This design comes from an exercise in tuning for small area on the open sky130 flow, not from production work. At most, simulation tests tie the RTL to the original design; equivalence was not proved. The series may have gaps, and a smaller design here may also do less where the tests do not look. Only the layout flow was run in runs 3 to 6; the RTL was not checked for function there. In runs 7 to 10 the design's own scripts or RTL, not TritonCTS, make the clock network. The clock input has no modelled driver; a real chip could not lean on it and would need a root buffer or a full tree.

==> design/flow/design.v <==
module pwm_hw(
input clk,                    
input reset,                  
input red,                    
input green,                  
input blue,                   
output [19:0] Red_High_HW,    
output [19:0] Red_Low_HW,     
output [19:0] Green_High_HW,  
output [19:0] Green_Low_HW,   
output [19:0] Blue_High_HW,   
output [19:0] Blue_Low_HW     
             );
HW_PWM Red  (.clk(clk), .reset(reset), .Colour_input(red),   .High_Count(Red_High_HW),   .Low_Count(Red_Low_HW));
HW_PWM Green(.clk(clk), .reset(reset), .Colour_input(green), .High_Count(Green_High_HW), .Low_Count(Green_Low_HW));
HW_PWM Blue (.clk(clk), .reset(reset), .Colour_input(blue),  .High_Count(Blue_High_HW),  .Low_Count(Blue_Low_HW));
endmodule
module HW_PWM(
input clk,
input reset,
input Colour_input,
output reg [19:0] High_Count,
output reg [19:0] Low_Count
            );
reg PrevPwm;
reg [19:0] Count;
wire rise = Colour_input & ~PrevPwm;
wire fall = ~Colour_input & PrevPwm;
wire run  = reset & ~(Colour_input ^ PrevPwm);    
wire ld_high   = reset & fall;
wire hold_high = reset & ~fall;
wire ld_low    = reset & rise;
wire hold_low  = reset & ~rise;
wire [19:0] c;
wire [4:0]  g;                 
wire [4:0]  p;                 
genvar j;
generate
    for (j = 0; j < 5; j = j + 1) begin : grp
        assign g[j] = &Count[4*j+3:4*j];
        assign c[4*j]   = p[j];
        assign c[4*j+1] = p[j] & Count[4*j];
        assign c[4*j+2] = p[j] & (&Count[4*j+1:4*j]);
        assign c[4*j+3] = p[j] & (&Count[4*j+2:4*j]);
    end
endgenerate
assign p[0] = 1'b1;
assign p[1] = g[0];
assign p[2] = &g[1:0];
assign p[3] = &g[2:0];
assign p[4] = &g[3:0];
always @(posedge clk) begin
    PrevPwm    <= reset & Colour_input;
    Count      <= {20{run}} & (Count ^ c);
    High_Count <= ({20{ld_high}} & Count) | ({20{hold_high}} & High_Count);
    Low_Count  <= ({20{ld_low}}  & Count) | ({20{hold_low}}  & Low_Count);
end
endmodule
==> design/flow/flow/run.sh <==
#!/bin/bash
# Own layout flow: the standard ORFS flow with three changes:
#  - synthesis maps the logic with an area-oriented ABC script (flow/area.abc);
#    everything else in synthesis, including flip-flop mapping, is the standard flow's own
#    synth_recipe.tcl unchanged;
#  - the port buffers are the smallest buffer cell;
#  - clock tree synthesis uses small clock buffers and no dummy load cells.
# Each tool's output goes to flow_make.log here; ORFS keeps per-step logs in orfs/logs.
set -euo pipefail
W="$(cd "$(dirname "$0")/.." && pwd)"
cd "$W"
{
  echo "proc abc {args} {"
  echo "  set i [lsearch -exact \$args -script]"
  echo "  if {\$i >= 0} { lset args [expr {\$i + 1}] $W/flow/area.abc }"
  echo "  yosys abc {*}\$args"
  echo "}"
  cat synth_recipe.tcl
} > area_synth.tcl
bash standard.sh finish \
  "SYNTH_SCRIPT=$W/area_synth.tcl" \
  "ADDER_MAP_FILE=" \
  "BUFFER_PORTS_ARGS=-buffer_cell sky130_fd_sc_hd__buf_1" \
  "CTS_ARGS=-sink_clustering_enable -repair_clock_nets -dont_use_dummy_load -buf_list {sky130_fd_sc_hd__clkbuf_8} -root_buf sky130_fd_sc_hd__clkbuf_8 -sink_clustering_size 20" \
  > flow_make.log 2>&1
==> design/flow/flow/area.abc <==
strash
&get -n
&fraig -x
&put
strash
&get -n
&dch -f
&nf -R 1000
&put
==> design/flow/standard.sh <==
#!/bin/bash
# synth_recipe.tcl (not shown) runs the flow's synth.tcl, then flattens the netlist and writes it again
# the make line also repeats each setting of config.mk as NAME=value (left out here)
make -C /OpenROAD-flow-scripts/flow DESIGN_CONFIG=/design/flow/config.mk WORK_HOME=/design/flow/orfs CLKGATE_MAP_FILE= SYNTH_SCRIPT=/design/flow/synth_recipe.tcl "${@:-finish}"
==> design/flow/config.mk <==
export PLATFORM = sky130hd
export DESIGN_NAME = pwm_hw
export DESIGN_NICKNAME = pwm_hw
export VERILOG_FILES = /design/flow/design.v
export SDC_FILE = /design/flow/constraint.sdc
export NUM_CORES = 4
export LEC_CHECK = 0
export CAP_MARGIN = 20
export CORE_MARGIN = 2
export CORE_UTILIZATION = 40
export GPL_TIMING_DRIVEN = 0
export PLACE_DENSITY = 0.6
export SLEW_MARGIN = 20
==> design/flow/constraint.sdc <==
create_clock -name core_clock -period 2.0 [get_ports {clk}]
set_input_delay 0.4000 -clock core_clock [delete_from_list [all_inputs] [get_ports {clk}]]
set_output_delay 0.4000 -clock core_clock [all_outputs]
set_load 0.01 [all_outputs]
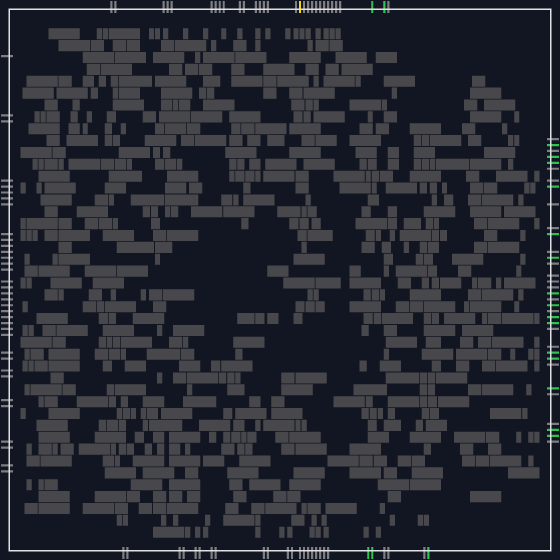
run_1/pinout.png
Pins as bars across the die edge, other pins in gray.
`Blue_Low_HW`: shown in green, pins 20, direction output, edge 15 right, 3 bottom, 2 top. `red`: shown in yellow, pins 1, direction input, edge top.
Port Buffer Count: 124
chip width: 124 um

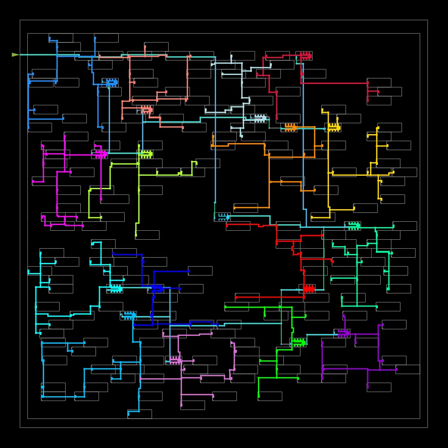
run_1/cts.png
num sequential: 183
H-tree depth: 4
Num CTS Buffers: 17

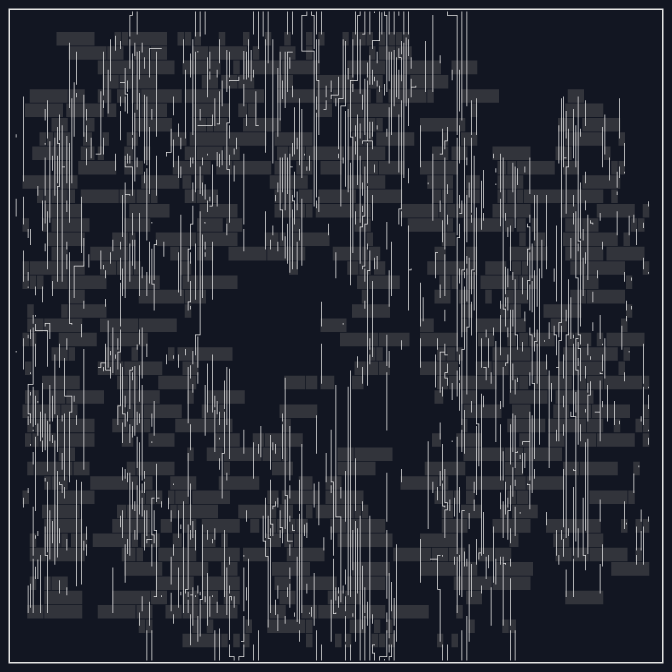
run_1/m2.png
The layer holds 45% of the routed length. The layer carries 6200 um of wire. The longest straight run is 42.8 um. 573 nets have wire on it.
via count: 4530
final WL: 13.6 mm
GR Util met2: 27.6%

==> results_dict.tcl, run 1 <==
set metrics [dict create \
    postCtsHoldBufs 0 \
    stdcell_count 824 \
    tightest_slew_ps 925 \
    finClkSkew_ps 21.9 \
    grt_max_degree 21 \
    cts_tree "yes" \
    ys_seq_elements 183 \
    path_clk_slew_ps 80 \
    synth_xor_xnor_area_share_pct 0.611 \
    crit_type "reg2reg" \
    area_delta_synth_final_pct 19.6 \
    viasPerCell 5.50 \
    yosys.area.top_type "dfxtp_1" \
    avgSynthCellArea_sq_um 11.6 \
    start_kind "register" \
    yosysWarnings 1 \
    whs_ps 220 \
    worstPathArrival_ps 2220 \
    drtAntennaViolNets 0 \
    finalSetupViolations 0 \
    avgRoutedWirePerCell_um 16.5 \
    relSlewSlack_pct 38.3 \
    wl_met2_mm 6.20 \
    use_met1_pct 23.6 \
    timing.final.hold_violations 0 \
    remaining_drc_errors 0 \
    clock-sinks 183 \
    status "complete, no violations" \
    root_buffer "clkbuf_8" \
    grt_pass1_wl_mm 21.2 \
    num_rows 43 \
    dp_hpwl_mm 9.02 \
    drive_above_1_share_pct 8.39 \
    finish.utilization_pct 49.3 \
    crit_required_ps 2330 \
    ys_types 18 \
    antenna_found_initial 0 \
    synth_mux_area_share_pct 0 \
    synth_top_family_by_area "compound AO/OA/AOI/OAI gates" \
    synth_area_sq_um 5740 \
    dp.cells 803 \
    max_freq_mhz 528 \
    synth_seq_area_share_pct 63.8 \
    setup_ws_ps 106 \
    fin_crit_sh_pct 94.7 \
    yosys.area_share.simple_pct 10.9 \
    crit_fanout 7 \
    regArea_sq_um 3680 \
    drv_slew 0 \
    dieArea_sq_um 15300 \
    synth_nets 500 \
    wl_met1_mm 6.34 \
    synth_top_area_share_pct 63.8 \
    grt_overflow 0 \
    wl_met3_um 924 \
    worstHoldPathType "in2reg" \
    synthAdderAreaFrac_pct 0 \
    ios 125 \
    synth_area_leaders "dfxtp_1 64%, a22o_1 18%, a21oi_1 3.3%, nor3_1 2.5%, nor2_1 2.4%" \
    cts_buffer_depth 2 \
    clkLatencyLatePin_ps 470 \
    multi_input_comb_area_sq_um 2160 \
    top_usage_layer "met2" \
    core_sq_um 13900 \
    pre_cts_ws_ps -715 \
    synthCells 495 \
    use_met3_pct 5.95 \
    top_layer_used "met4" \
    first_iter_violations 324 \
    nets 651 \
    max_cap_violations 0 \
    grt_usage_pct 17.9 \
    synth_compound_gate_area_share_pct 24.4 \
    period_minus_slack_ps 1890 \
    dr.pass1.iters 4 \
    place_congestion 0.725 \
    start_util_pct 41.2 \
    diodes 0 \
    n_fill_cell 1289 \
    grt_pass1_vias 4180 \
]
-- run 1: through the flow --
step	cell area [sq um]	TNS [ps]
final	6860	0
after global routing	6860	-14.9
after CTS	6800	0
after detailed placement	6500	-29540
after global placement	6430	-154770
after floorplan	5740	-11550
-- run 1: cells in the mapped netlist (all sizes together) --
cell type,count
xnor2,4
dfxtp,183
clkinv,4
nor4,3
nor2,36
o21bai,2
nand4,6
and3,14
nand3,3
a22o,120
and4,6
and2,13
a211oi,13
a21oi,38
nor3,29
nand2,9
nand2b,3
o21ai,9
-- run 1: registers in the layout, summed over array words and instances (netlist names) --
name and count:
Blue.Low_Count 20, Red.PrevPwm 1, Blue.Count 20, Blue.High_Count 20
Green.Count 20, Red.High_Count 20, Red.Count 20, Blue.PrevPwm 1
Green.Low_Count 20, Green.High_Count 20, Red.Low_Count 20, Green.PrevPwm 1
-- run 1: what timing repair did --
action                                  CTS  global route
gates resized for setup                  13            20
buffers inserted                          0             4
pin swaps                                 3             2
endpoints found under the setup margin   44            18
-- run 1: cells in the final DEF (no fill, tap or decap), drive strengths merged, types with 3 or more instances in the layout --
cell type / Yosys / final
nand2b: 3 / 3
nor4: 3 / 3
nor3: 29 / 29
xnor2: 4 / 4
clkinv: 4 / 3
dfxtp: 183 / 183
a21oi: 38 / 38
nand3: 3 / 3
and4: 6 / 6
and2: 13 / 13
nor2: 36 / 36
nand2: 9 / 9
and3: 14 / 14
clkbuf: 0 / 17
o21ai: 9 / 9
buf: 0 / 132
nand4: 6 / 6
a22o: 120 / 120
a211oi: 13 / 13
-- run 1: path summary, 6_finish.rpt --
path	from	slack, ps	to	cells past startpoint
max	Red.Count[1]	110	Red.Count[19]	6
min	red	220	Red.PrevPwm	3
max reg2reg	Red.Count[1]	110	Red.Count[19]	6
min reg2reg	Red.Count[0]	470	Red.Count[0]	1
-- run 1: critical path: stages, from the launching register on --
cell and delay (ps):
dfxtp_2 400, and4_4 270, nand4_1 220, nor4_4 410
and3_4 260, and3_1 150, nor3_1 40
-- run 1: layout make-up --
| class | count | share of cell area (%) |
|---|---|---|
| clock buffer | 17 | 3.41 |
| sequential | 183 | 53.6 |
| timing repair buffer | 132 | 7.93 |
| inverter | 4 | 0.273 |
| tap | 180 | 3.28 |
| multi-input combinational | 308 | 31.5 |
run_1/gates.png
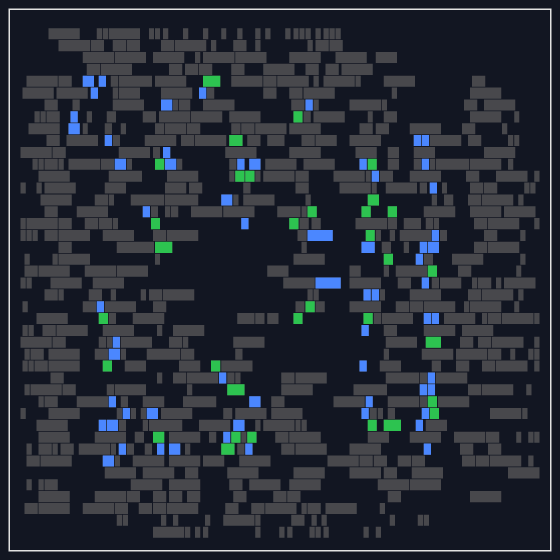

==> run 2, diff against run 1 <==
--- a/design/flow/config.mk
+++ b/design/flow/config.mk
@@ -8,6 +8,6 @@
 export CAP_MARGIN = 20
 export CORE_MARGIN = 2
-export CORE_UTILIZATION = 40
+export CORE_UTILIZATION = 65
 export GPL_TIMING_DRIVEN = 0
-export PLACE_DENSITY = 0.6
+export PLACE_DENSITY = 0.8
 export SLEW_MARGIN = 20
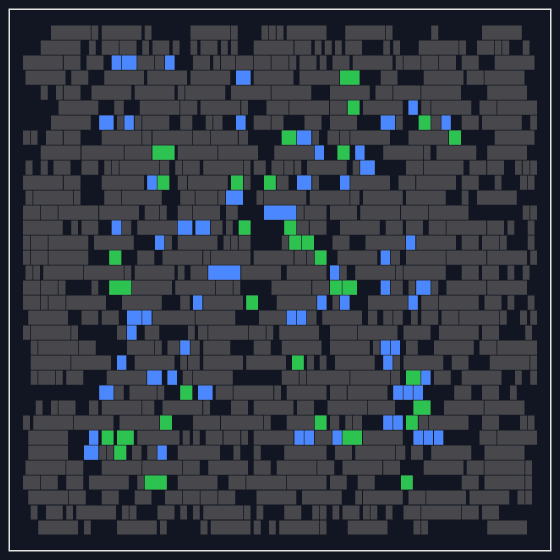
run_2/gates.png
aoi and oai cells: shown in blue, cells 62, most used a21oi_1. and/or cells: shown in green, cells 33, most used and3_1.
Layout Cells excl Fill: 752
commonest non-fill, non-tap cell in the layout: dfxtp_1

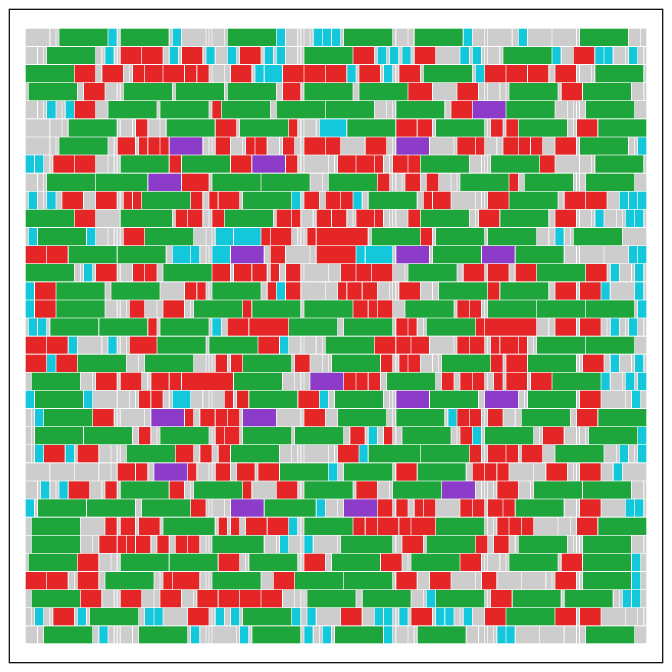
run_2/class_map.png
Fill, decap, tap and diode cells in gray.
clock-net drivers: shown in purple, cells 17. sequential cells: shown in green, cells 183. remaining buffers and delay cells: shown in cyan, cells 132. remaining logic cells: shown in red, cells 312.

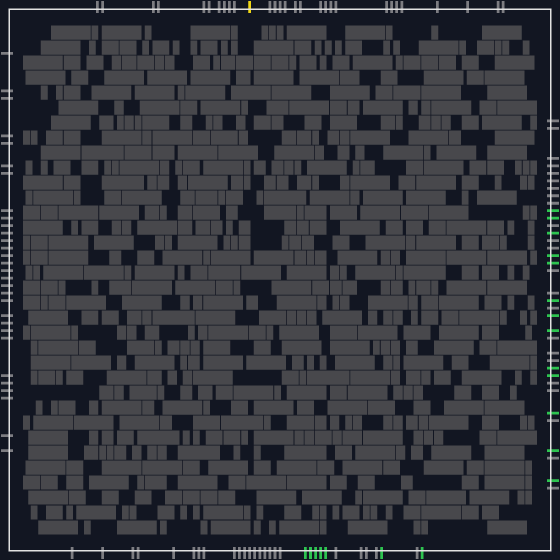
run_2/pinout.png
Pins as bars across the die edge, other pins in gray.
Vert. Die Dim: 98.0 um
chip width: 98.0 um

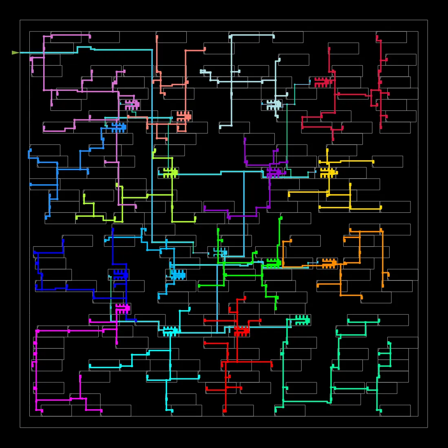
run_2/cts.png
clock sinks: 183
CTS Root Cell: clkbuf_8

==> run 2 against run 1 <==
Against the previous run:
- utilization rose by 29 points
- register-to-register slack barely moved
- clock skew rose by 18 ps
- flip-flop and latch count did not move
- highest routed layer unchanged
==> results_dict.tcl, run 2 <==
set metrics [dict create \
    status "complete, no violations" \
    setup_ws_ps 104 \
    pre_cts_ws_ps -612 \
    period_minus_slack_ps 1900 \
    grt_overflow 0 \
    first_iter_violations 195 \
    cts_buffers 17 \
    synth_seq_area_share_pct 63.8 \
    cts_buffer_depth 2 \
    diodes 0 \
    synth_area_leaders "dfxtp_1 64%, a22o_1 18%, a21oi_1 3.3%, nor3_1 2.5%, nor2_1 2.4%" \
    synth_top_area_share_pct 63.8 \
    viasPerCell 6.12 \
    worstPathArrival_ps 2190 \
    synth_ff_type "dfxtp_1" \
    grt_pass1_wl_mm 20.5 \
    drtAntennaViolNets 0 \
    start_kind "register" \
    synthMostInstantiatedCell "dfxtp_1" \
    crit_type "reg2reg" \
    regArea_sq_um 3670 \
    core_sq_um 8640 \
    fin_crit_sh_pct 94.8 \
    ys_seq_elements 183 \
    yosys.area.top_type "dfxtp_1" \
    tightest_slew_ps 967 \
    start_util_pct 66.4 \
    finish.utilization_pct 78.3 \
    synth_commonest_cells "183 x dfxtp_1, 120 x a22o_1, 38 x a21oi_1, 36 x nor2_1, 29 x nor3_1" \
    grt_max_degree 21 \
    via_count 4600 \
    yosysWarnings 1 \
    area_delta_synth_final_pct 17.8 \
    ios 125 \
    postCtsHoldBufs 0 \
    n_fill_cell 611 \
    ys_types 18 \
    drive_above_1_share_pct 8.39 \
    async_reset_ff_share_pct 0 \
    drv_slew 0 \
    htreeDepth 4 \
    crit_required_ps 2290 \
    max_cap_violations 0 \
    synth_edf_count 0 \
    worstHoldPathType "in2reg" \
    cp-end-kind "register" \
    synthCells 495 \
    nets 651 \
    relSlewSlack_pct 35.5 \
    dieArea_sq_um 9600 \
    cts_tree "yes" \
    grt_pass1_vias 4185 \
    multi_input_comb_area_sq_um 2170 \
    stdcell_area_sq_um 6760 \
    antenna_found_initial 0 \
    finClkSkew_ps 39.9 \
    crit_fanout 7 \
    timing.final.hold_violations 0 \
    remaining_drc_errors 0 \
    num_rows 34 \
    dp.cells 730 \
    placed_cell_area_sq_um 6390 \
    place_congestion 0.796 \
    clkLatencyLatePin_ps 440 \
    max_freq_mhz 527 \
    finalSetupViolations 0 \
    wl_mm 12.9 \
    avgSynthCellArea_sq_um 11.6 \
    final_cell_mix "176 x dfxtp_1, 124 x buf_1, 120 x a22o_1" \
    grt_usage_pct 26.5 \
    avgRoutedWirePerCell_um 17.1 \
    dr.pass1.iters 6 \
    synth_area_sq_um 5740 \
    io_buffers 124 \
    dp_hpwl_mm 8.42 \
    synth_nets 500 \
    path_clk_slew_ps 80 \
]
## run 2: cell counts after synthesis
No cell type changed its count.
## run 2: cells by family (layout without fill, tap and decap cells)
family / count (synthesis) / in the layout / share of synthesized area [%]
flip-flops: 183 / 183 / 63.8
AO/OA/AOI/OAI: 182 / 182 / 24.4
AND/OR/NAND/NOR: 122 / 122 / 10.9
XOR/XNOR: 4 / 4 / 0.610
buffers and inverters: 4 / 153 / 0.262
## run 2: repair_timing
action | CTS | global route
gates cloned | 0 | 0
pin swaps | 2 | 2
resized for setup | 14 | 17
endpoints found under the setup margin | 28 | 26
buffers inserted | 1 | 4
## run 2: final timing paths
check / start / end / slack (ps) / depth (start not counted)
worst max-delay path: Green.Count[3] / Green.Count[18] / 100 / 6
worst min-delay path: red / Red.PrevPwm / 220 / 3
worst max register to register: Green.Count[3] / Green.Count[18] / 100 / 6
worst min register to register: Blue.High_Count[15] / Blue.High_Count[15] / 480 / 1
## run 2: critical path, stage by stage, from the launching register on
cell and delay, ps:
dfxtp_1 390, and4_4 280, nand4_1 190, nor4_4 430, and3_4 270, xnor2_1 140
nor2_1 70
## run 2: layer usage
| metal | part of all wire, % | GRT usage [%] | up-vias |
|---|---|---|---|
| met5 | 0 | 0 | - |
| met3 | 6.5 | 7.95 | 15 |
| met1 | 45 | 35.8 | 2226 |
| li1 | - | - | 2204 |
| met2 | 47 | 41.5 | 155 |
| met4 | 1.3 | 8.12 | 0 |
## run 2: metrics by stage
| stage | setup TNS [ps] | hold slack, ps |
|---|---|---|
| after global placement | -129320 | 460 |
| after detailed placement | -23140 | 462 |
| final | 0 | 223 |
| after floorplan | -11550 | 460 |
| after CTS | 0 | 205 |
| after global routing | -76.5 | 211 |
## run 2: cell type report
type | instances | share of cell area (%)
Inverter | 4 | 0.222
Timing Repair Buffer | 132 | 7.94
Tap cell | 108 | 2.00
Clock buffer | 17 | 3.46
Multi-Input combinational cell | 308 | 32.1
Sequential cell | 183 | 54.3
run_2/m2.png
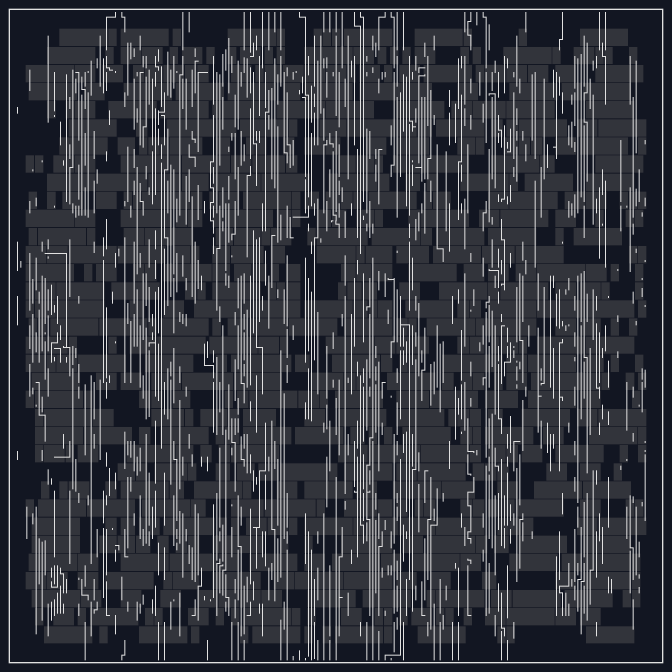

==> run 3, diff against run 2 <==
--- a/design/flow/design.v
+++ b/design/flow/design.v
@@ -32,25 +32,7 @@
 wire ld_low    = reset & rise;
 wire hold_low  = reset & ~rise;
-wire [19:0] c;
-wire [4:0]  g;                 
-wire [4:0]  p;                 
-genvar j;
-generate
-    for (j = 0; j < 5; j = j + 1) begin : grp
-        assign g[j] = &Count[4*j+3:4*j];
-        assign c[4*j]   = p[j];
-        assign c[4*j+1] = p[j] & Count[4*j];
-        assign c[4*j+2] = p[j] & (&Count[4*j+1:4*j]);
-        assign c[4*j+3] = p[j] & (&Count[4*j+2:4*j]);
-    end
-endgenerate
-assign p[0] = 1'b1;
-assign p[1] = g[0];
-assign p[2] = &g[1:0];
-assign p[3] = &g[2:0];
-assign p[4] = &g[3:0];
 always @(posedge clk) begin
     PrevPwm    <= reset & Colour_input;
-    Count      <= {20{run}} & (Count ^ c);
+    Count      <= {20{run}} & (Count + 20'd1);
     High_Count <= ({20{ld_high}} & Count) | ({20{hold_high}} & High_Count);
     Low_Count  <= ({20{ld_low}}  & Count) | ({20{hold_low}}  & Low_Count);
--- a/design/flow/flow/run.sh
+++ b/design/flow/flow/run.sh
@@ -20,5 +20,4 @@
 bash standard.sh finish \
   "SYNTH_SCRIPT=$W/area_synth.tcl" \
-  "ADDER_MAP_FILE=" \
   "BUFFER_PORTS_ARGS=-buffer_cell sky130_fd_sc_hd__buf_1" \
   "CTS_ARGS=-sink_clustering_enable -repair_clock_nets -dont_use_dummy_load -buf_list {sky130_fd_sc_hd__clkbuf_8} -root_buf sky130_fd_sc_hd__clkbuf_8 -sink_clustering_size 20" \
--- a/design/flow/config.mk
+++ b/design/flow/config.mk
@@ -8,6 +8,6 @@
 export CAP_MARGIN = 20
 export CORE_MARGIN = 2
-export CORE_UTILIZATION = 65
+export CORE_UTILIZATION = 40
 export GPL_TIMING_DRIVEN = 0
-export PLACE_DENSITY = 0.8
+export PLACE_DENSITY = 0.6
 export SLEW_MARGIN = 20
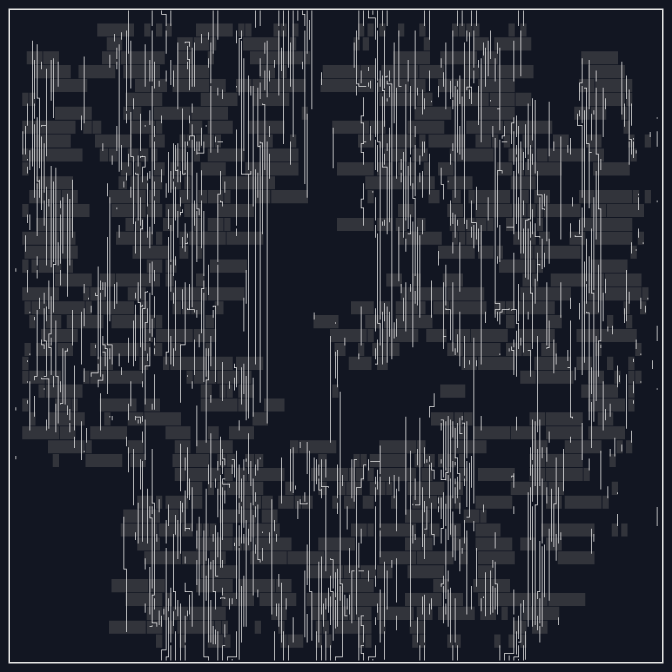
run_3/m2.png
The layer carries 6800 um of wire. 606 nets have wire on it. The layer holds 48% of the routed length. The wires run mostly vertical. The longest straight run is 55.1 um.
via count: 4779
final WL: 14.3 mm
GR Util met2: 28.8%

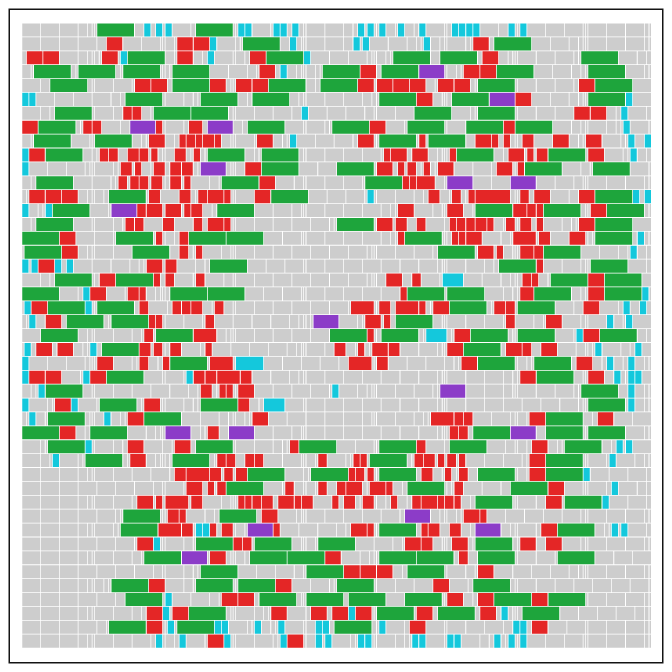
run_3/class_map.png
Fill, decap, tap and diode cells in gray.
remaining buffers and delay cells: shown in cyan, cells 128. remaining logic cells: shown in red, cells 365. sequential cells: shown in green, cells 183. clock-net drivers: shown in purple, cells 17.

==> run 3 against run 2 <==
Against the previous run:
- routed wire length increased by 11%
- count of clock-buffer cells in the layout unchanged
- non-clock buffer count decreased by 4
- design area increased by 5.7%
- synthesized cell count increased by 11%
- maximum frequency increased by 3.4%
- critical path depth increased by 1
- highest routed layer unchanged
==> results_dict.tcl, run 3 <==
set metrics [dict create \
    cts_buffer_depth 2 \
    worstHoldPathType "in2reg" \
    synth_top_area_share_pct 59.9 \
    drv_slew 0 \
    diodes 0 \
    cts_buffers 17 \
    period_minus_slack_ps 1830 \
    io_buffers 124 \
    tightest_slew_ps 923 \
    synth_area_sq_um 6120 \
    synth_area_leaders "dfxtp_1 60%, a22o_1 17%, nor2_1 2.5%, a21oi_1 1.9%, xnor2_1 1.9%" \
    use_met3_pct 5.97 \
    drtAntennaViolNets 0 \
    dieArea_sq_um 16300 \
    crit_type "reg2reg" \
    synthCells 548 \
    path_clk_slew_ps 80 \
    r2r_slack_ps 170 \
    postCtsHoldBufs 0 \
    dr.pass1.iters 4 \
    whs_ps 236 \
    synth_commonest_cells "183 x dfxtp_1, 120 x a22o_1, 41 x nor2_1, 23 x a21oi_1, 21 x nand2_1" \
    area_delta_synth_final_pct 16.8 \
    grt_overflow 0 \
    start_util_pct 40.5 \
    remaining_drc_errors 0 \
    viasPerCell 5.42 \
    max_freq_mhz 545 \
    cp-end-kind "register" \
    synth_nets 562 \
    dp_hpwl_mm 9.84 \
    crit_fanout 4 \
    yosys.area.top_type "dfxtp_1" \
    synth_ff_type "dfxtp_1" \
    regArea_sq_um 3660 \
    first_iter_violations 243 \
    timing.final.hold_violations 0 \
    htreeDepth 4 \
    clkLatencyLatePin_ps 460 \
    status "complete, no violations" \
    start_kind "register" \
    ios 125 \
    rr_endpoint "Red.Count[18]" \
    rsz0062_at_grt "no" \
    worstPathArrival_ps 2180 \
    grt_max_degree 24 \
    pre_cts_ws_ps -310 \
    ys_seq_elements 183 \
    finalSetupViolations 0 \
    grt_usage_pct 17.8 \
    n_fill_cell 1456 \
    drive_above_1_share_pct 4.47 \
    cts_tree "yes" \
    nets 709 \
    grt_pass1_vias 4570 \
    setup_ws_ps 166 \
    crit_end "Red.Count[18]" \
    use_met1_pct 22.3 \
    synth_seq_area_share_pct 59.9 \
    avgSynthCellArea_sq_um 11.2 \
    synth_edf_count 0 \
    post_cts_buffers 0 \
    finClkSkew_ps 25.6 \
    crit_start "Red.Count[1]" \
    dp.cells 864 \
    async_reset_ff_share_pct 0 \
    relSlewSlack_pct 38.2 \
    crit_required_ps 2350 \
    clock-sinks 183 \
    place_congestion 0.837 \
    fin_crit_sh_pct 91.7 \
    avgRoutedWirePerCell_um 16.2 \
    stdcell_count 881 \
    timing.rr.start "Red.Count[1]" \
    antenna_found_initial 0 \
    reg2regPathDepth 7 \
    multi_input_comb_area_sq_um 2460 \
    ys_types 23 \
    top_usage_layer "met2" \
    layout_commonest_cell "dfxtp_1" \
    max_cap_violations 0 \
    core_sq_um 15100 \
    synthMostInstantiatedCell "dfxtp_1" \
    cts_resized 1 \
    grt_pass1_wl_mm 23.0 \
    yosysWarnings 1 \
    root_buffer "clkbuf_8" \
    num_rows 45 \
    final_cell_mix "183 x dfxtp_1, 124 x buf_1, 120 x a22o_1" \
]
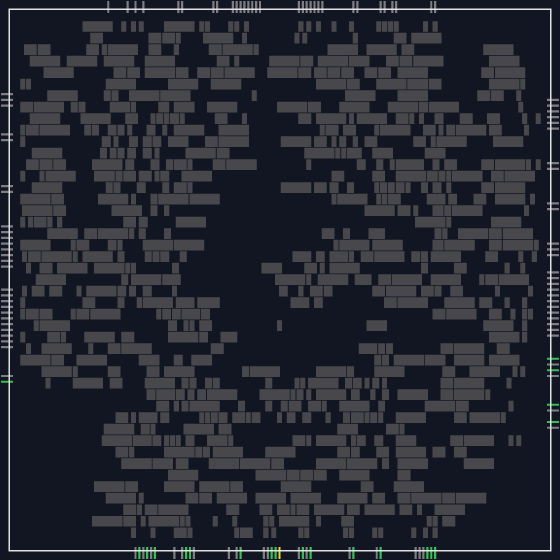
run_3/pinout.png
Pins as bars across the die edge, other pins in gray.
Vert. Die Dim: 128 um
chip width: 128 um

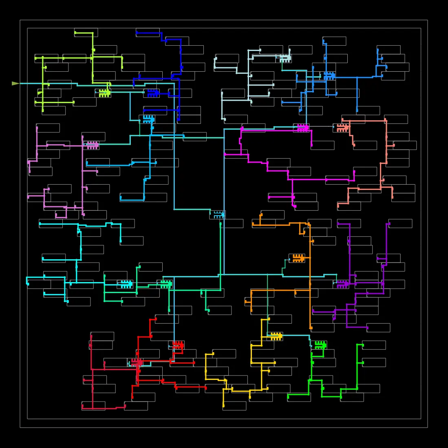
run_3/cts.png

## run 3: cell types whose count changed in the layout (fill, tap and decap cells not counted), moves of 9 or more
cell	previous run	this run
xnor2_1	4	13
a211oi_1	13	0
a21oi_1	35	23
nor2_1	30	41
nand2_1	7	21
nor3_1	29	12
nand4_1	6	17
nand3_1	3	17
ha_1	0	9
xor2_1	0	12
## run 3: per-layer routing
metal	vias to the layer above	part of all wire, %
met5	-	0
met4	0	1.3
met3	18	5.1
met2	107	48
met1	2300	46
li1	2354	-
## run 3: through the flow
stage | util, % | setup TNS [ps] | cell area (sq um)
final | 47.3 | 0 | 7140
after global routing | 47.3 | 0 | 7140
after CTS | 47.2 | 0 | 7120
after detailed placement | 45.6 | -21970 | 6880
after global placement | 45.2 | -62190 | 6820
after floorplan | - | 0 | 6120
## run 3: cell families after synthesis
logic type	synth area share, %
flip-flops	59.9
buffers and inverters	0.552
AND/OR/NAND/NOR	12.4
XOR/XNOR	3.58
adder cells (fa/ha/maj)	1.84
AO/OA/AOI/OAI	21.8
## run 3: worst max-delay path: stages (launching register included)
cell     delay [ps]
dfxtp_1         410
ha_1            250
nand3_1         110
nor2_1          180
nand3_1         150
nor4_2          370
a21oi_1         120
o21a_1          130
## run 3: worst min-delay path by stage
stage                         from                   to  slack (ps)  cells past startpoint
4_1_cts                      green        Green.PrevPwm         210                      2
3_3_place_gp          Red.Count[0]         Red.Count[0]         450                      1
3_5_place_dp   Green.Low_Count[17]  Green.Low_Count[17]         460                      1
6_report                     green        Green.PrevPwm         240                      2
2_1_floorplan         Red.Count[0]         Red.Count[0]         440                      1
5_1_grt                      green        Green.PrevPwm         210                      2
## run 3: final cells by class
type	count	share of cell area (%)
multi-input cells	356	34.5
repair buffers	128	7.20
clock buffers	17	3.27
inverters	9	0.473
flip-flops and latches	183	51.3
well taps	188	3.29
run_3/gates.png
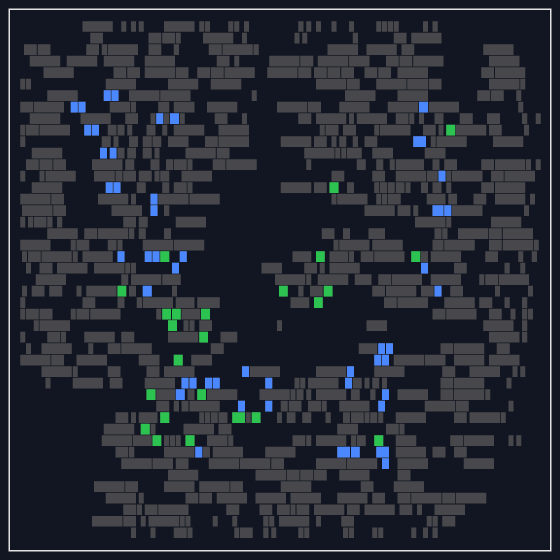

==> run 4, diff against run 3 <==
--- a/design/flow/flow/run.sh
+++ b/design/flow/flow/run.sh
@@ -21,4 +21,4 @@
   "SYNTH_SCRIPT=$W/area_synth.tcl" \
   "BUFFER_PORTS_ARGS=-buffer_cell sky130_fd_sc_hd__buf_1" \
-  "CTS_ARGS=-sink_clustering_enable -repair_clock_nets -dont_use_dummy_load -buf_list {sky130_fd_sc_hd__clkbuf_8} -root_buf sky130_fd_sc_hd__clkbuf_8 -sink_clustering_size 20" \
+  "CTS_ARGS=-sink_clustering_enable -repair_clock_nets -dont_use_dummy_load -buf_list {sky130_fd_sc_hd__clkbuf_8} -root_buf sky130_fd_sc_hd__clkbuf_16" \
   > flow_make.log 2>&1
==> design/flow/flow/area.abc (replaced) <==
strash
&get -n
&fraig -x
&syn2
&dch -f
&nf -R 1000
&put
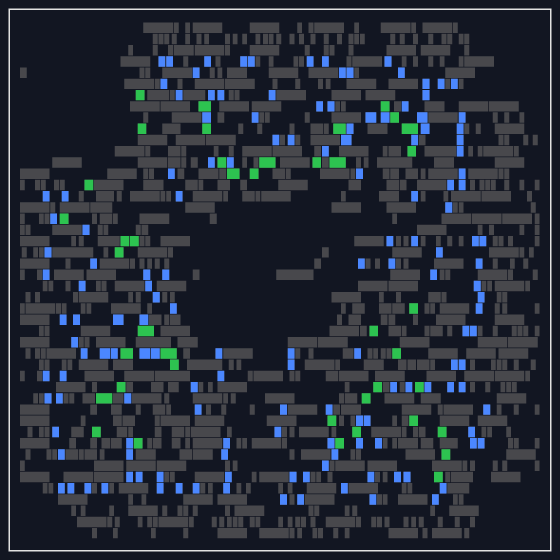
run_4/gates.png
and/or cells: shown in green, cells 41, most used and3_1. aoi and oai cells: shown in blue, cells 149, most used o21ai_0, where widely spread.
multi-input combinational area share: 36.6%
commonest non-fill, non-tap cell in the layout: nor2_1
Layout Cells excl Fill: 1123

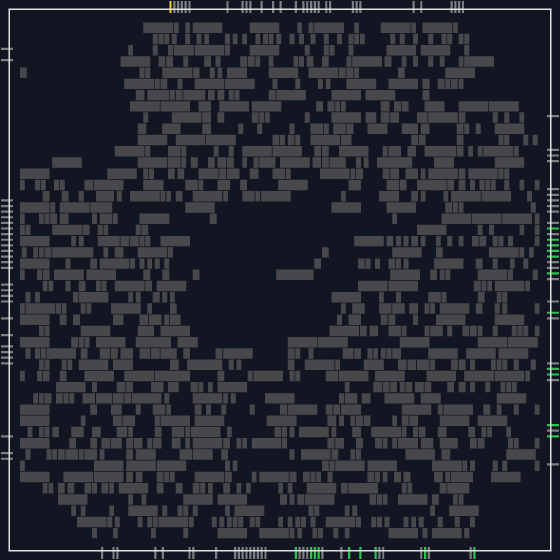
run_4/pinout.png
Pins as bars across the die edge, other pins in gray.
chip width: 131 um
Vert. Die Dim: 131 um

==> run 4 against run 3 <==
Against the previous run:
- sequential share of layout area decreased by 2.7 points
- count of clock-buffer cells in the layout unchanged
- routed wire length increased by 1.8%
- still clean on timing, DRC and antenna
- die area increased by 4.9%
==> results_dict.tcl, run 4 <==
set metrics [dict create \
    status "complete, no violations" \
    clkLatencyLatePin_ps 390 \
    remaining_drc_errors 0 \
    viasPerCell 4.77 \
    whs_ps 306 \
    slowest_delay_ps 360 \
    finClkSkew_ps 26.9 \
    yosysWarnings 1 \
    timing.final.hold_violations 0 \
    max_cap_violations 0 \
    ys_seq_elements 183 \
    r2r_slack_ps 100 \
    pre_cts_ws_ps -727 \
    grt_pass1_vias 4730 \
    max_freq_mhz 526 \
    drive_above_1_share_pct 5.84 \
    synth_area_sq_um 6430 \
    start_kind "register" \
    first_iter_violations 332 \
    relSlewSlack_pct 53.9 \
    tightest_slew_ps 689 \
    synth_commonest_cells "284 x nor2_1, 183 x dfxtp_1, 124 x o21ai_0, 25 x and3_1, 21 x xor2_1" \
    synth_area_leaders "dfxtp_1 57%, nor2_1 17%, o21ai_0 9.7%, xor2_1 2.9%, and3_1 2.4%" \
    crit_slowest_cell "dfxtp_4" \
    htreeDepth 4 \
    crit_type "reg2reg" \
    wl_mm 14.5 \
    yosys.area.top_type "dfxtp_1" \
    crit_path_cell_trace "and3_4 > and3_4 > and2_4 > and3_4 > nand4_1 > nor2_2 > nand4_1 > xor2_1 > nor2_1" \
    nets 923 \
    worstHoldPathType "in2reg" \
    worstPathArrival_ps 2150 \
    synthMostInstantiatedCell "nor2_1" \
    core_sq_um 15800 \
    antenna_found_initial 0 \
    synth_edf_count 0 \
    ys_types 21 \
    fin_tns_setup_ps 0 \
    rsz0062_at_grt "yes" \
    final_cell_mix "283 x nor2_1, 178 x dfxtp_1, 124 x o21ai_0" \
    synth_seq_area_share_pct 57.0 \
    avgRoutedWirePerCell_um 12.9 \
    finish.utilization_pct 48.1 \
    placed_cell_area_sq_um 7210 \
    path_clk_slew_ps 100 \
    area_delta_synth_final_pct 17.9 \
    dieArea_sq_um 17100 \
    dp_hpwl_mm 9.36 \
    stdcell_area_sq_um 7580 \
    worst_path_most_repeated_cell "and3_4" \
    cp-end-kind "register" \
    io_buffers 124 \
    grt_overflow 0 \
    diodes 0 \
    crit_required_ps 2250 \
    finalSetupViolations 0 \
    clock-sinks 183 \
    drv_slew 0 \
    synth_ff_type "dfxtp_1" \
    place_congestion 0.724 \
    synth_nets 772 \
    avgSynthCellArea_sq_um 8.48 \
    num_rows 46 \
    cts_buffers 17 \
    dr.pass1.iters 4 \
    async_reset_ff_share_pct 0 \
    grt_usage_pct 17.1 \
    grt_pass1_wl_mm 23.2 \
    drtAntennaViolNets 0 \
    dp.cells 1100 \
    postCtsHoldBufs 0 \
    n_fill_cell 1660 \
    synthCells 758 \
    cts_tree "yes" \
    crit_fanout 5 \
    fin_crit_sh_pct 95.1 \
    setup_ws_ps 98.7 \
    synth_top_area_share_pct 57.0 \
    start_util_pct 40.8 \
    period_minus_slack_ps 1900 \
    grt_max_degree 59 \
    ios 125 \
    cts_buffer_depth 2 \
    via_count 5362 \
]
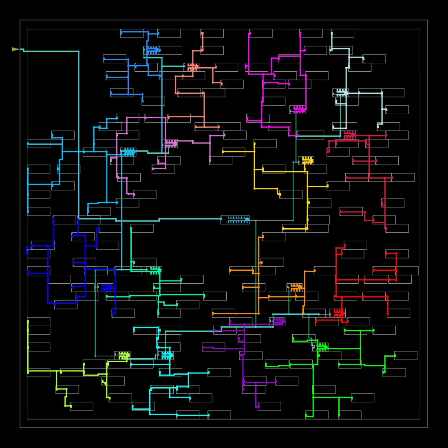
run_4/cts.png
CTS Root Cell: clkbuf_16

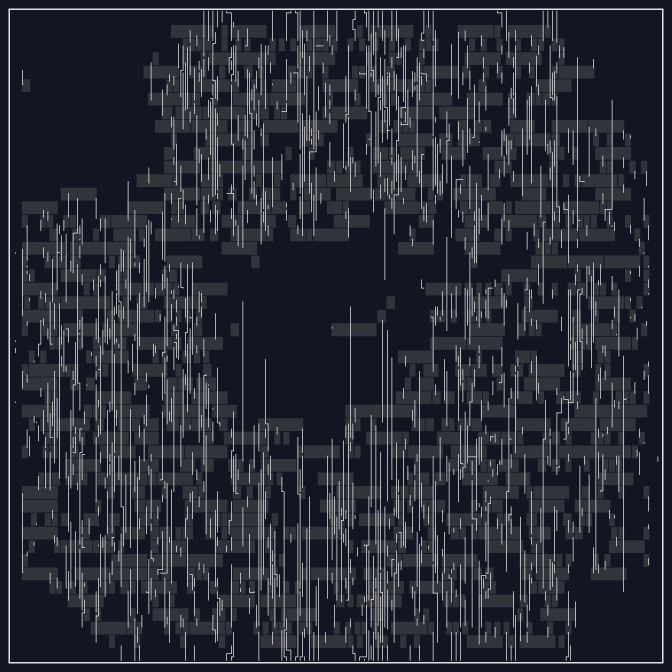
run_4/m2.png
The layer carries 6520 um of wire. The layer holds 45% of the routed length.

## run 4: critical path: cells and delay by family, from the launching register on
family,cells,cell delay (ps)
xor gates and xnor gates,1,180
DFF,1,360
and+or+nand+nor,8,1220
## run 4: kinds of logic (layout without fill, tap and decap cells)
logic type	count (synthesis)	after routing	share of synthesized area, %
AO/OA/AOI/OAI	150	150	12.0
XOR/XNOR	33	33	4.50
adder cells (fa/ha/maj)	9	9	1.75
buffers and inverters	12	161	0.701
flip-flops	183	183	57.0
AND/OR/NAND/NOR	371	371	24.0
## run 4: metal layers
layer / GRT usage, % / part of all wire, % / up-vias
met1: 22.4 / 48 / 2427
met4: 7.32 / 1.2 / 0
met2: 26.7 / 45 / 104
li1: - / - / 2820
met5: 0 / 0 / -
met3: 4.48 / 5.5 / 11
## run 4: cell type report
type | instances | area [sq um] | area share, %
repair buffers | 132 | 559 | 7.38
clock buffers | 17 | 245 | 3.24
inverters | 12 | 52.6 | 0.693
multi-input cells | 563 | 2770 | 36.6
well taps | 216 | 270 | 3.57
flip-flops and latches | 183 | 3680 | 48.5
## run 4: timing repair
| action | CTS | global route |
|---|---|---|
| resized for setup | 22 | 12 |
| setup buffers | 1 | 5 |
| pin swaps | 2 | 3 |
| setup endpoints to repair | 131 | 12 |
## run 4: final timing paths
check,start,to,cells after the start
worst max-delay path,Green.Count[6],Green.Count[19],9
worst min-delay path,green,Green.PrevPwm,2
worst max register to register,Green.Count[6],Green.Count[19],9
worst min register to register,Red.Low_Count[4],Red.Low_Count[4],2
run_4/class_map.png
Fill, decap, tap and diode cells in gray.
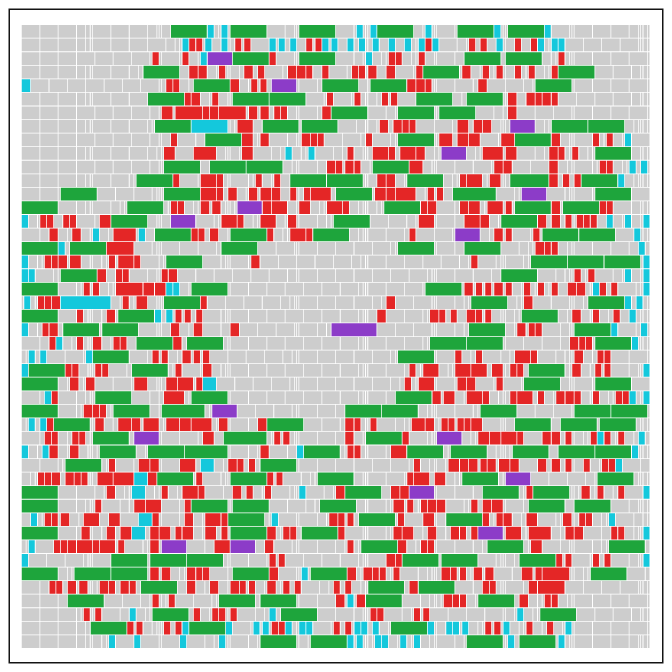

==> run 5, diff against run 4 <==
==> design/flow/flow/run.sh (replaced) <==
#!/bin/bash
# Own layout flow: the standard ORFS flow, with the port buffers made as
# the smallest buffer and clock tree synthesis without dummy load cells.
set -euo pipefail
cd "$(dirname "$0")/.."
bash standard.sh finish \
  "BUFFER_PORTS_ARGS=-buffer_cell sky130_fd_sc_hd__buf_1" \
  "CTS_ARGS=-sink_clustering_enable -repair_clock_nets -dont_use_dummy_load" \
  > flow_make.log 2>&1
--- a/design/flow/config.mk
+++ b/design/flow/config.mk
@@ -9,5 +9,4 @@
 export CORE_MARGIN = 2
 export CORE_UTILIZATION = 40
-export GPL_TIMING_DRIVEN = 0
 export PLACE_DENSITY = 0.6
 export SLEW_MARGIN = 20
removed: design/flow/flow/area.abc
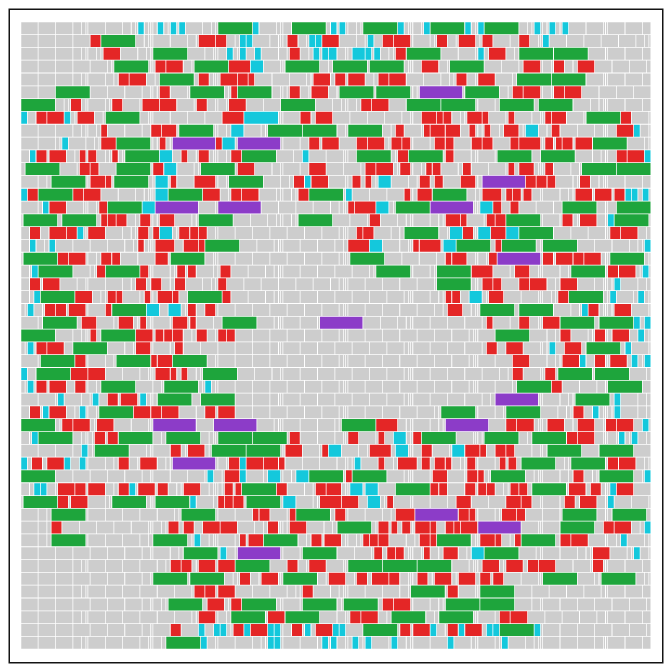
run_5/class_map.png
Fill, decap, tap and diode cells in gray.
clock-net drivers: shown in purple, cells 17. remaining buffers and delay cells: shown in cyan, cells 158. sequential cells: shown in green, cells 183. remaining logic cells: shown in red, cells 480.

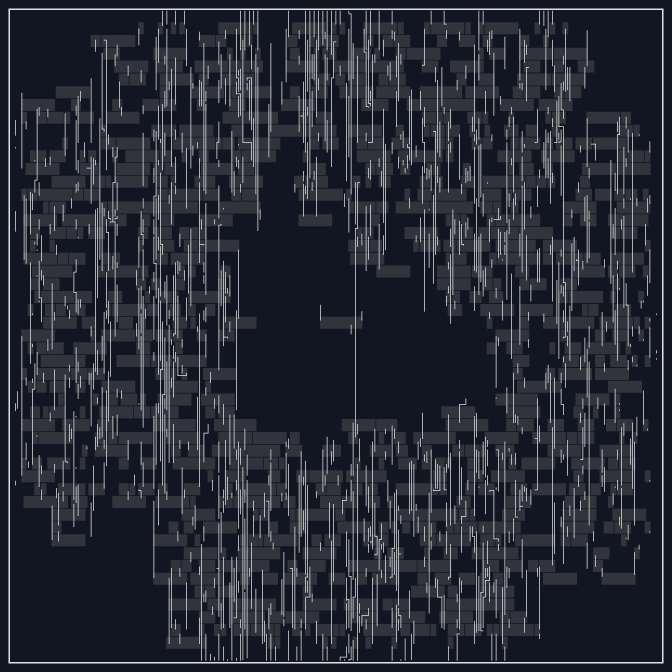
run_5/m2.png
The layer carries 6600 um of wire. 671 nets have wire on it.
final WL: 14.9 mm
GR Util met2: 24.6%
via count: 5090

==> run 5 against run 4 <==
Against the previous run:
- still clean on timing, DRC and antenna
- register-to-register slack improved by 70 ps
- worst setup slack improved by 65 ps
- synthesized cell count fell by 7.5%
- cell count shrank 5.0%
- maximum frequency rose by 3.5%
- die area increased by 12%
- utilization fell by 0.31 points
- count of clock-buffer cells in the layout unchanged
- highest routed layer unchanged
==> results_dict.tcl, run 5 <==
set metrics [dict create \
    status "complete, no violations" \
    synthMostInstantiatedCell "dfxtp_1" \
    crit_path_cell_trace "nand3_2 > or4_1 > or3_1 > a21oi_1" \
    nets 854 \
    reg2regPathDepth 4 \
    viasPerCell 4.77 \
    worstPathArrival_ps 2180 \
    die_width_um 139 \
    remaining_drc_errors 0 \
    crit_required_ps 2340 \
    avgSynthCellArea_sq_um 10.3 \
    yosysWarnings 1 \
    cts_buffer_depth 2 \
    timing.rr.start "Green.Count[10]" \
    crit_type "reg2reg" \
    period_minus_slack_ps 1840 \
    n_fill_cell 1733 \
    cts_buffers 17 \
    fin_tns_setup_ps 0 \
    fin_crit_sh_pct 91.8 \
    synth_seq_area_share_pct 50.6 \
    grt_max_degree 46 \
    clock-sinks 183 \
    layout_commonest_cell "dfxtp_1" \
    placed_cell_area_sq_um 8090 \
    synth_nets 715 \
    grt_pass1_wl_mm 25.4 \
    multi_input_comb_area_sq_um 3360 \
    worstHoldPathType "in2reg" \
    place_congestion 0.764 \
    synth_commonest_cells "183 x dfxtp_1, 121 x mux2i_1, 120 x nor2b_1, 35 x nor2_1, 30 x clkbuf_1" \
    rsz0062_at_grt "no" \
    path_clk_slew_ps 60 \
    synth_ff_type "dfxtp_1" \
    dieArea_sq_um 19200 \
    start_util_pct 40.6 \
    drive_above_1_share_pct 7.52 \
    antenna_found_initial 0 \
    dieHeight_um 139 \
    r2r_slack_ps 160 \
    ios 125 \
    ys_seq_elements 183 \
    final_cell_mix "183 x dfxtp_1, 123 x buf_1, 121 x mux2i_1" \
    relSlewSlack_pct 73.7 \
    cp-end-kind "register" \
    crit_slowest_cell "or4_1" \
    holdPathStages 2 \
    min_from "green" \
    htreeDepth 4 \
    synth_edf_count 0 \
    max_cap_violations 0 \
    crit_fanout 8 \
    async_reset_ff_share_pct 0 \
    ys_types 29 \
    drtAntennaViolNets 0 \
    drv_slew 0 \
    grt_pass1_vias 5033 \
    max_freq_mhz 545 \
    num_rows 49 \
    avgRoutedWirePerCell_um 14.0 \
    root_buffer "clkbuf_16" \
    whs_ps 258 \
    finalSetupViolations 0 \
    yosys.area.top_type "dfxtp_1" \
    synth_area_sq_um 7240 \
    synth_area_leaders "dfxtp_1 51%, mux2i_1 17%, nor2b_1 10%, xnor2_1 2.7%, nor2_1 1.8%" \
    stdcell_area_sq_um 8520 \
    start_kind "register" \
    regArea_sq_um 3660 \
    grt_usage_pct 16.1 \
    area_delta_synth_final_pct 17.7 \
    min_to "Green.PrevPwm" \
    synthCells 701 \
    io_buffers 124 \
    grt_overflow 0 \
    first_iter_violations 216 \
    tightest_slew_ps 389 \
    postCtsHoldBufs 0 \
    rr_endpoint "Green.Count[19]" \
]
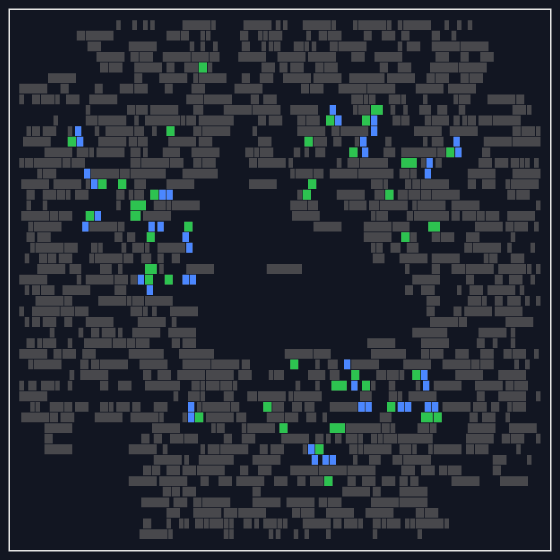
run_5/gates.png
aoi and oai cells: shown in blue, cells 42. and/or cells: shown in green, cells 40, most used or3_1.
multi-input combinational area share: 39.5%
Layout Cells excl Fill: 1067

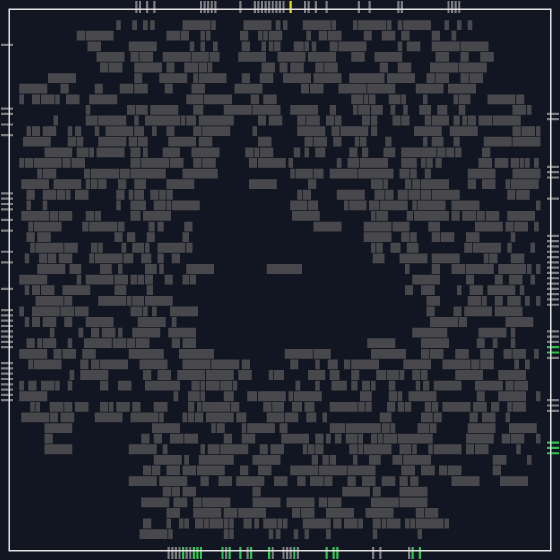
run_5/pinout.png
Pins as bars across the die edge, other pins in gray.
`red`: shown in yellow, pins 1, direction input, edge top. `Blue_Low_HW`: shown in green, pins 20, direction output, edge 15 bottom, 5 right.
All pins by edge: 32 right, 32 top, 31 bottom, 30 left.

-- run 5: cell type report --
class | count | share of cell area [%]
clock buffer | 17 | 4.99
inverter | 12 | 0.529
multi-input combinational | 468 | 39.5
sequential | 183 | 43.0
tap | 229 | 3.36
timing repair buffer | 158 | 8.62
-- run 5: cells by family (layout without fill, tap and decap cells) --
group	count (synthesis)	count (layout)	share of synthesized area (%)
xor gates and xnor gates	32	32	3.87
and+or+nand+nor	264	264	21.4
muxes	121	121	16.7
DFF	183	183	50.6
adders and majority gates	9	9	1.56
AOI/OAI and AO/OA	42	42	2.90
buffers and inverters	50	187	2.94
-- run 5: worst max-delay path by stage --
stage                     from         endpoint  slack (ps)  cells after the start
2_1_floorplan    Blue.Count[3]   Blue.Count[18]         300                      6
3_3_place_gp     Blue.Count[5]   Blue.Count[19]         200                      4
3_5_place_dp     Blue.Count[5]   Blue.Count[19]         140                      4
4_1_cts          Blue.Count[5]   Blue.Count[19]         130                      4
5_1_grt        Green.Count[10]  Green.Count[19]          40                      4
6_report       Green.Count[10]  Green.Count[19]         160                      4
-- run 5: critical path, delay by kind of cell, from the launching register on --
| family | cells | cell delay [ps] |
|---|---|---|
| flops | 1 | 430 |
| simple gates | 3 | 1170 |
| compound gates | 1 | 140 |
-- run 5: metrics by stage --
step                setup WS, ps  utilization (%)
floorplan                    301                -
global placement             203             45.3
detailed placement           141             45.3
CTS                          134             47.7
global route                42.4             47.8
finish                       164             47.8
-- run 5: what timing repair did --
action | 4_1_cts | 5_1_grt
setup endpoints to repair | 0 | 1
endpoints found under the hold margin | 0 | 0
gates resized for setup | 0 | 1
buffers inserted | 0 | 0
-- run 5: routing by layer --
layer / wire length (um) / global-route usage [%]
met1: 7440 / 21.9
met2: 6600 / 24.6
met3: 608 / 4.47
met4: 266 / 5.96
met5: 0 / 0
run_5/cts.png
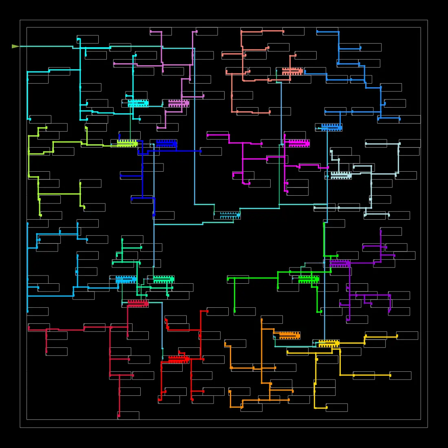

==> run 6, diff against run 5 <==
==> design/flow/design.v (replaced) <==
module pwm_hw(
input clk,      			 
input reset,  			     
input red,                   
input green,                 
input blue,                  
output [19:0] Red_High_HW,   
output [19:0] Red_Low_HW,    
output [19:0] Green_High_HW, 
output [19:0] Green_Low_HW,  
output [19:0] Blue_High_HW,  
output [19:0] Blue_Low_HW    
             );
HW_PWM Red(.clk(clk),.reset(reset),.Colour_input(red),.High_Count(Red_High_HW),.Low_Count(Red_Low_HW));           
HW_PWM Green(.clk(clk),.reset(reset),.Colour_input(green),.High_Count(Green_High_HW), .Low_Count(Green_Low_HW));  
HW_PWM Blue(.clk(clk),.reset(reset),.Colour_input(blue),.High_Count(Blue_High_HW), .Low_Count(Blue_Low_HW));      
endmodule
module HW_PWM(
input clk,                     
input reset,                   
input Colour_input,            
output reg [19:0] High_Count,  
output reg [19:0] Low_Count    
            );
reg PrevPwm;                   
reg [19:0]Count;               
always@(posedge clk)
begin
if (!reset)                    
    begin
	Count<=20'b0;
	High_Count<=20'b0;
	Low_Count<=20'b0;          
	PrevPwm<=1'b0;
	end
else if(Colour_input==1)       
   begin
	if(PrevPwm!=Colour_input)  
		begin
 		Low_Count<=Count;      
		PrevPwm<=1'b1;         
		Count<=20'b0;          
		end
	else
		begin                  
		Count<=Count+1'b1;     
		end
  end
else if(Colour_input==0)       
	begin
	if(PrevPwm!=Colour_input)  
		begin
		High_Count<=Count;     
		PrevPwm<=Colour_input; 
		Count<=20'b0;          
		end
else
     begin                     
     Count<=Count+1'b1;        
     end     
end
end			
endmodule			
==> design/flow/run.sh (new file) <==
#!/bin/bash
# synth_recipe.tcl (not shown) runs the flow's synth.tcl, then flattens the netlist and writes it again
# the make line also repeats each setting of config.mk as NAME=value (left out here)
make -C /OpenROAD-flow-scripts/flow DESIGN_CONFIG=/design/flow/config.mk WORK_HOME=/design/flow/orfs CLKGATE_MAP_FILE= SYNTH_SCRIPT=/design/flow/synth_recipe.tcl finish
removed: design/flow/flow/run.sh
removed: design/flow/standard.sh
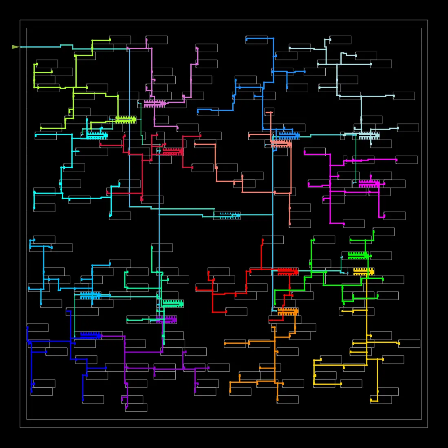
run_6/cts.png

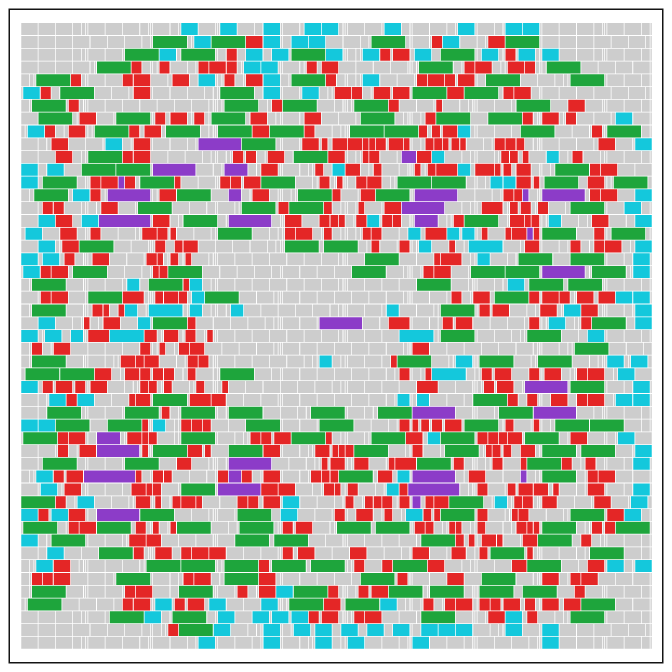
run_6/class_map.png
Fill, decap, tap and diode cells in gray.
sequential cells: shown in green, cells 183. remaining logic cells: shown in red, cells 481. remaining buffers and delay cells: shown in cyan, cells 159. clock drivers and dummy loads: shown in purple, cells 31.

==> run 6 against run 5 <==
Against the previous run:
- synthesized cell count up 0.29%
- cell count up 1.5%
- utilization up 5.5 points
- critical path depth unchanged
- highest routed layer unchanged
- largest cell class unchanged
- worst hold slack better by 46 ps
- still clean
- worst setup slack better by 82 ps
- global-route usage up 0.79 points
==> results_dict.tcl, run 6 <==
set metrics [dict create \
    start_util_pct 40.5 \
    whs_ps 304 \
    synth_top_area_share_pct 50.5 \
    synth_edf_count 0 \
    multi_input_comb_area_sq_um 3390 \
    max_freq_mhz 570 \
    io_buffers 124 \
    cts_buffer_depth 2 \
    root_buffer "clkbuf_16" \
    slowest_delay_ps 550 \
    remaining_drc_errors 0 \
    grt_overflow 0 \
    postCtsHoldBufs 0 \
    avgRoutedWirePerCell_um 14.8 \
    diodes 0 \
    place_congestion 0.830 \
    finish.utilization_pct 53.3 \
    antenna_found_initial 0 \
    ys_types 33 \
    relSlewSlack_pct 75.9 \
    post_cts_buffers 0 \
    area_delta_synth_final_pct 31.5 \
    period_minus_slack_ps 1750 \
    synth_ff_type "dfxtp_1" \
    drive_above_1_share_pct 8.31 \
    async_reset_ff_share_pct 0 \
    finalSetupViolations 0 \
    finClkSkew_ps 7.20 \
    synth_area_sq_um 7260 \
    n_fill_cell 1599 \
    crit_path_cell_trace "nand4_1 > or4_4 > or3_1 > a21oi_1" \
    status "complete, no violations" \
    grt_pass1_wl_mm 27.0 \
    ios 125 \
    regArea_sq_um 3660 \
    fin_tns_setup_ps 0 \
    cts_resized 0 \
    worstPathArrival_ps 2100 \
    cts_tree "yes" \
    timing.final.hold_violations 0 \
    clock-sinks 183 \
    tightest_slew_ps 356 \
    yosysWarnings 1 \
    final_cell_mix "183 x dfxtp_1, 125 x mux2i_1, 123 x nor2b_1, 123 x clkdlybuf4s50_1, 43 x nor2_1" \
    avgSynthCellArea_sq_um 10.3 \
    num_rows 49 \
    htreeDepth 4 \
    grt_usage_pct 16.9 \
    synthMostInstantiatedCell "dfxtp_1" \
    synthCells 703 \
    crit_slowest_cell "or4_4" \
    grt_pass1_vias 5449 \
    drtAntennaViolNets 0 \
    wl_mm 16.0 \
    start_kind "register" \
    synth_commonest_cells "183 x dfxtp_1, 125 x mux2i_1, 123 x nor2b_1, 43 x nor2_1, 34 x clkbuf_1" \
    drv_slew 0 \
    max_cap_violations 0 \
    via_count 5327 \
    holdPathStages 2 \
    cp-end-kind "register" \
    synth_area_leaders "dfxtp_1 50%, mux2i_1 17%, nor2b_1 11%, xnor2_1 2.8%, nor2_1 2.2%" \
    dieArea_sq_um 19200 \
    viasPerCell 4.92 \
    synth_nets 717 \
    crit_fanout 6 \
    cts_buffers 17 \
    nets 856 \
    rsz0062_at_grt "no" \
    reg2regPathDepth 4 \
    first_iter_violations 155 \
    ys_seq_elements 183 \
    fin_crit_sh_pct 87.7 \
    path_clk_slew_ps 70 \
    dp_hpwl_mm 11.4 \
    grt_max_degree 46 \
    layout_commonest_cell "dfxtp_1" \
    clkLatencyLatePin_ps 420 \
    synth_seq_area_share_pct 50.5 \
    core_sq_um 17900 \
    worstHoldPathType "in2reg" \
    yosys.area.top_type "dfxtp_1" \
    dr.pass1.iters 4 \
    crit_required_ps 2350 \
    crit_type "reg2reg" \
]
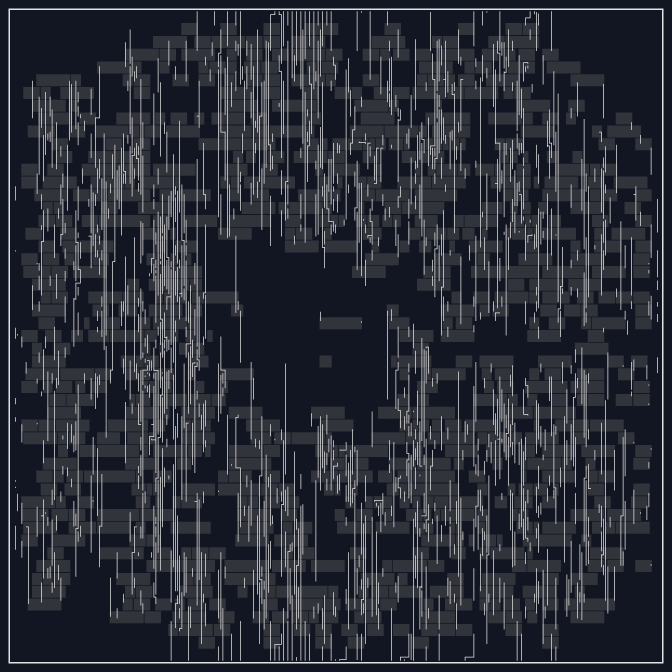
run_6/m2.png
The layer carries 7840 um of wire. The longest straight run is 45.9 um. The layer holds 49% of the routed length. The wires run mostly vertical. 724 nets have wire on it.

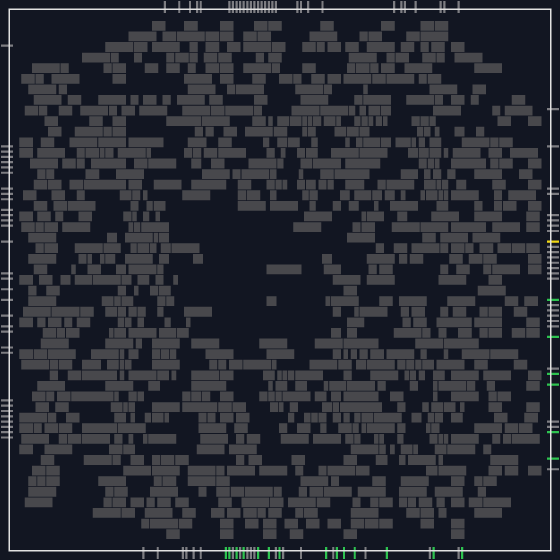
run_6/pinout.png
Pins as bars across the die edge, other pins in gray.
`Blue_Low_HW`: shown in green, pins 20, direction output, edge 14 bottom, 6 right. `red`: shown in yellow, pins 1, direction input, edge right.
All pins by edge: 32 bottom, 32 left, 31 right, 30 top.
chip width: 139 um
Vert. Die Dim: 139 um

run 6: cell types whose count changed in the layout (fill, tap and decap cells not counted), sizes merged, moves of 8 or more:
cell | before | now
nand2 | 22 | 13
or3 | 20 | 12
nand3 | 17 | 27
clkdlybuf4s50 | 0 | 123
nor2 | 35 | 43
o21ai | 21 | 11
a21oi | 21 | 13
buf | 158 | 36
run 6: area by class of cell:
cell class / count / area share, %
flip-flops and latches: 183 / 38.4
repair buffers: 159 / 16.4
well taps: 229 / 3.00
clock inverters: 7 / 1.25
multi-input cells: 470 / 35.5
clock buffers: 24 / 5.05
inverters: 11 / 0.433
run 6: kinds of logic (layout without fill, tap and decap cells):
group           after synthesis  after routing  share of synthesized area [%]
simple gates                269            269                           21.0
xor+xnor                     36             36                           4.34
flops                       183            183                           50.5
fa+ha+maj                     9              9                           1.55
mux                         125            125                           17.2
buf+inv                      50            201                           2.88
compound gates               31             31                           2.47
run 6: metrics by stage:
stage	instances	instance area (sq um)	setup slack, ps
final	1083	9540	246
after global routing	1083	9540	78.9
after CTS	1083	9540	228
after detailed placement	1052	8940	16.3
after global placement	1052	8940	30.9
after floorplan	703	7260	243
run 6: metal layers:
metal | GRT usage, % | wire (um)
met1 | 21.0 | 7380
met4 | 6.06 | 248
met3 | 3.83 | 577
met2 | 29.0 | 7840
met5 | 0 | 0
run 6: path summary, 6_finish.rpt:
path	slack [ps]	end	startpoint
max reg2reg	250	Red.Count[15]	Red.Count[4]
min	300	Green.PrevPwm	reset
min reg2reg	500	Red.Count[0]	Red.Count[0]
max	250	Red.Count[15]	Red.Count[4]
run 6: critical path: cells and delay by family, from the launching register on:
kind,cells,cell delay (ps)
AND/OR/NAND/NOR,3,1060
flip-flops,1,460
AO/OA/AOI/OAI,1,160
run_6/gates.png
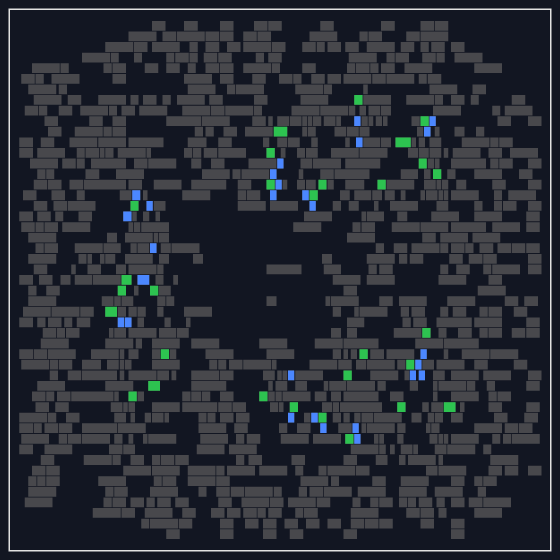

--- run 7 (changed files replaced; the others as in run 6) ---
removed: design/flow/run.sh
==> design/flow/design.v <==
module pwm_hw(
input clk,                    
input reset,                  
input red,                    
input green,                  
input blue,                   
output [19:0] Red_High_HW,    
output [19:0] Red_Low_HW,     
output [19:0] Green_High_HW,  
output [19:0] Green_Low_HW,   
output [19:0] Blue_High_HW,   
output [19:0] Blue_Low_HW     
             );
HW_PWM Red  (.clk(clk), .reset(reset), .Colour_input(red),   .High_Count(Red_High_HW),   .Low_Count(Red_Low_HW));
HW_PWM Green(.clk(clk), .reset(reset), .Colour_input(green), .High_Count(Green_High_HW), .Low_Count(Green_Low_HW));
HW_PWM Blue (.clk(clk), .reset(reset), .Colour_input(blue),  .High_Count(Blue_High_HW),  .Low_Count(Blue_Low_HW));
endmodule
module HW_PWM(
input clk,
input reset,
input Colour_input,
output reg [19:0] High_Count,
output reg [19:0] Low_Count
            );
reg PrevPwm;
reg [19:0] Count;
wire rise = Colour_input & ~PrevPwm;
wire fall = ~Colour_input & PrevPwm;
wire run  = reset & ~(Colour_input ^ PrevPwm);    
wire ld_high   = reset & fall;
wire hold_high = reset & ~fall;
wire ld_low    = reset & rise;
wire hold_low  = reset & ~rise;
wire [19:0] c;
wire [4:0]  g;                 
wire [4:0]  p;                 
genvar j;
generate
    for (j = 0; j < 5; j = j + 1) begin : grp
        assign g[j] = &Count[4*j+3:4*j];
        assign c[4*j]   = p[j];
        assign c[4*j+1] = p[j] & Count[4*j];
        assign c[4*j+2] = p[j] & (&Count[4*j+1:4*j]);
        assign c[4*j+3] = p[j] & (&Count[4*j+2:4*j]);
    end
endgenerate
assign p[0] = 1'b1;
assign p[1] = g[0];
assign p[2] = &g[1:0];
assign p[3] = &g[2:0];
assign p[4] = &g[3:0];
always @(posedge clk) begin
    PrevPwm    <= reset & Colour_input;
    Count      <= {20{run}} & (Count ^ c);
    High_Count <= ({20{ld_high}} & Count) | ({20{hold_high}} & High_Count);
    Low_Count  <= ({20{ld_low}}  & Count) | ({20{hold_low}}  & Low_Count);
end
endmodule
==> design/flow/flow/run.sh <==
#!/bin/bash
# Own layout flow: the standard ORFS flow with three changes:
#  - synthesis maps the logic with an area-oriented ABC script (flow/area.abc);
#    everything else in synthesis, including flip-flop mapping, is the standard flow's own
#    synth_recipe.tcl unchanged;
#  - the port buffers are the smallest buffer cell;
#  - the clock tree is built by hand from inverters (flow/cts_hook.tcl).
# Each tool's output goes to flow_make.log here; ORFS keeps per-step logs in orfs/logs.
set -euo pipefail
W="$(cd "$(dirname "$0")/.." && pwd)"
cd "$W"
{
  echo "proc abc {args} {"
  echo "  set i [lsearch -exact \$args -script]"
  echo "  if {\$i >= 0} { lset args [expr {\$i + 1}] $W/flow/area.abc }"
  echo "  yosys abc {*}\$args"
  echo "}"
  cat synth_recipe.tcl
} > area_synth.tcl
bash standard.sh finish \
  "SYNTH_SCRIPT=$W/area_synth.tcl" \
  "ADDER_MAP_FILE=" \
  "BUFFER_PORTS_ARGS=-buffer_cell sky130_fd_sc_hd__buf_1" \
  "PRE_CTS_TCL=$W/flow/cts_hook.tcl" \
  > flow_make.log 2>&1
==> design/flow/flow/area.abc <==
strash
&get -n
&fraig -x
&put
strash
&get -n
&dch -f
&nf -R 1000
&put
==> design/flow/flow/cts_hook.tcl <==
# PRE_CTS_TCL hook: build the clock tree by hand (flow/manual_cts.tcl) from
# inverters, two levels (an even number of inversions): one root inverter on
# the clock port driving leaf inverters, each leaf driving a balanced cluster
# of flip-flops. ORFS's own clock_tree_synthesis and repair_clock_inverters
# are then skipped; the rest of cts.tcl (placement legalisation, timing
# repair) runs as usual.
set ::env(MCTS_NET) clk
set ::env(MCTS_LEAVES) 9
set ::env(MCTS_LEAF) sky130_fd_sc_hd__inv_8
set ::env(MCTS_ROOT) sky130_fd_sc_hd__inv_8
source [file join [file dirname [info script]] manual_cts.tcl]
mcts_build
set_propagated_clock [all_clocks]
proc repair_clock_inverters {args} { puts "repair_clock_inverters skipped: clock tree built by cts_hook.tcl" }
proc clock_tree_synthesis {args} { puts "clock_tree_synthesis skipped: clock tree built by cts_hook.tcl" }
==> design/flow/flow/manual_cts.tcl <==
proc mcts_split {pins n} {
  if {$n <= 1} { return [list $pins] }
  set xs {}; set ys {}
  foreach p $pins { lappend xs [lindex $p 1]; lappend ys [lindex $p 2] }
  set dx [expr {[tcl::mathfunc::max {*}$xs] - [tcl::mathfunc::min {*}$xs]}]
  set dy [expr {[tcl::mathfunc::max {*}$ys] - [tcl::mathfunc::min {*}$ys]}]
  set idx [expr {$dx >= $dy ? 1 : 2}]
  set sorted [lsort -real -index $idx $pins]
  set n1 [expr {$n / 2}]
  set k [expr {round(double([llength $pins]) * $n1 / $n)}]
  return [concat [mcts_split [lrange $sorted 0 [expr {$k - 1}]] $n1] \
                 [mcts_split [lrange $sorted $k end] [expr {$n - $n1}]]]
}
proc mcts_build {} {
  set db [ord::get_db]
  set block [ord::get_db_block]
  set clknet [$block findNet $::env(MCTS_NET)]
  set pins {}
  foreach it [$clknet getITerms] {
    set inst [$it getInst]
    set bb [$inst getBBox]
    lappend pins [list $it [expr {([$bb xMin] + [$bb xMax]) / 2.0}] [expr {([$bb yMin] + [$bb yMax]) / 2.0}]]
  }
  set nleaf $::env(MCTS_LEAVES)
  set clusters [mcts_split $pins $nleaf]
  set leafm [$db findMaster $::env(MCTS_LEAF)]
  set rootnet $clknet
  if {$::env(MCTS_ROOT) ne ""} {
    set rootm [$db findMaster $::env(MCTS_ROOT)]
    set root [odb::dbInst_create $block $rootm mcts_root]
    set rootnet [odb::dbNet_create $block mcts_clk_root]
    $rootnet setSigType CLOCK
    [$root findITerm A] connect $clknet
    [$root findITerm [expr {[$root findITerm X] ne "NULL" ? "X" : "Y"}]] connect $rootnet
  }
  set i 0; set sx 0; set sy 0
  foreach c $clusters {
    set net [odb::dbNet_create $block mcts_clk_$i]
    $net setSigType CLOCK
    set inst [odb::dbInst_create $block $leafm mcts_leaf_$i]
    set cx 0; set cy 0
    foreach p $c {
      set it [lindex $p 0]
      $it disconnect
      $it connect $net
      set cx [expr {$cx + [lindex $p 1]}]; set cy [expr {$cy + [lindex $p 2]}]
    }
    set cx [expr {int($cx / [llength $c])}]; set cy [expr {int($cy / [llength $c])}]
    $inst setLocation $cx $cy
    $inst setPlacementStatus PLACED
    [$inst findITerm A] connect $rootnet
    set out [$inst findITerm X]
    if {$out eq "NULL"} { set out [$inst findITerm Y] }
    $out connect $net
    puts "mcts leaf $i: [llength $c] sinks at $cx $cy"
    set sx [expr {$sx + $cx}]; set sy [expr {$sy + $cy}]
    incr i
  }
  if {$::env(MCTS_ROOT) ne ""} {
    $root setLocation [expr {int($sx / $i)}] [expr {int($sy / $i)}]
    $root setPlacementStatus PLACED
  }
}
==> design/flow/standard.sh <==
#!/bin/bash
# synth_recipe.tcl (not shown) runs the flow's synth.tcl, then flattens the netlist and writes it again
# the make line also repeats each setting of config.mk as NAME=value (left out here)
make -C /OpenROAD-flow-scripts/flow DESIGN_CONFIG=/design/flow/config.mk WORK_HOME=/design/flow/orfs CLKGATE_MAP_FILE= SYNTH_SCRIPT=/design/flow/synth_recipe.tcl "${@:-finish}"
==> design/flow/config.mk <==
export PLATFORM = sky130hd
export DESIGN_NAME = pwm_hw
export DESIGN_NICKNAME = pwm_hw
export VERILOG_FILES = /design/flow/design.v
export SDC_FILE = /design/flow/constraint.sdc
export NUM_CORES = 4
export LEC_CHECK = 0
export CAP_MARGIN = 0
export CORE_MARGIN = 2
export CORE_UTILIZATION = 40
export GPL_TIMING_DRIVEN = 0
export PLACE_DENSITY = 0.6
export SLEW_MARGIN = 0
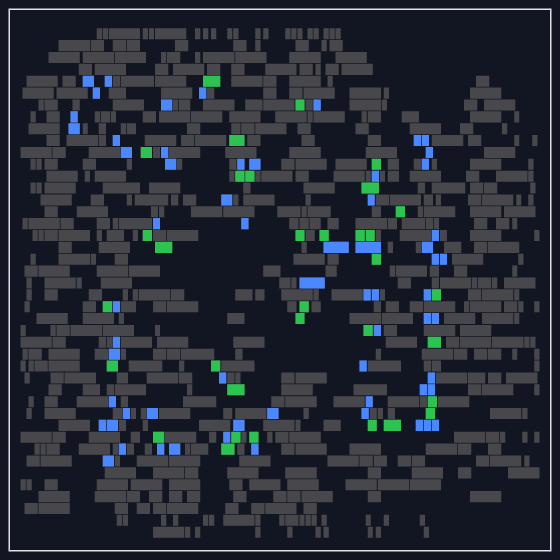
run_7/gates.png
and/or cells: shown in green, cells 33, most used and2_0. aoi and oai cells: shown in blue, cells 62, most used a21oi_1.
commonest non-fill, non-tap cell in the layout: dfxtp_1
Layout Cells excl Fill: 822
multi-input combinational area share: 32.1%

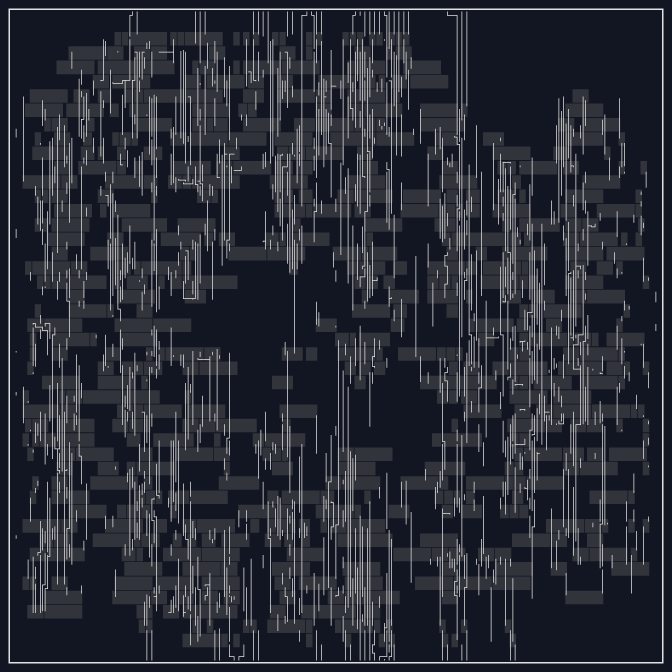
run_7/m2.png
final WL: 13.7 mm
GR Util met2: 26.9%
via count: 4556

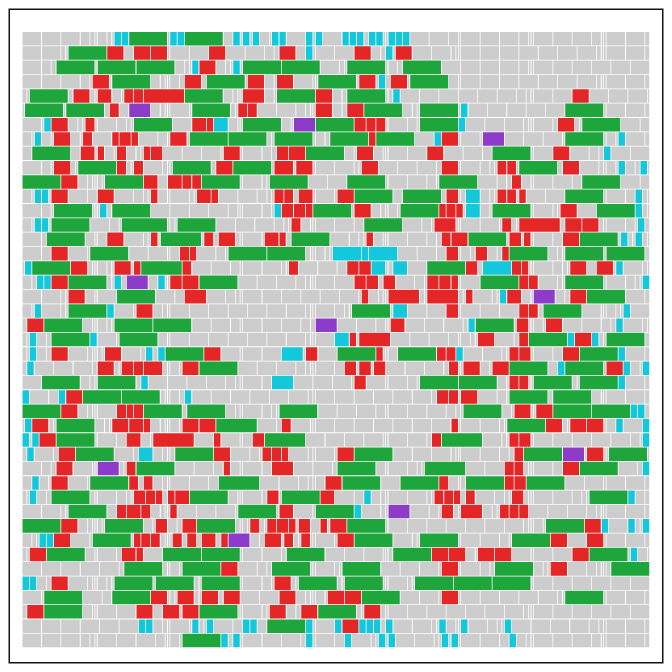
run_7/class_map.png
Fill, decap, tap and diode cells in gray.
sequential cells: shown in green, cells 183. clock-net drivers: shown in purple, cells 10. remaining buffers and delay cells: shown in cyan, cells 137. remaining logic cells: shown in red, cells 312.

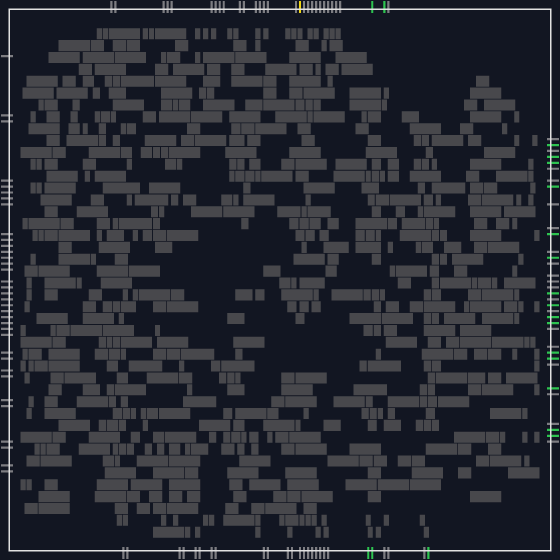
run_7/pinout.png
Pins as bars across the die edge, other pins in gray.
Vert. Die Dim: 124 um
chip width: 124 um

==> run 7 against run 6 <==
Against the previous run:
- die area decreased by 20%
- critical path depth grew 2
- global-route usage fell by 0.072 points
- register-to-register slack got worse by 130 ps
- clock skew increased by 9.1 ps
- design area shrank 29%
==> results_dict.tcl, run 7 <==
set metrics [dict create \
    relSlewSlack_pct 20.3 \
    drive_above_1_share_pct 8.72 \
    place_congestion 0.725 \
    dieArea_sq_um 15300 \
    status "complete, no violations" \
    use_met1_pct 24.3 \
    slowest_delay_ps 420 \
    crit_slowest_cell "nor4_4" \
    max_freq_mhz 530 \
    synth_area_leaders "dfxtp_1 64%, a22o_1 18%, a21oi_1 3.3%, nor3_1 2.5%, nor2_1 2.4%" \
    crit_path_cell_trace "and4_4 > nand4_1 > nor4_4 > and3_4 > and3_1 > nor3_1" \
    regArea_sq_um 3680 \
    grt_pass1_vias 4115 \
    remaining_drc_errors 0 \
    crit_fanout 7 \
    viasPerCell 5.54 \
    synth_area_sq_um 5740 \
    final_cell_mix "175 x dfxtp_1, 124 x buf_1, 120 x a22o_1" \
    drtAntennaViolNets 0 \
    avgSynthCellArea_sq_um 11.6 \
    synthCells 495 \
    crit_required_ps 2120 \
    diodes 0 \
    synth_nets 500 \
    yosys.area.top_type "dfxtp_1" \
    placed_cell_area_sq_um 6510 \
    use_met3_pct 2.84 \
    synthMostInstantiatedCell "dfxtp_1" \
    drv_slew 0 \
    ys_seq_elements 183 \
    reg2regPathDepth 6 \
    dp_hpwl_mm 9.04 \
    grt_pass1_wl_mm 21.3 \
    grt_max_degree 22 \
    ys_types 18 \
    postCtsHoldBufs 0 \
    timing.final.hold_violations 0 \
    io_buffers 124 \
    multi_input_comb_area_sq_um 2190 \
    n_fill_cell 1288 \
    start_util_pct 41.2 \
    synth_seq_area_share_pct 63.8 \
    nets 649 \
    finalSetupViolations 0 \
    pre_cts_ws_ps -670 \
    setup_ws_ps 115 \
    start_kind "register" \
    path_buf_inv 0 \
    crit_type "reg2reg" \
    synth_top_area_share_pct 63.8 \
    crit_end "Red.Count[19]" \
    rr_endpoint "Red.Count[19]" \
    antenna_found_initial 0 \
    crit_start "Red.Count[3]" \
    synth_commonest_cells "183 x dfxtp_1, 120 x a22o_1, 38 x a21oi_1, 36 x nor2_1, 29 x nor3_1" \
    path_clk_slew_ps 110 \
    synth_ff_type "dfxtp_1" \
    ios 125 \
    top_usage_layer "met2" \
    avgRoutedWirePerCell_um 16.6 \
    worstPathArrival_ps 2010 \
    grt_usage_pct 16.9 \
    path_depth 6 \
    max_cap_violations 0 \
    core_sq_um 13900 \
    cp-end-kind "register" \
    num_rows 43 \
    fin_crit_sh_pct 94.3 \
    grt_overflow 0 \
    critPathTopFamily "simple AND/OR/NAND/NOR gates" \
    yosysWarnings 1 \
    stdcell_area_sq_um 6810 \
    async_reset_ff_share_pct 0 \
    finish.utilization_pct 48.9 \
    synth_edf_count 0 \
    clkLatencyLatePin_ps 250 \
    first_iter_violations 403 \
    period_minus_slack_ps 1890 \
    area_delta_synth_final_pct 18.7 \
    whs_ps 418 \
    worstHoldPathType "in2reg" \
    dr.pass1.iters 4 \
    tightest_slew_ps 1200 \
    finClkSkew_ps 16.3 \
    r2r_slack_ps 110 \
    timing.rr.start "Red.Count[3]" \
]
==> run 7: changes by cell type after synthesis, sizes merged, moves of 19 or more <==
cell	change
nor3	+19
nand3	-24
a21oi	+25
mux2i	-125
a22o	+120
xnor2	-19
nor2b	-123
clkbuf	-36
==> run 7: cells by family after synthesis <==
family | share of synthesized area, %
flops | 63.8
buf+inv | 0.262
xor+xnor | 0.610
compound gates | 24.4
simple gates | 10.9
==> run 7: worst min-delay path: stages <==
cell,delay (ps)
buf_1,90
clkinv_1,100
nor2_1,40
==> run 7: how the worst min path moves through the flow <==
| stage | start | end | depth (start not counted) |
|---|---|---|---|
| finish | red | Red.PrevPwm | 3 |
| global route | red | Red.PrevPwm | 3 |
| CTS | red | Red.PrevPwm | 3 |
| detailed placement | Green.High_Count[18] | Green.High_Count[18] | 1 |
| global placement | Blue.Low_Count[8] | Blue.Low_Count[8] | 1 |
| floorplan | Blue.Count[0] | Blue.Count[0] | 1 |
==> run 7: metrics by stage <==
stage          cells  TNS (ps)
6_report         822         0
5_1_grt          822    -0.261
4_1_cts          816         0
3_5_place_dp     804    -36400
3_3_place_gp     799   -154770
2_1_floorplan    495    -11550
==> run 7: per-layer routing <==
metal | share of wire [%] | vias to the layer above
met1 | 46 | 2202
li1 | - | 2205
met4 | 1.9 | 0
met2 | 45 | 132
met3 | 6.7 | 17
met5 | 0 | -
==> run 7: what timing repair did <==
item                                    in CTS  in global routing
gates resized for setup                     17                 27
endpoints found under the setup margin      65                 56
gates cloned                                 0                  0
pin swaps                                    3                  5
buffers inserted                             2                  6
==> run 7: final cells by class <==
| class | instances | area share (%) |
|---|---|---|
| Tap cell | 180 | 3.31 |
| Sequential cell | 183 | 54.0 |
| Multi-Input combinational cell | 308 | 32.1 |
| Timing Repair Buffer | 137 | 8.71 |
| Inverter | 14 | 1.93 |
==> run 8, diff against run 7 <==
--- a/design/flow/config.mk
+++ b/design/flow/config.mk
@@ -8,6 +8,6 @@
 export CAP_MARGIN = 0
 export CORE_MARGIN = 2
-export CORE_UTILIZATION = 40
+export CORE_UTILIZATION = 65
 export GPL_TIMING_DRIVEN = 0
-export PLACE_DENSITY = 0.6
+export PLACE_DENSITY = 0.8
 export SLEW_MARGIN = 0
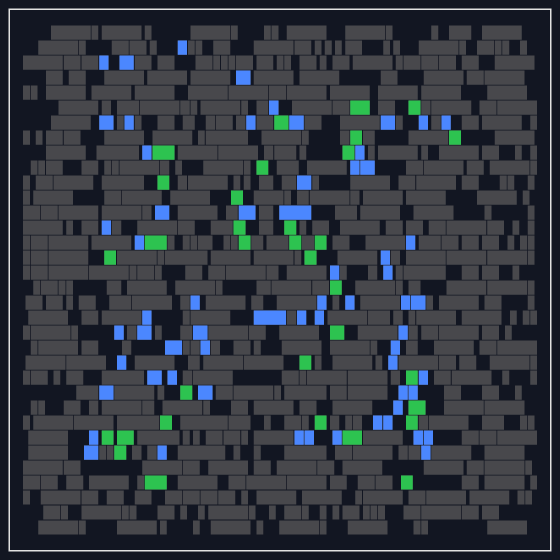
run_8/gates.png
aoi and oai cells: shown in blue, cells 63, most used a21oi_1. and/or cells: shown in green, cells 33, most used and3_1.

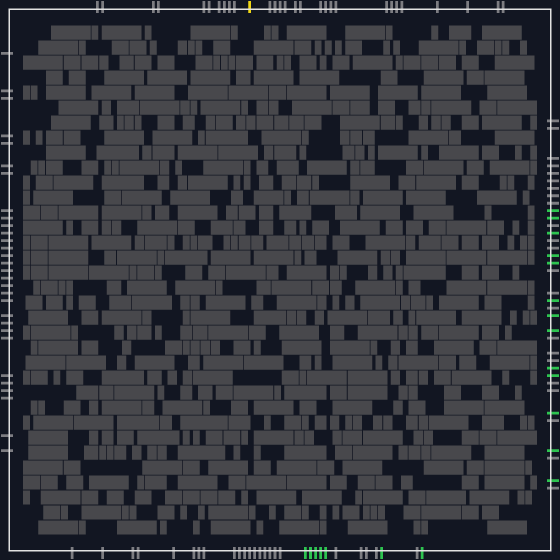
run_8/pinout.png
Pins as bars across the die edge, other pins in gray.
`red`: shown in yellow, pins 1, direction input, edge top. `Blue_Low_HW`: shown in green, pins 20, direction output, edge 13 right, 7 bottom.
chip width: 98.0 um
Vert. Die Dim: 98.0 um

==> run 8 against run 7 <==
Against the previous run:
- synthesized area unchanged
- still clean
- flip-flop and latch count stayed put
- sequential share of layout area is 1.2 points higher
- first-iteration DRC count fell by 40%
- die area is 37% lower
- via count grew 0.50%
- critical path depth up 1
- worst setup slack worse by 3.4 ps
==> results_dict.tcl, run 8 <==
set metrics [dict create \
    status "complete, no violations" \
    start_kind "register" \
    synth_edf_count 0 \
    remaining_drc_errors 0 \
    antenna_found_initial 0 \
    path_buf_inv 0 \
    dieArea_sq_um 9600 \
    diodes 0 \
    layout_commonest_cell "dfxtp_1" \
    wl_mm 12.6 \
    synth_top_area_share_pct 63.8 \
    finalSetupViolations 0 \
    ys_seq_elements 183 \
    synth_xor_xnor_area_share_pct 0.611 \
    synthAdderAreaFrac_pct 0 \
    dr.pass1.iters 5 \
    crit_slowest_cell "dfxtp_1" \
    synth_compound_gate_area_share_pct 24.4 \
    timing.final.hold_violations 0 \
    synth_top_family_by_area "compound AO/OA/AOI/OAI gates" \
    crit_fanout 7 \
    relSlewSlack_pct 24.8 \
    ys_types 18 \
    crit_path_cell_trace "and4_4 > and4_2 > and3_2 > nand3_1 > nor2_2 > a21oi_1 > nor3_1" \
    tightest_slew_ps 1130 \
    path_clk_slew_ps 100 \
    yosys.area_share.simple_pct 10.9 \
    yosys.area.top_type "dfxtp_1" \
    fin_crit_sh_pct 94.4 \
    area_delta_synth_final_pct 16.2 \
    ios 125 \
    worstHoldPathType "in2reg" \
    drv_slew 0 \
    synth_area_leaders "dfxtp_1 64%, a22o_1 18%, a21oi_1 3.3%, nor3_1 2.5%, nor2_1 2.4%" \
    crit_type "reg2reg" \
    dp_hpwl_mm 8.27 \
    period_minus_slack_ps 1890 \
    dp.cells 729 \
    grt_usage_pct 23.9 \
    synthMostInstantiatedCell "dfxtp_1" \
    synth_ff_type "dfxtp_1" \
    grt_pass1_vias 4030 \
    cp-end-kind "register" \
    grt_max_degree 22 \
    first_iter_violations 242 \
    synth_commonest_cells "183 x dfxtp_1, 120 x a22o_1, 38 x a21oi_1, 36 x nor2_1, 29 x nor3_1" \
    avgSynthCellArea_sq_um 11.6 \
    synth_nets 500 \
    grt_pass1_wl_mm 19.7 \
    final_cell_mix "174 x dfxtp_1, 124 x buf_1, 120 x a22o_1" \
    drive_above_1_share_pct 7.84 \
    max_freq_mhz 529 \
    async_reset_ff_share_pct 0 \
    worstPathArrival_ps 2040 \
    synth_seq_area_share_pct 63.8 \
    io_buffers 124 \
]
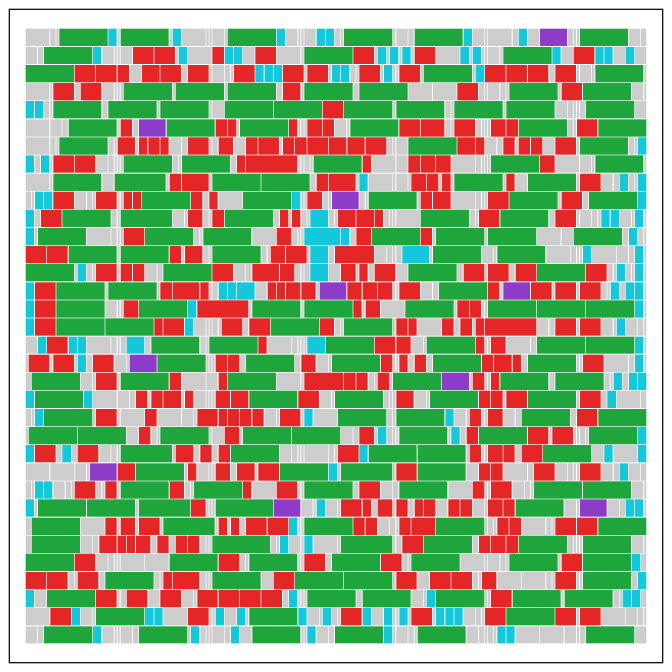
run_8/class_map.png
Fill, decap, tap and diode cells in gray.
Row Count: 34
Seq area share: 55.2%
final instance area: 6670 sq um
CORE AREA: 8640 sq um
final core occ: 77.2%

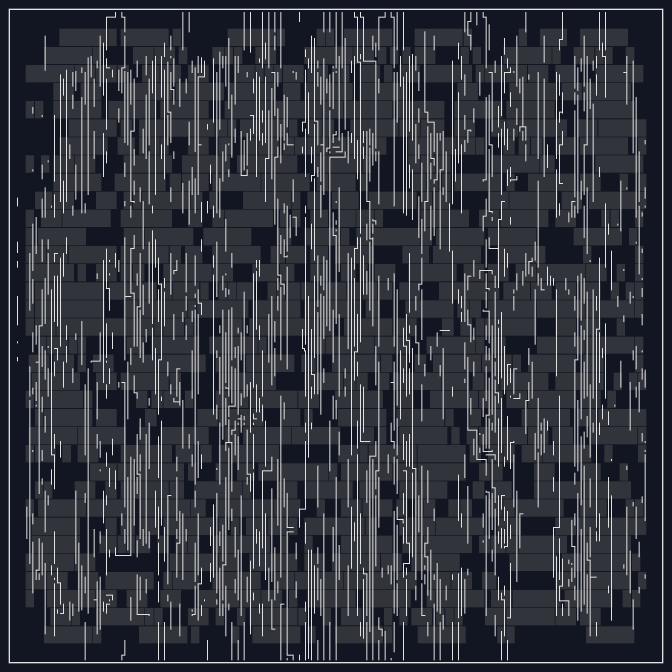
run_8/m2.png
The longest straight run is 36.7 um. The wires run mostly vertical. The layer carries 5760 um of wire. The layer holds 46% of the routed length.

-- run 8: cell counts after synthesis --
No cell type changed its count.
-- run 8: cell families after synthesis --
group | after synthesis
AO/OA/AOI/OAI | 182
AND/OR/NAND/NOR | 122
XOR/XNOR | 4
flip-flops | 183
buffers and inverters | 4
-- run 8: repair_timing --
action	in CTS	in global routing
setup endpoints to repair	100	82
gates cloned	0	1
pin swaps	3	4
setup buffers	0	6
gates resized for setup	20	23
-- run 8: final timing paths --
path	startpoint	endpoint	slack [ps]	depth (start not counted)
min reg2reg	Green.Count[0]	Green.Count[0]	470	1
max reg2reg	Red.Count[2]	Red.Count[15]	110	7
max	Red.Count[2]	Red.Count[15]	110	7
min	red	Red.PrevPwm	410	3
-- run 8: final cells by class --
type,count,area [sq um]
fill,621,1970
inverter,14,131
multi-input combinational,309,2180
sequential,183,3680
tap,108,135
timing repair buffer,132,537
-- run 8: metrics by stage --
step	worst slack, ps	instance area [sq um]	hold WS, ps	setup TNS (ps)
after detailed placement	-882	6380	464	-47330
after global routing	-14.8	6670	431	-15.1
after CTS	-28.3	6570	393	-36.6
after floorplan	-360	5740	460	-11550
after global placement	-1580	6340	460	-129320
final	111	6670	408	0
-- run 8: per-layer routing --
layer	GRT usage (%)	wire length, um	part of all wire [%]	vias to the layer above
met3	2.58	940	7.4	24
met4	5.56	278	2.2	0
met1	35.0	5640	45	2183
met5	0	0	0	-
met2	38.6	5760	46	184
li1	-	-	-	2188
-- run 8: worst reg2reg max path, stage by stage (launching register included) --
cell and delay (ps):
dfxtp_1 420, and4_4 300, and4_2 290, and3_2 250, nand3_1 110, nor2_2 210
a21oi_1 110, nor3_1 140
==> run 9, diff against run 8 <==
--- a/design/flow/flow/run.sh
+++ b/design/flow/flow/run.sh
@@ -22,4 +22,5 @@
   "ADDER_MAP_FILE=" \
   "BUFFER_PORTS_ARGS=-buffer_cell sky130_fd_sc_hd__buf_1" \
+  "RECOVER_POWER=100" \
   "PRE_CTS_TCL=$W/flow/cts_hook.tcl" \
   > flow_make.log 2>&1
==> design/flow/config.mk (replaced) <==
export PLATFORM = sky130hd
export DESIGN_NAME = pwm_hw
export DESIGN_NICKNAME = pwm_hw
export VERILOG_FILES = /design/flow/design.v
export SDC_FILE = /design/flow/constraint.sdc
export NUM_CORES = 4
export LEC_CHECK = 0
export CAP_MARGIN = 20
export CORE_MARGIN = 2
export CORE_UTILIZATION = 40
export GPL_TIMING_DRIVEN = 0
export PLACE_DENSITY = 0.6
export SLEW_MARGIN = 20
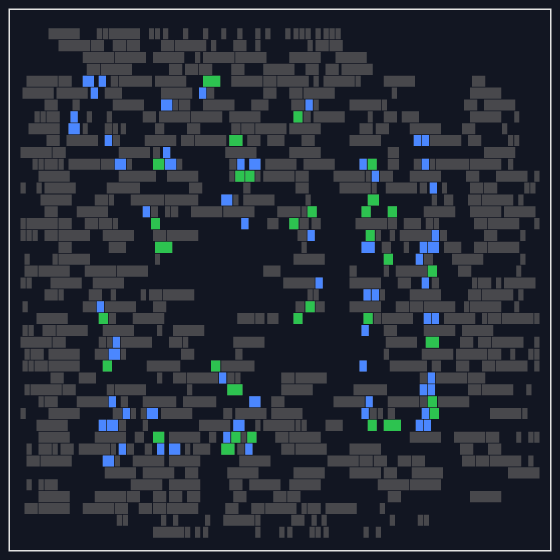
run_9/gates.png
aoi and oai cells: shown in blue, cells 62, most used a21oi_1. and/or cells: shown in green, cells 33, most used and3_1.

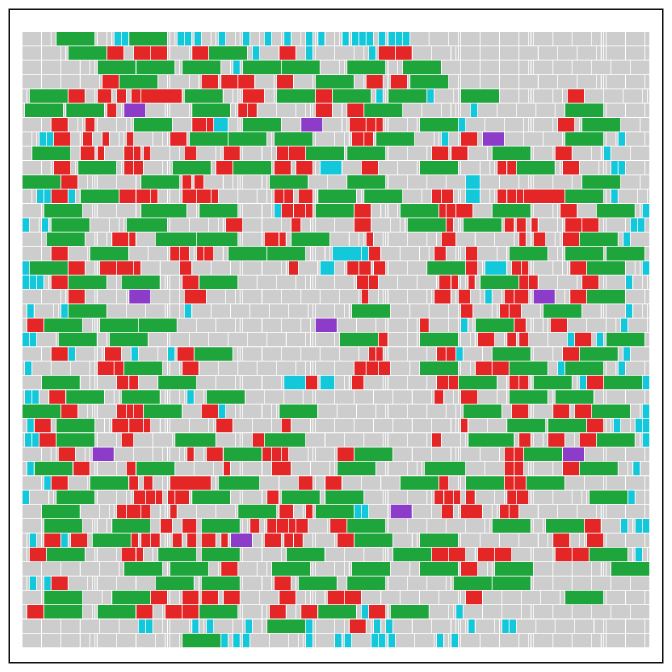
run_9/class_map.png
Fill, decap, tap and diode cells in gray.
final core occ: 48.3%
final instance area: 6730 sq um
CORE AREA: 13900 sq um
Seq area share: 54.7%

==> run 9 against run 8 <==
Against the previous run:
- worst hold slack worse by 29 ps
- still clean on timing, DRC and antenna
- cell count rose by 9.7%
- global-route usage shrank 7.2 points
- synthesized cell count is the same
- sequential share of layout area down 0.48 points
- largest cell class unchanged
- first-iteration DRC count is 48% higher
- register-to-register slack improved by 20 ps
- die area increased by 60%
==> results_dict.tcl, run 9 <==
set metrics [dict create \
    rr_endpoint "Red.Count[19]" \
    synth_area_sq_um 5740 \
    min_from "red" \
    async_reset_ff_share_pct 0 \
    clkLatencyLatePin_ps 240 \
    yosysWarnings 1 \
    synthMostInstantiatedCell "dfxtp_1" \
    cp-end-kind "register" \
    dieArea_sq_um 15300 \
    crit_path_cell_trace "and4_4 > nand4_1 > nor4_4 > and3_4 > and3_1 > nor3_1" \
    num_rows 43 \
    worstPathArrival_ps 1990 \
    pre_cts_ws_ps -715 \
    first_iter_violations 359 \
    synth_ff_type "dfxtp_1" \
    viasPerCell 5.46 \
    ys_types 18 \
    start_util_pct 41.2 \
    dr.pass1.iters 4 \
    worstHoldPathType "in2reg" \
    whs_ps 379 \
    grt_overflow 0 \
    postCtsHoldBufs 0 \
    ios 125 \
    area_delta_synth_final_pct 17.2 \
    max_cap_violations 0 \
    crit_type "reg2reg" \
    placed_cell_area_sq_um 6500 \
    drv_slew 0 \
    place_congestion 0.725 \
    holdPathStages 3 \
    grt_max_degree 22 \
    rsz0062_at_grt "no" \
    yosys.area.top_type "dfxtp_1" \
    setup_ws_ps 132 \
    reg2regPathDepth 6 \
    grt_pass1_wl_mm 21.2 \
    min_to "Red.PrevPwm" \
    grt_usage_pct 16.7 \
    final_cell_mix "174 x dfxtp_1, 123 x buf_1, 120 x a22o_1" \
    die_width_um 124 \
    ys_seq_elements 183 \
    r2r_slack_ps 130 \
    period_minus_slack_ps 1870 \
    dieHeight_um 124 \
    io_buffers 124 \
    grt_pass1_vias 4151 \
    timing.final.hold_violations 0 \
    nets 645 \
    avgRoutedWirePerCell_um 16.5 \
    finalSetupViolations 0 \
    max_freq_mhz 535 \
    synthCells 495 \
    remaining_drc_errors 0 \
    status "complete, no violations" \
    avgSynthCellArea_sq_um 11.6 \
    synth_nets 500 \
    tightest_slew_ps 1230 \
    synth_edf_count 0 \
    synth_top_area_share_pct 63.8 \
    drive_above_1_share_pct 7.37 \
    synth_seq_area_share_pct 63.8 \
    layout_commonest_cell "dfxtp_1" \
    fin_crit_sh_pct 93.4 \
    crit_fanout 7 \
    dp_hpwl_mm 9.02 \
    crit_required_ps 2120 \
    crit_slowest_cell "nor4_4" \
    path_clk_slew_ps 110 \
    synth_commonest_cells "183 x dfxtp_1, 120 x a22o_1, 38 x a21oi_1, 36 x nor2_1, 29 x nor3_1" \
    timing.rr.start "Red.Count[1]" \
    synth_area_leaders "dfxtp_1 64%, a22o_1 18%, a21oi_1 3.3%, nor3_1 2.5%, nor2_1 2.4%" \
    finClkSkew_ps 11.9 \
    slowest_delay_ps 410 \
    relSlewSlack_pct 18.1 \
    diodes 0 \
    start_kind "register" \
    drtAntennaViolNets 0 \
    antenna_found_initial 0 \
]
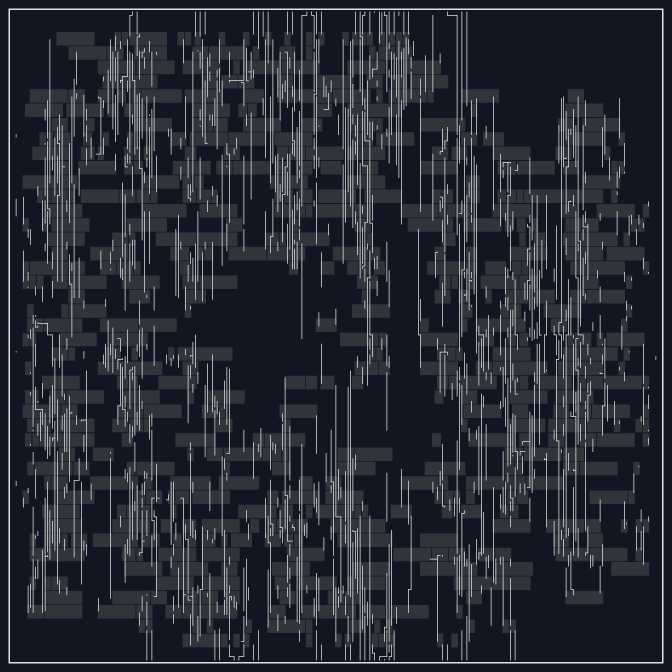
run_9/m2.png
GR Util met2: 27.4%
via count: 4464
final WL: 13.5 mm

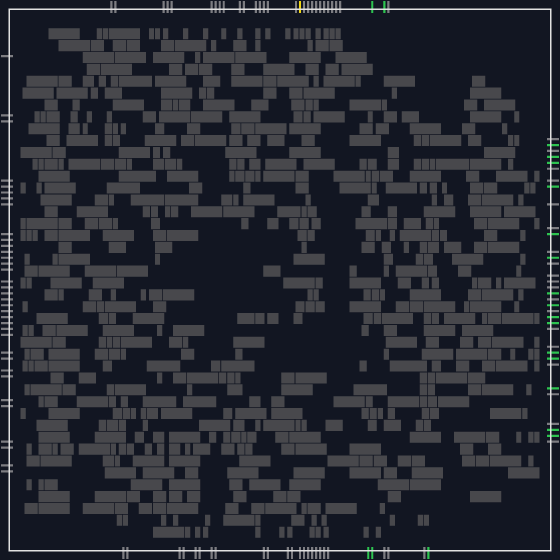
run_9/pinout.png
Pins as bars across the die edge, other pins in gray.
`Blue_Low_HW`: shown in green, pins 20, direction output, edge 15 right, 3 bottom, 2 top. `red`: shown in yellow, pins 1, direction input, edge top.
All pins by edge: 35 left, 34 right, 30 top, 26 bottom.

==> run 9: cell counts after synthesis <==
No cell type changed its count.
==> run 9: final cells by class <==
| cell class | count | area, sq um |
|---|---|---|
| inverters | 14 | 129 |
| fillers | 1310 | 7210 |
| flip-flops and latches | 183 | 3680 |
| repair buffers | 133 | 552 |
| multi-input cells | 308 | 2140 |
| well taps | 180 | 225 |
==> run 9: repair_timing <==
item                       CTS  global route
resized for setup           16            21
setup buffers                0             5
setup endpoints to repair   49            20
pin swaps                    3             3
==> run 9: cells by family (layout without fill, tap and decap cells) <==
logic type      Yosys count  after routing  synth area share [%]
xor+xnor                  4              4                 0.610
flops                   183            183                  63.8
compound gates          182            182                  24.4
buf+inv                   4            147                 0.262
simple gates            122            122                  10.9
==> run 9: worst max-delay path: cells and delay by family, from the launching register on <==
family	cells	cell delay (ps)
flip-flops	1	400
AND/OR/NAND/NOR	6	1340
==> run 9: per-layer routing <==
metal / track usage, % / vias up / routed length, um
met2: 27.4 / 123 / 6160
met4: 2.63 / 0 / 216
li1: - / 2194 / -
met1: 23.6 / 2132 / 6220
met5: 0 / - / 0
met3: 2.75 / 15 / 893
==> run 9: worst max path at each step <==
stage                       startpoint              end  cells past startpoint
after floorplan                  reset  Green.Count[14]                      5
after global placement           reset    Red.Count[14]                      6
after detailed placement         reset    Red.Count[14]                      7
after CTS                 Red.Count[1]    Red.Count[15]                      7
after global routing      Red.Count[1]    Red.Count[15]                      7
final                     Red.Count[1]    Red.Count[19]                      6
==> run 9: metrics by stage <==
stage / util (%) / TNS [ps] / cells
4_1_cts: 47.9 / 0 / 813
3_5_place_dp: 46.6 / -29540 / 803
2_1_floorplan: - / -11550 / 495
5_1_grt: 48.3 / 0 / 818
3_3_place_gp: 46.1 / -154770 / 799
6_report: 48.3 / 0 / 818
==> run 10, diff against run 9 <==
--- a/design/flow/config.mk
+++ b/design/flow/config.mk
@@ -11,3 +11,4 @@
 export GPL_TIMING_DRIVEN = 0
 export PLACE_DENSITY = 0.6
+export SETUP_SLACK_MARGIN = -0.05
 export SLEW_MARGIN = 20
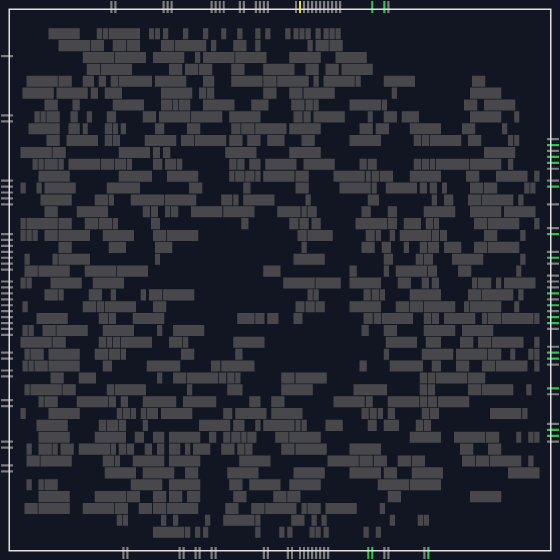
run_10/pinout.png
Pins as bars across the die edge, other pins in gray.
`red`: shown in yellow, pins 1, direction input, edge top. `Blue_Low_HW`: shown in green, pins 20, direction output, edge 15 right, 3 bottom, 2 top.
All pins by edge: 35 left, 34 right, 30 top, 26 bottom.

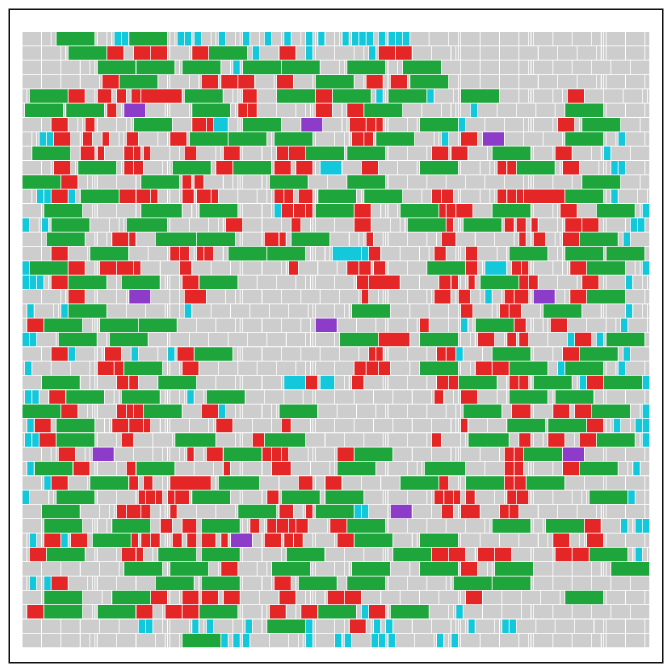
run_10/class_map.png
Fill, decap, tap and diode cells in gray.
Row Count: 43
Seq area share: 54.7%
final core occ: 48.2%
final instance area: 6720 sq um

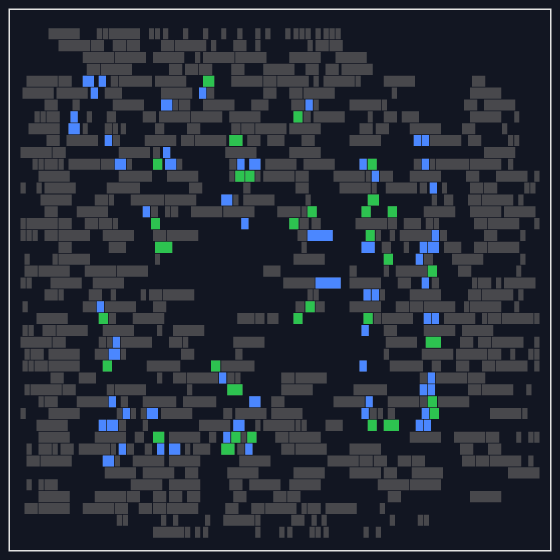
run_10/gates.png
multi-input combinational area share: 32.1%
Layout Cells excl Fill: 815

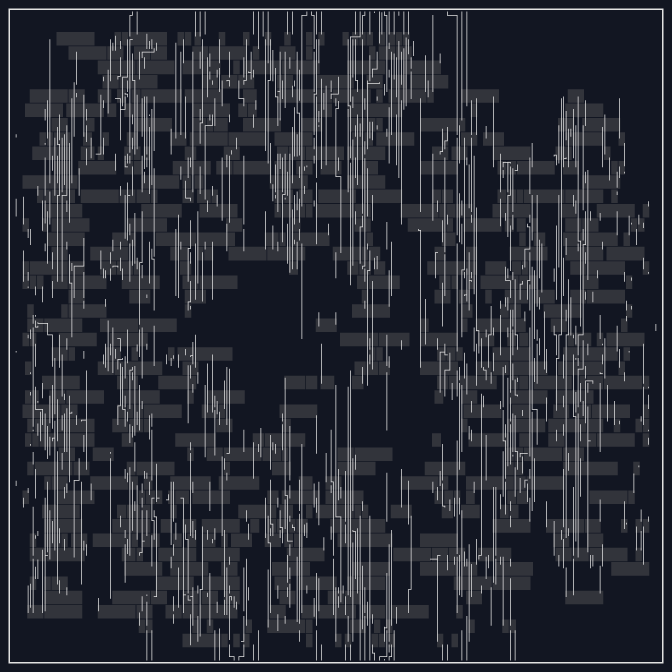
run_10/m2.png
The layer holds 46% of the routed length. 565 nets have wire on it. The longest straight run is 44.8 um. The layer carries 6160 um of wire.

==> run 10 against run 9 <==
Against the previous run:
- still clean
- register-to-register slack worse by 30 ps
- via count is 0.11% lower
- first-iteration DRC count shrank 5.8%
- worst setup slack got worse by 27 ps
- design area fell by 0.17%
- critical path depth up 1
- sequential share of layout area about the same
- maximum frequency down 1.4%
- routed wire length grew 0.24%
- largest cell class unchanged
==> results_dict.tcl, run 10 <==
set metrics [dict create \
    cp-end-kind "register" \
    holdPathStages 3 \
    first_iter_violations 338 \
    async_reset_ff_share_pct 0 \
    grt_pass1_wl_mm 21.1 \
    postCtsHoldBufs 0 \
    path_clk_slew_ps 110 \
    drive_above_1_share_pct 7.09 \
    antenna_found_initial 0 \
    finalSetupViolations 0 \
    grt_pass1_vias 4133 \
    synth_seq_area_share_pct 63.8 \
    worstPathArrival_ps 2070 \
    diodes 0 \
    ios 125 \
    finClkSkew_ps 15.5 \
    path_depth 7 \
    start_kind "input pin" \
    pre_cts_ws_ps -715 \
    place_congestion 0.725 \
    tightest_slew_ps 931 \
    relSlewSlack_pct 37.9 \
    final_cell_mix "175 x dfxtp_1, 124 x buf_1, 120 x a22o_1" \
    drtAntennaViolNets 0 \
    layout_commonest_cell "dfxtp_1" \
    wl_mm 13.5 \
    ys_types 18 \
    ys_seq_elements 183 \
    synthCells 495 \
    remaining_drc_errors 0 \
    status "complete, no violations" \
    period_minus_slack_ps 1890 \
    reg2regPathDepth 6 \
    crit_path_cell_trace "buf_1 > clkinv_2 > a21oi_4 > buf_8 > nand2_2 > o21bai_1 > a21oi_1" \
    grt_overflow 0 \
    max_freq_mhz 528 \
    path_buf_inv 3 \
    crit_slowest_cell "a21oi_4" \
    grt_usage_pct 16.7 \
    n_fill_cell 1302 \
    setup_ws_ps 105 \
    slowest_delay_ps 350 \
    io_buffers 124 \
    synth_area_sq_um 5740 \
    dieArea_sq_um 15300 \
    timing.final.hold_violations 0 \
    via_count 4459 \
    dieHeight_um 124 \
    area_delta_synth_final_pct 17.0 \
    yosys.area.top_type "dfxtp_1" \
    die_width_um 124 \
    crit_fanout 20 \
    synth_edf_count 0 \
    synth_top_area_share_pct 63.8 \
    dp_hpwl_mm 9.02 \
    viasPerCell 5.47 \
    synthMostInstantiatedCell "dfxtp_1" \
    critPathTopFamily "compound AO/OA/AOI/OAI gates" \
    avgSynthCellArea_sq_um 11.6 \
    synth_commonest_cells "183 x dfxtp_1, 120 x a22o_1, 38 x a21oi_1, 36 x nor2_1, 29 x nor3_1" \
    dp.cells 803 \
    core_sq_um 13900 \
    dr.pass1.iters 4 \
    fin_tns_setup_ps 0 \
    worstHoldPathType "in2reg" \
    start_util_pct 41.2 \
    crit_required_ps 2170 \
    crit_type "in2reg" \
    avgRoutedWirePerCell_um 16.6 \
    grt_max_degree 22 \
    fin_crit_sh_pct 94.7 \
    synth_ff_type "dfxtp_1" \
    yosysWarnings 1 \
    nets 642 \
    max_cap_violations 0 \
    drv_slew 0 \
    synth_area_leaders "dfxtp_1 64%, a22o_1 18%, a21oi_1 3.3%, nor3_1 2.5%, nor2_1 2.4%" \
    clkLatencyLatePin_ps 240 \
    synth_nets 500 \
]
[run 10: cell counts after synthesis]
No cell type changed its count.
[run 10: repair_timing]
action / CTS / global route
pin swaps: 2 / 3
buffers inserted: 0 / 2
setup endpoints to repair: 43 / 15
gates resized for setup: 15 / 16
gates cloned: 0 / 0
[run 10: per-layer routing]
layer,up-vias,wire length (um),global-route usage [%]
li1,2183,-,-
met1,2155,6350,23.6
met2,108,6160,27.2
met3,13,822,2.75
met4,0,199,2.63
met5,-,0,0
[run 10: tightest hold or removal path, delay by kind of cell]
kind                   cells  cell delay [ps]
AND/OR/NAND/NOR            1               40
buffers and inverters      2              170
[run 10: kinds of logic after synthesis]
family / share of synthesized area [%]
buffers and inverters: 0.262
and+or+nand+nor: 10.9
AOI/OAI and AO/OA: 24.4
DFF: 63.8
xor gates and xnor gates: 0.610
[run 10: area by class of cell]
cell class | count | area, sq um | share of cell area, %
Sequential cell | 183 | 3670 | 54.7
Multi-Input combinational cell | 308 | 2160 | 32.1
Timing Repair Buffer | 130 | 529 | 7.88
Tap cell | 180 | 225 | 3.35
Inverter | 14 | 129 | 1.92
[run 10: worst paths after layout]
kind	start	to	slack, ps
hold reg to reg	Blue.Low_Count[11]	Blue.Low_Count[11]	490
setup / recovery	reset	Red.Count[14]	110
hold / removal	red	Red.PrevPwm	410
setup reg to reg	Red.Count[0]	Red.Count[19]	110
[run 10: through the flow]
step	utilization [%]	hold WS [ps]	instance area [sq um]
floorplan	-	460	5740
global placement	46.1	459	6430
detailed placement	46.6	462	6500
CTS	47.9	397	6680
global route	48.2	432	6720
finish	48.2	414	6720

## afterwards: timing with drivers on the ports
Ports are ideal in the flow. The routed layouts listed here were re-timed in OpenROAD. Step 1 assumes that a clkbuf_16 drives the clock port and a buf_2 every other input. Step 2 times the ports against the registers' clock, not the clock port: input delays grow and output delays shrink by t, the midpoint of the rising clock arrivals with the driver on. a / b / c = ideal / step 1 / step 2; a / b = the first two.
run	t (ns)	setup slack, ns	worst hold slack (ns)	worst setup path at the end	worst slew at a driven data input, ns
run 1	0.490	0.106 / 0.106 / -0.324	0.220 / 0.230 / 0.473	input to register	0.06
run 2	0.459	0.104 / 0.104 / -0.334	0.223 / 0.224 / 0.478	input to register	0.06
run 3	0.478	0.166 / 0.166 / -0.143	0.236 / 0.241 / 0.478	input to register	0.05
run 4	0.416	0.099 / 0.099 / -0.066	0.306 / 0.286 / 0.471	input to register	0.03
run 5	0.456	0.164 / 0.164 / 0.164	0.258 / 0.247 / 0.493	register to register	0.05
run 6	0.458	0.246 / 0.218 / 0.003	0.304 / 0.291 / 0.496	input to register	0.06
run 7	0.291	0.115 / 0.114 / -0.124	0.418 / 0.412 / 0.484	input to register	0.06
run 8	0.278	0.111 / 0.111 / -0.116	0.408 / 0.398 / 0.472	input to register	0.05
run 9	0.287	0.132 / 0.132 / -0.072	0.379 / 0.371 / 0.480	input to register	0.06
run 10	0.288	0.105 / 0.105 / -0.183	0.414 / 0.406 / 0.486	input to register	0.06
Met with ideal ports but missed after step 2: setup timing in 8 of these runs. The setup slack of run 2, which loses most, moves by 0.000 ns with the drivers and by -0.438 ns with both steps.
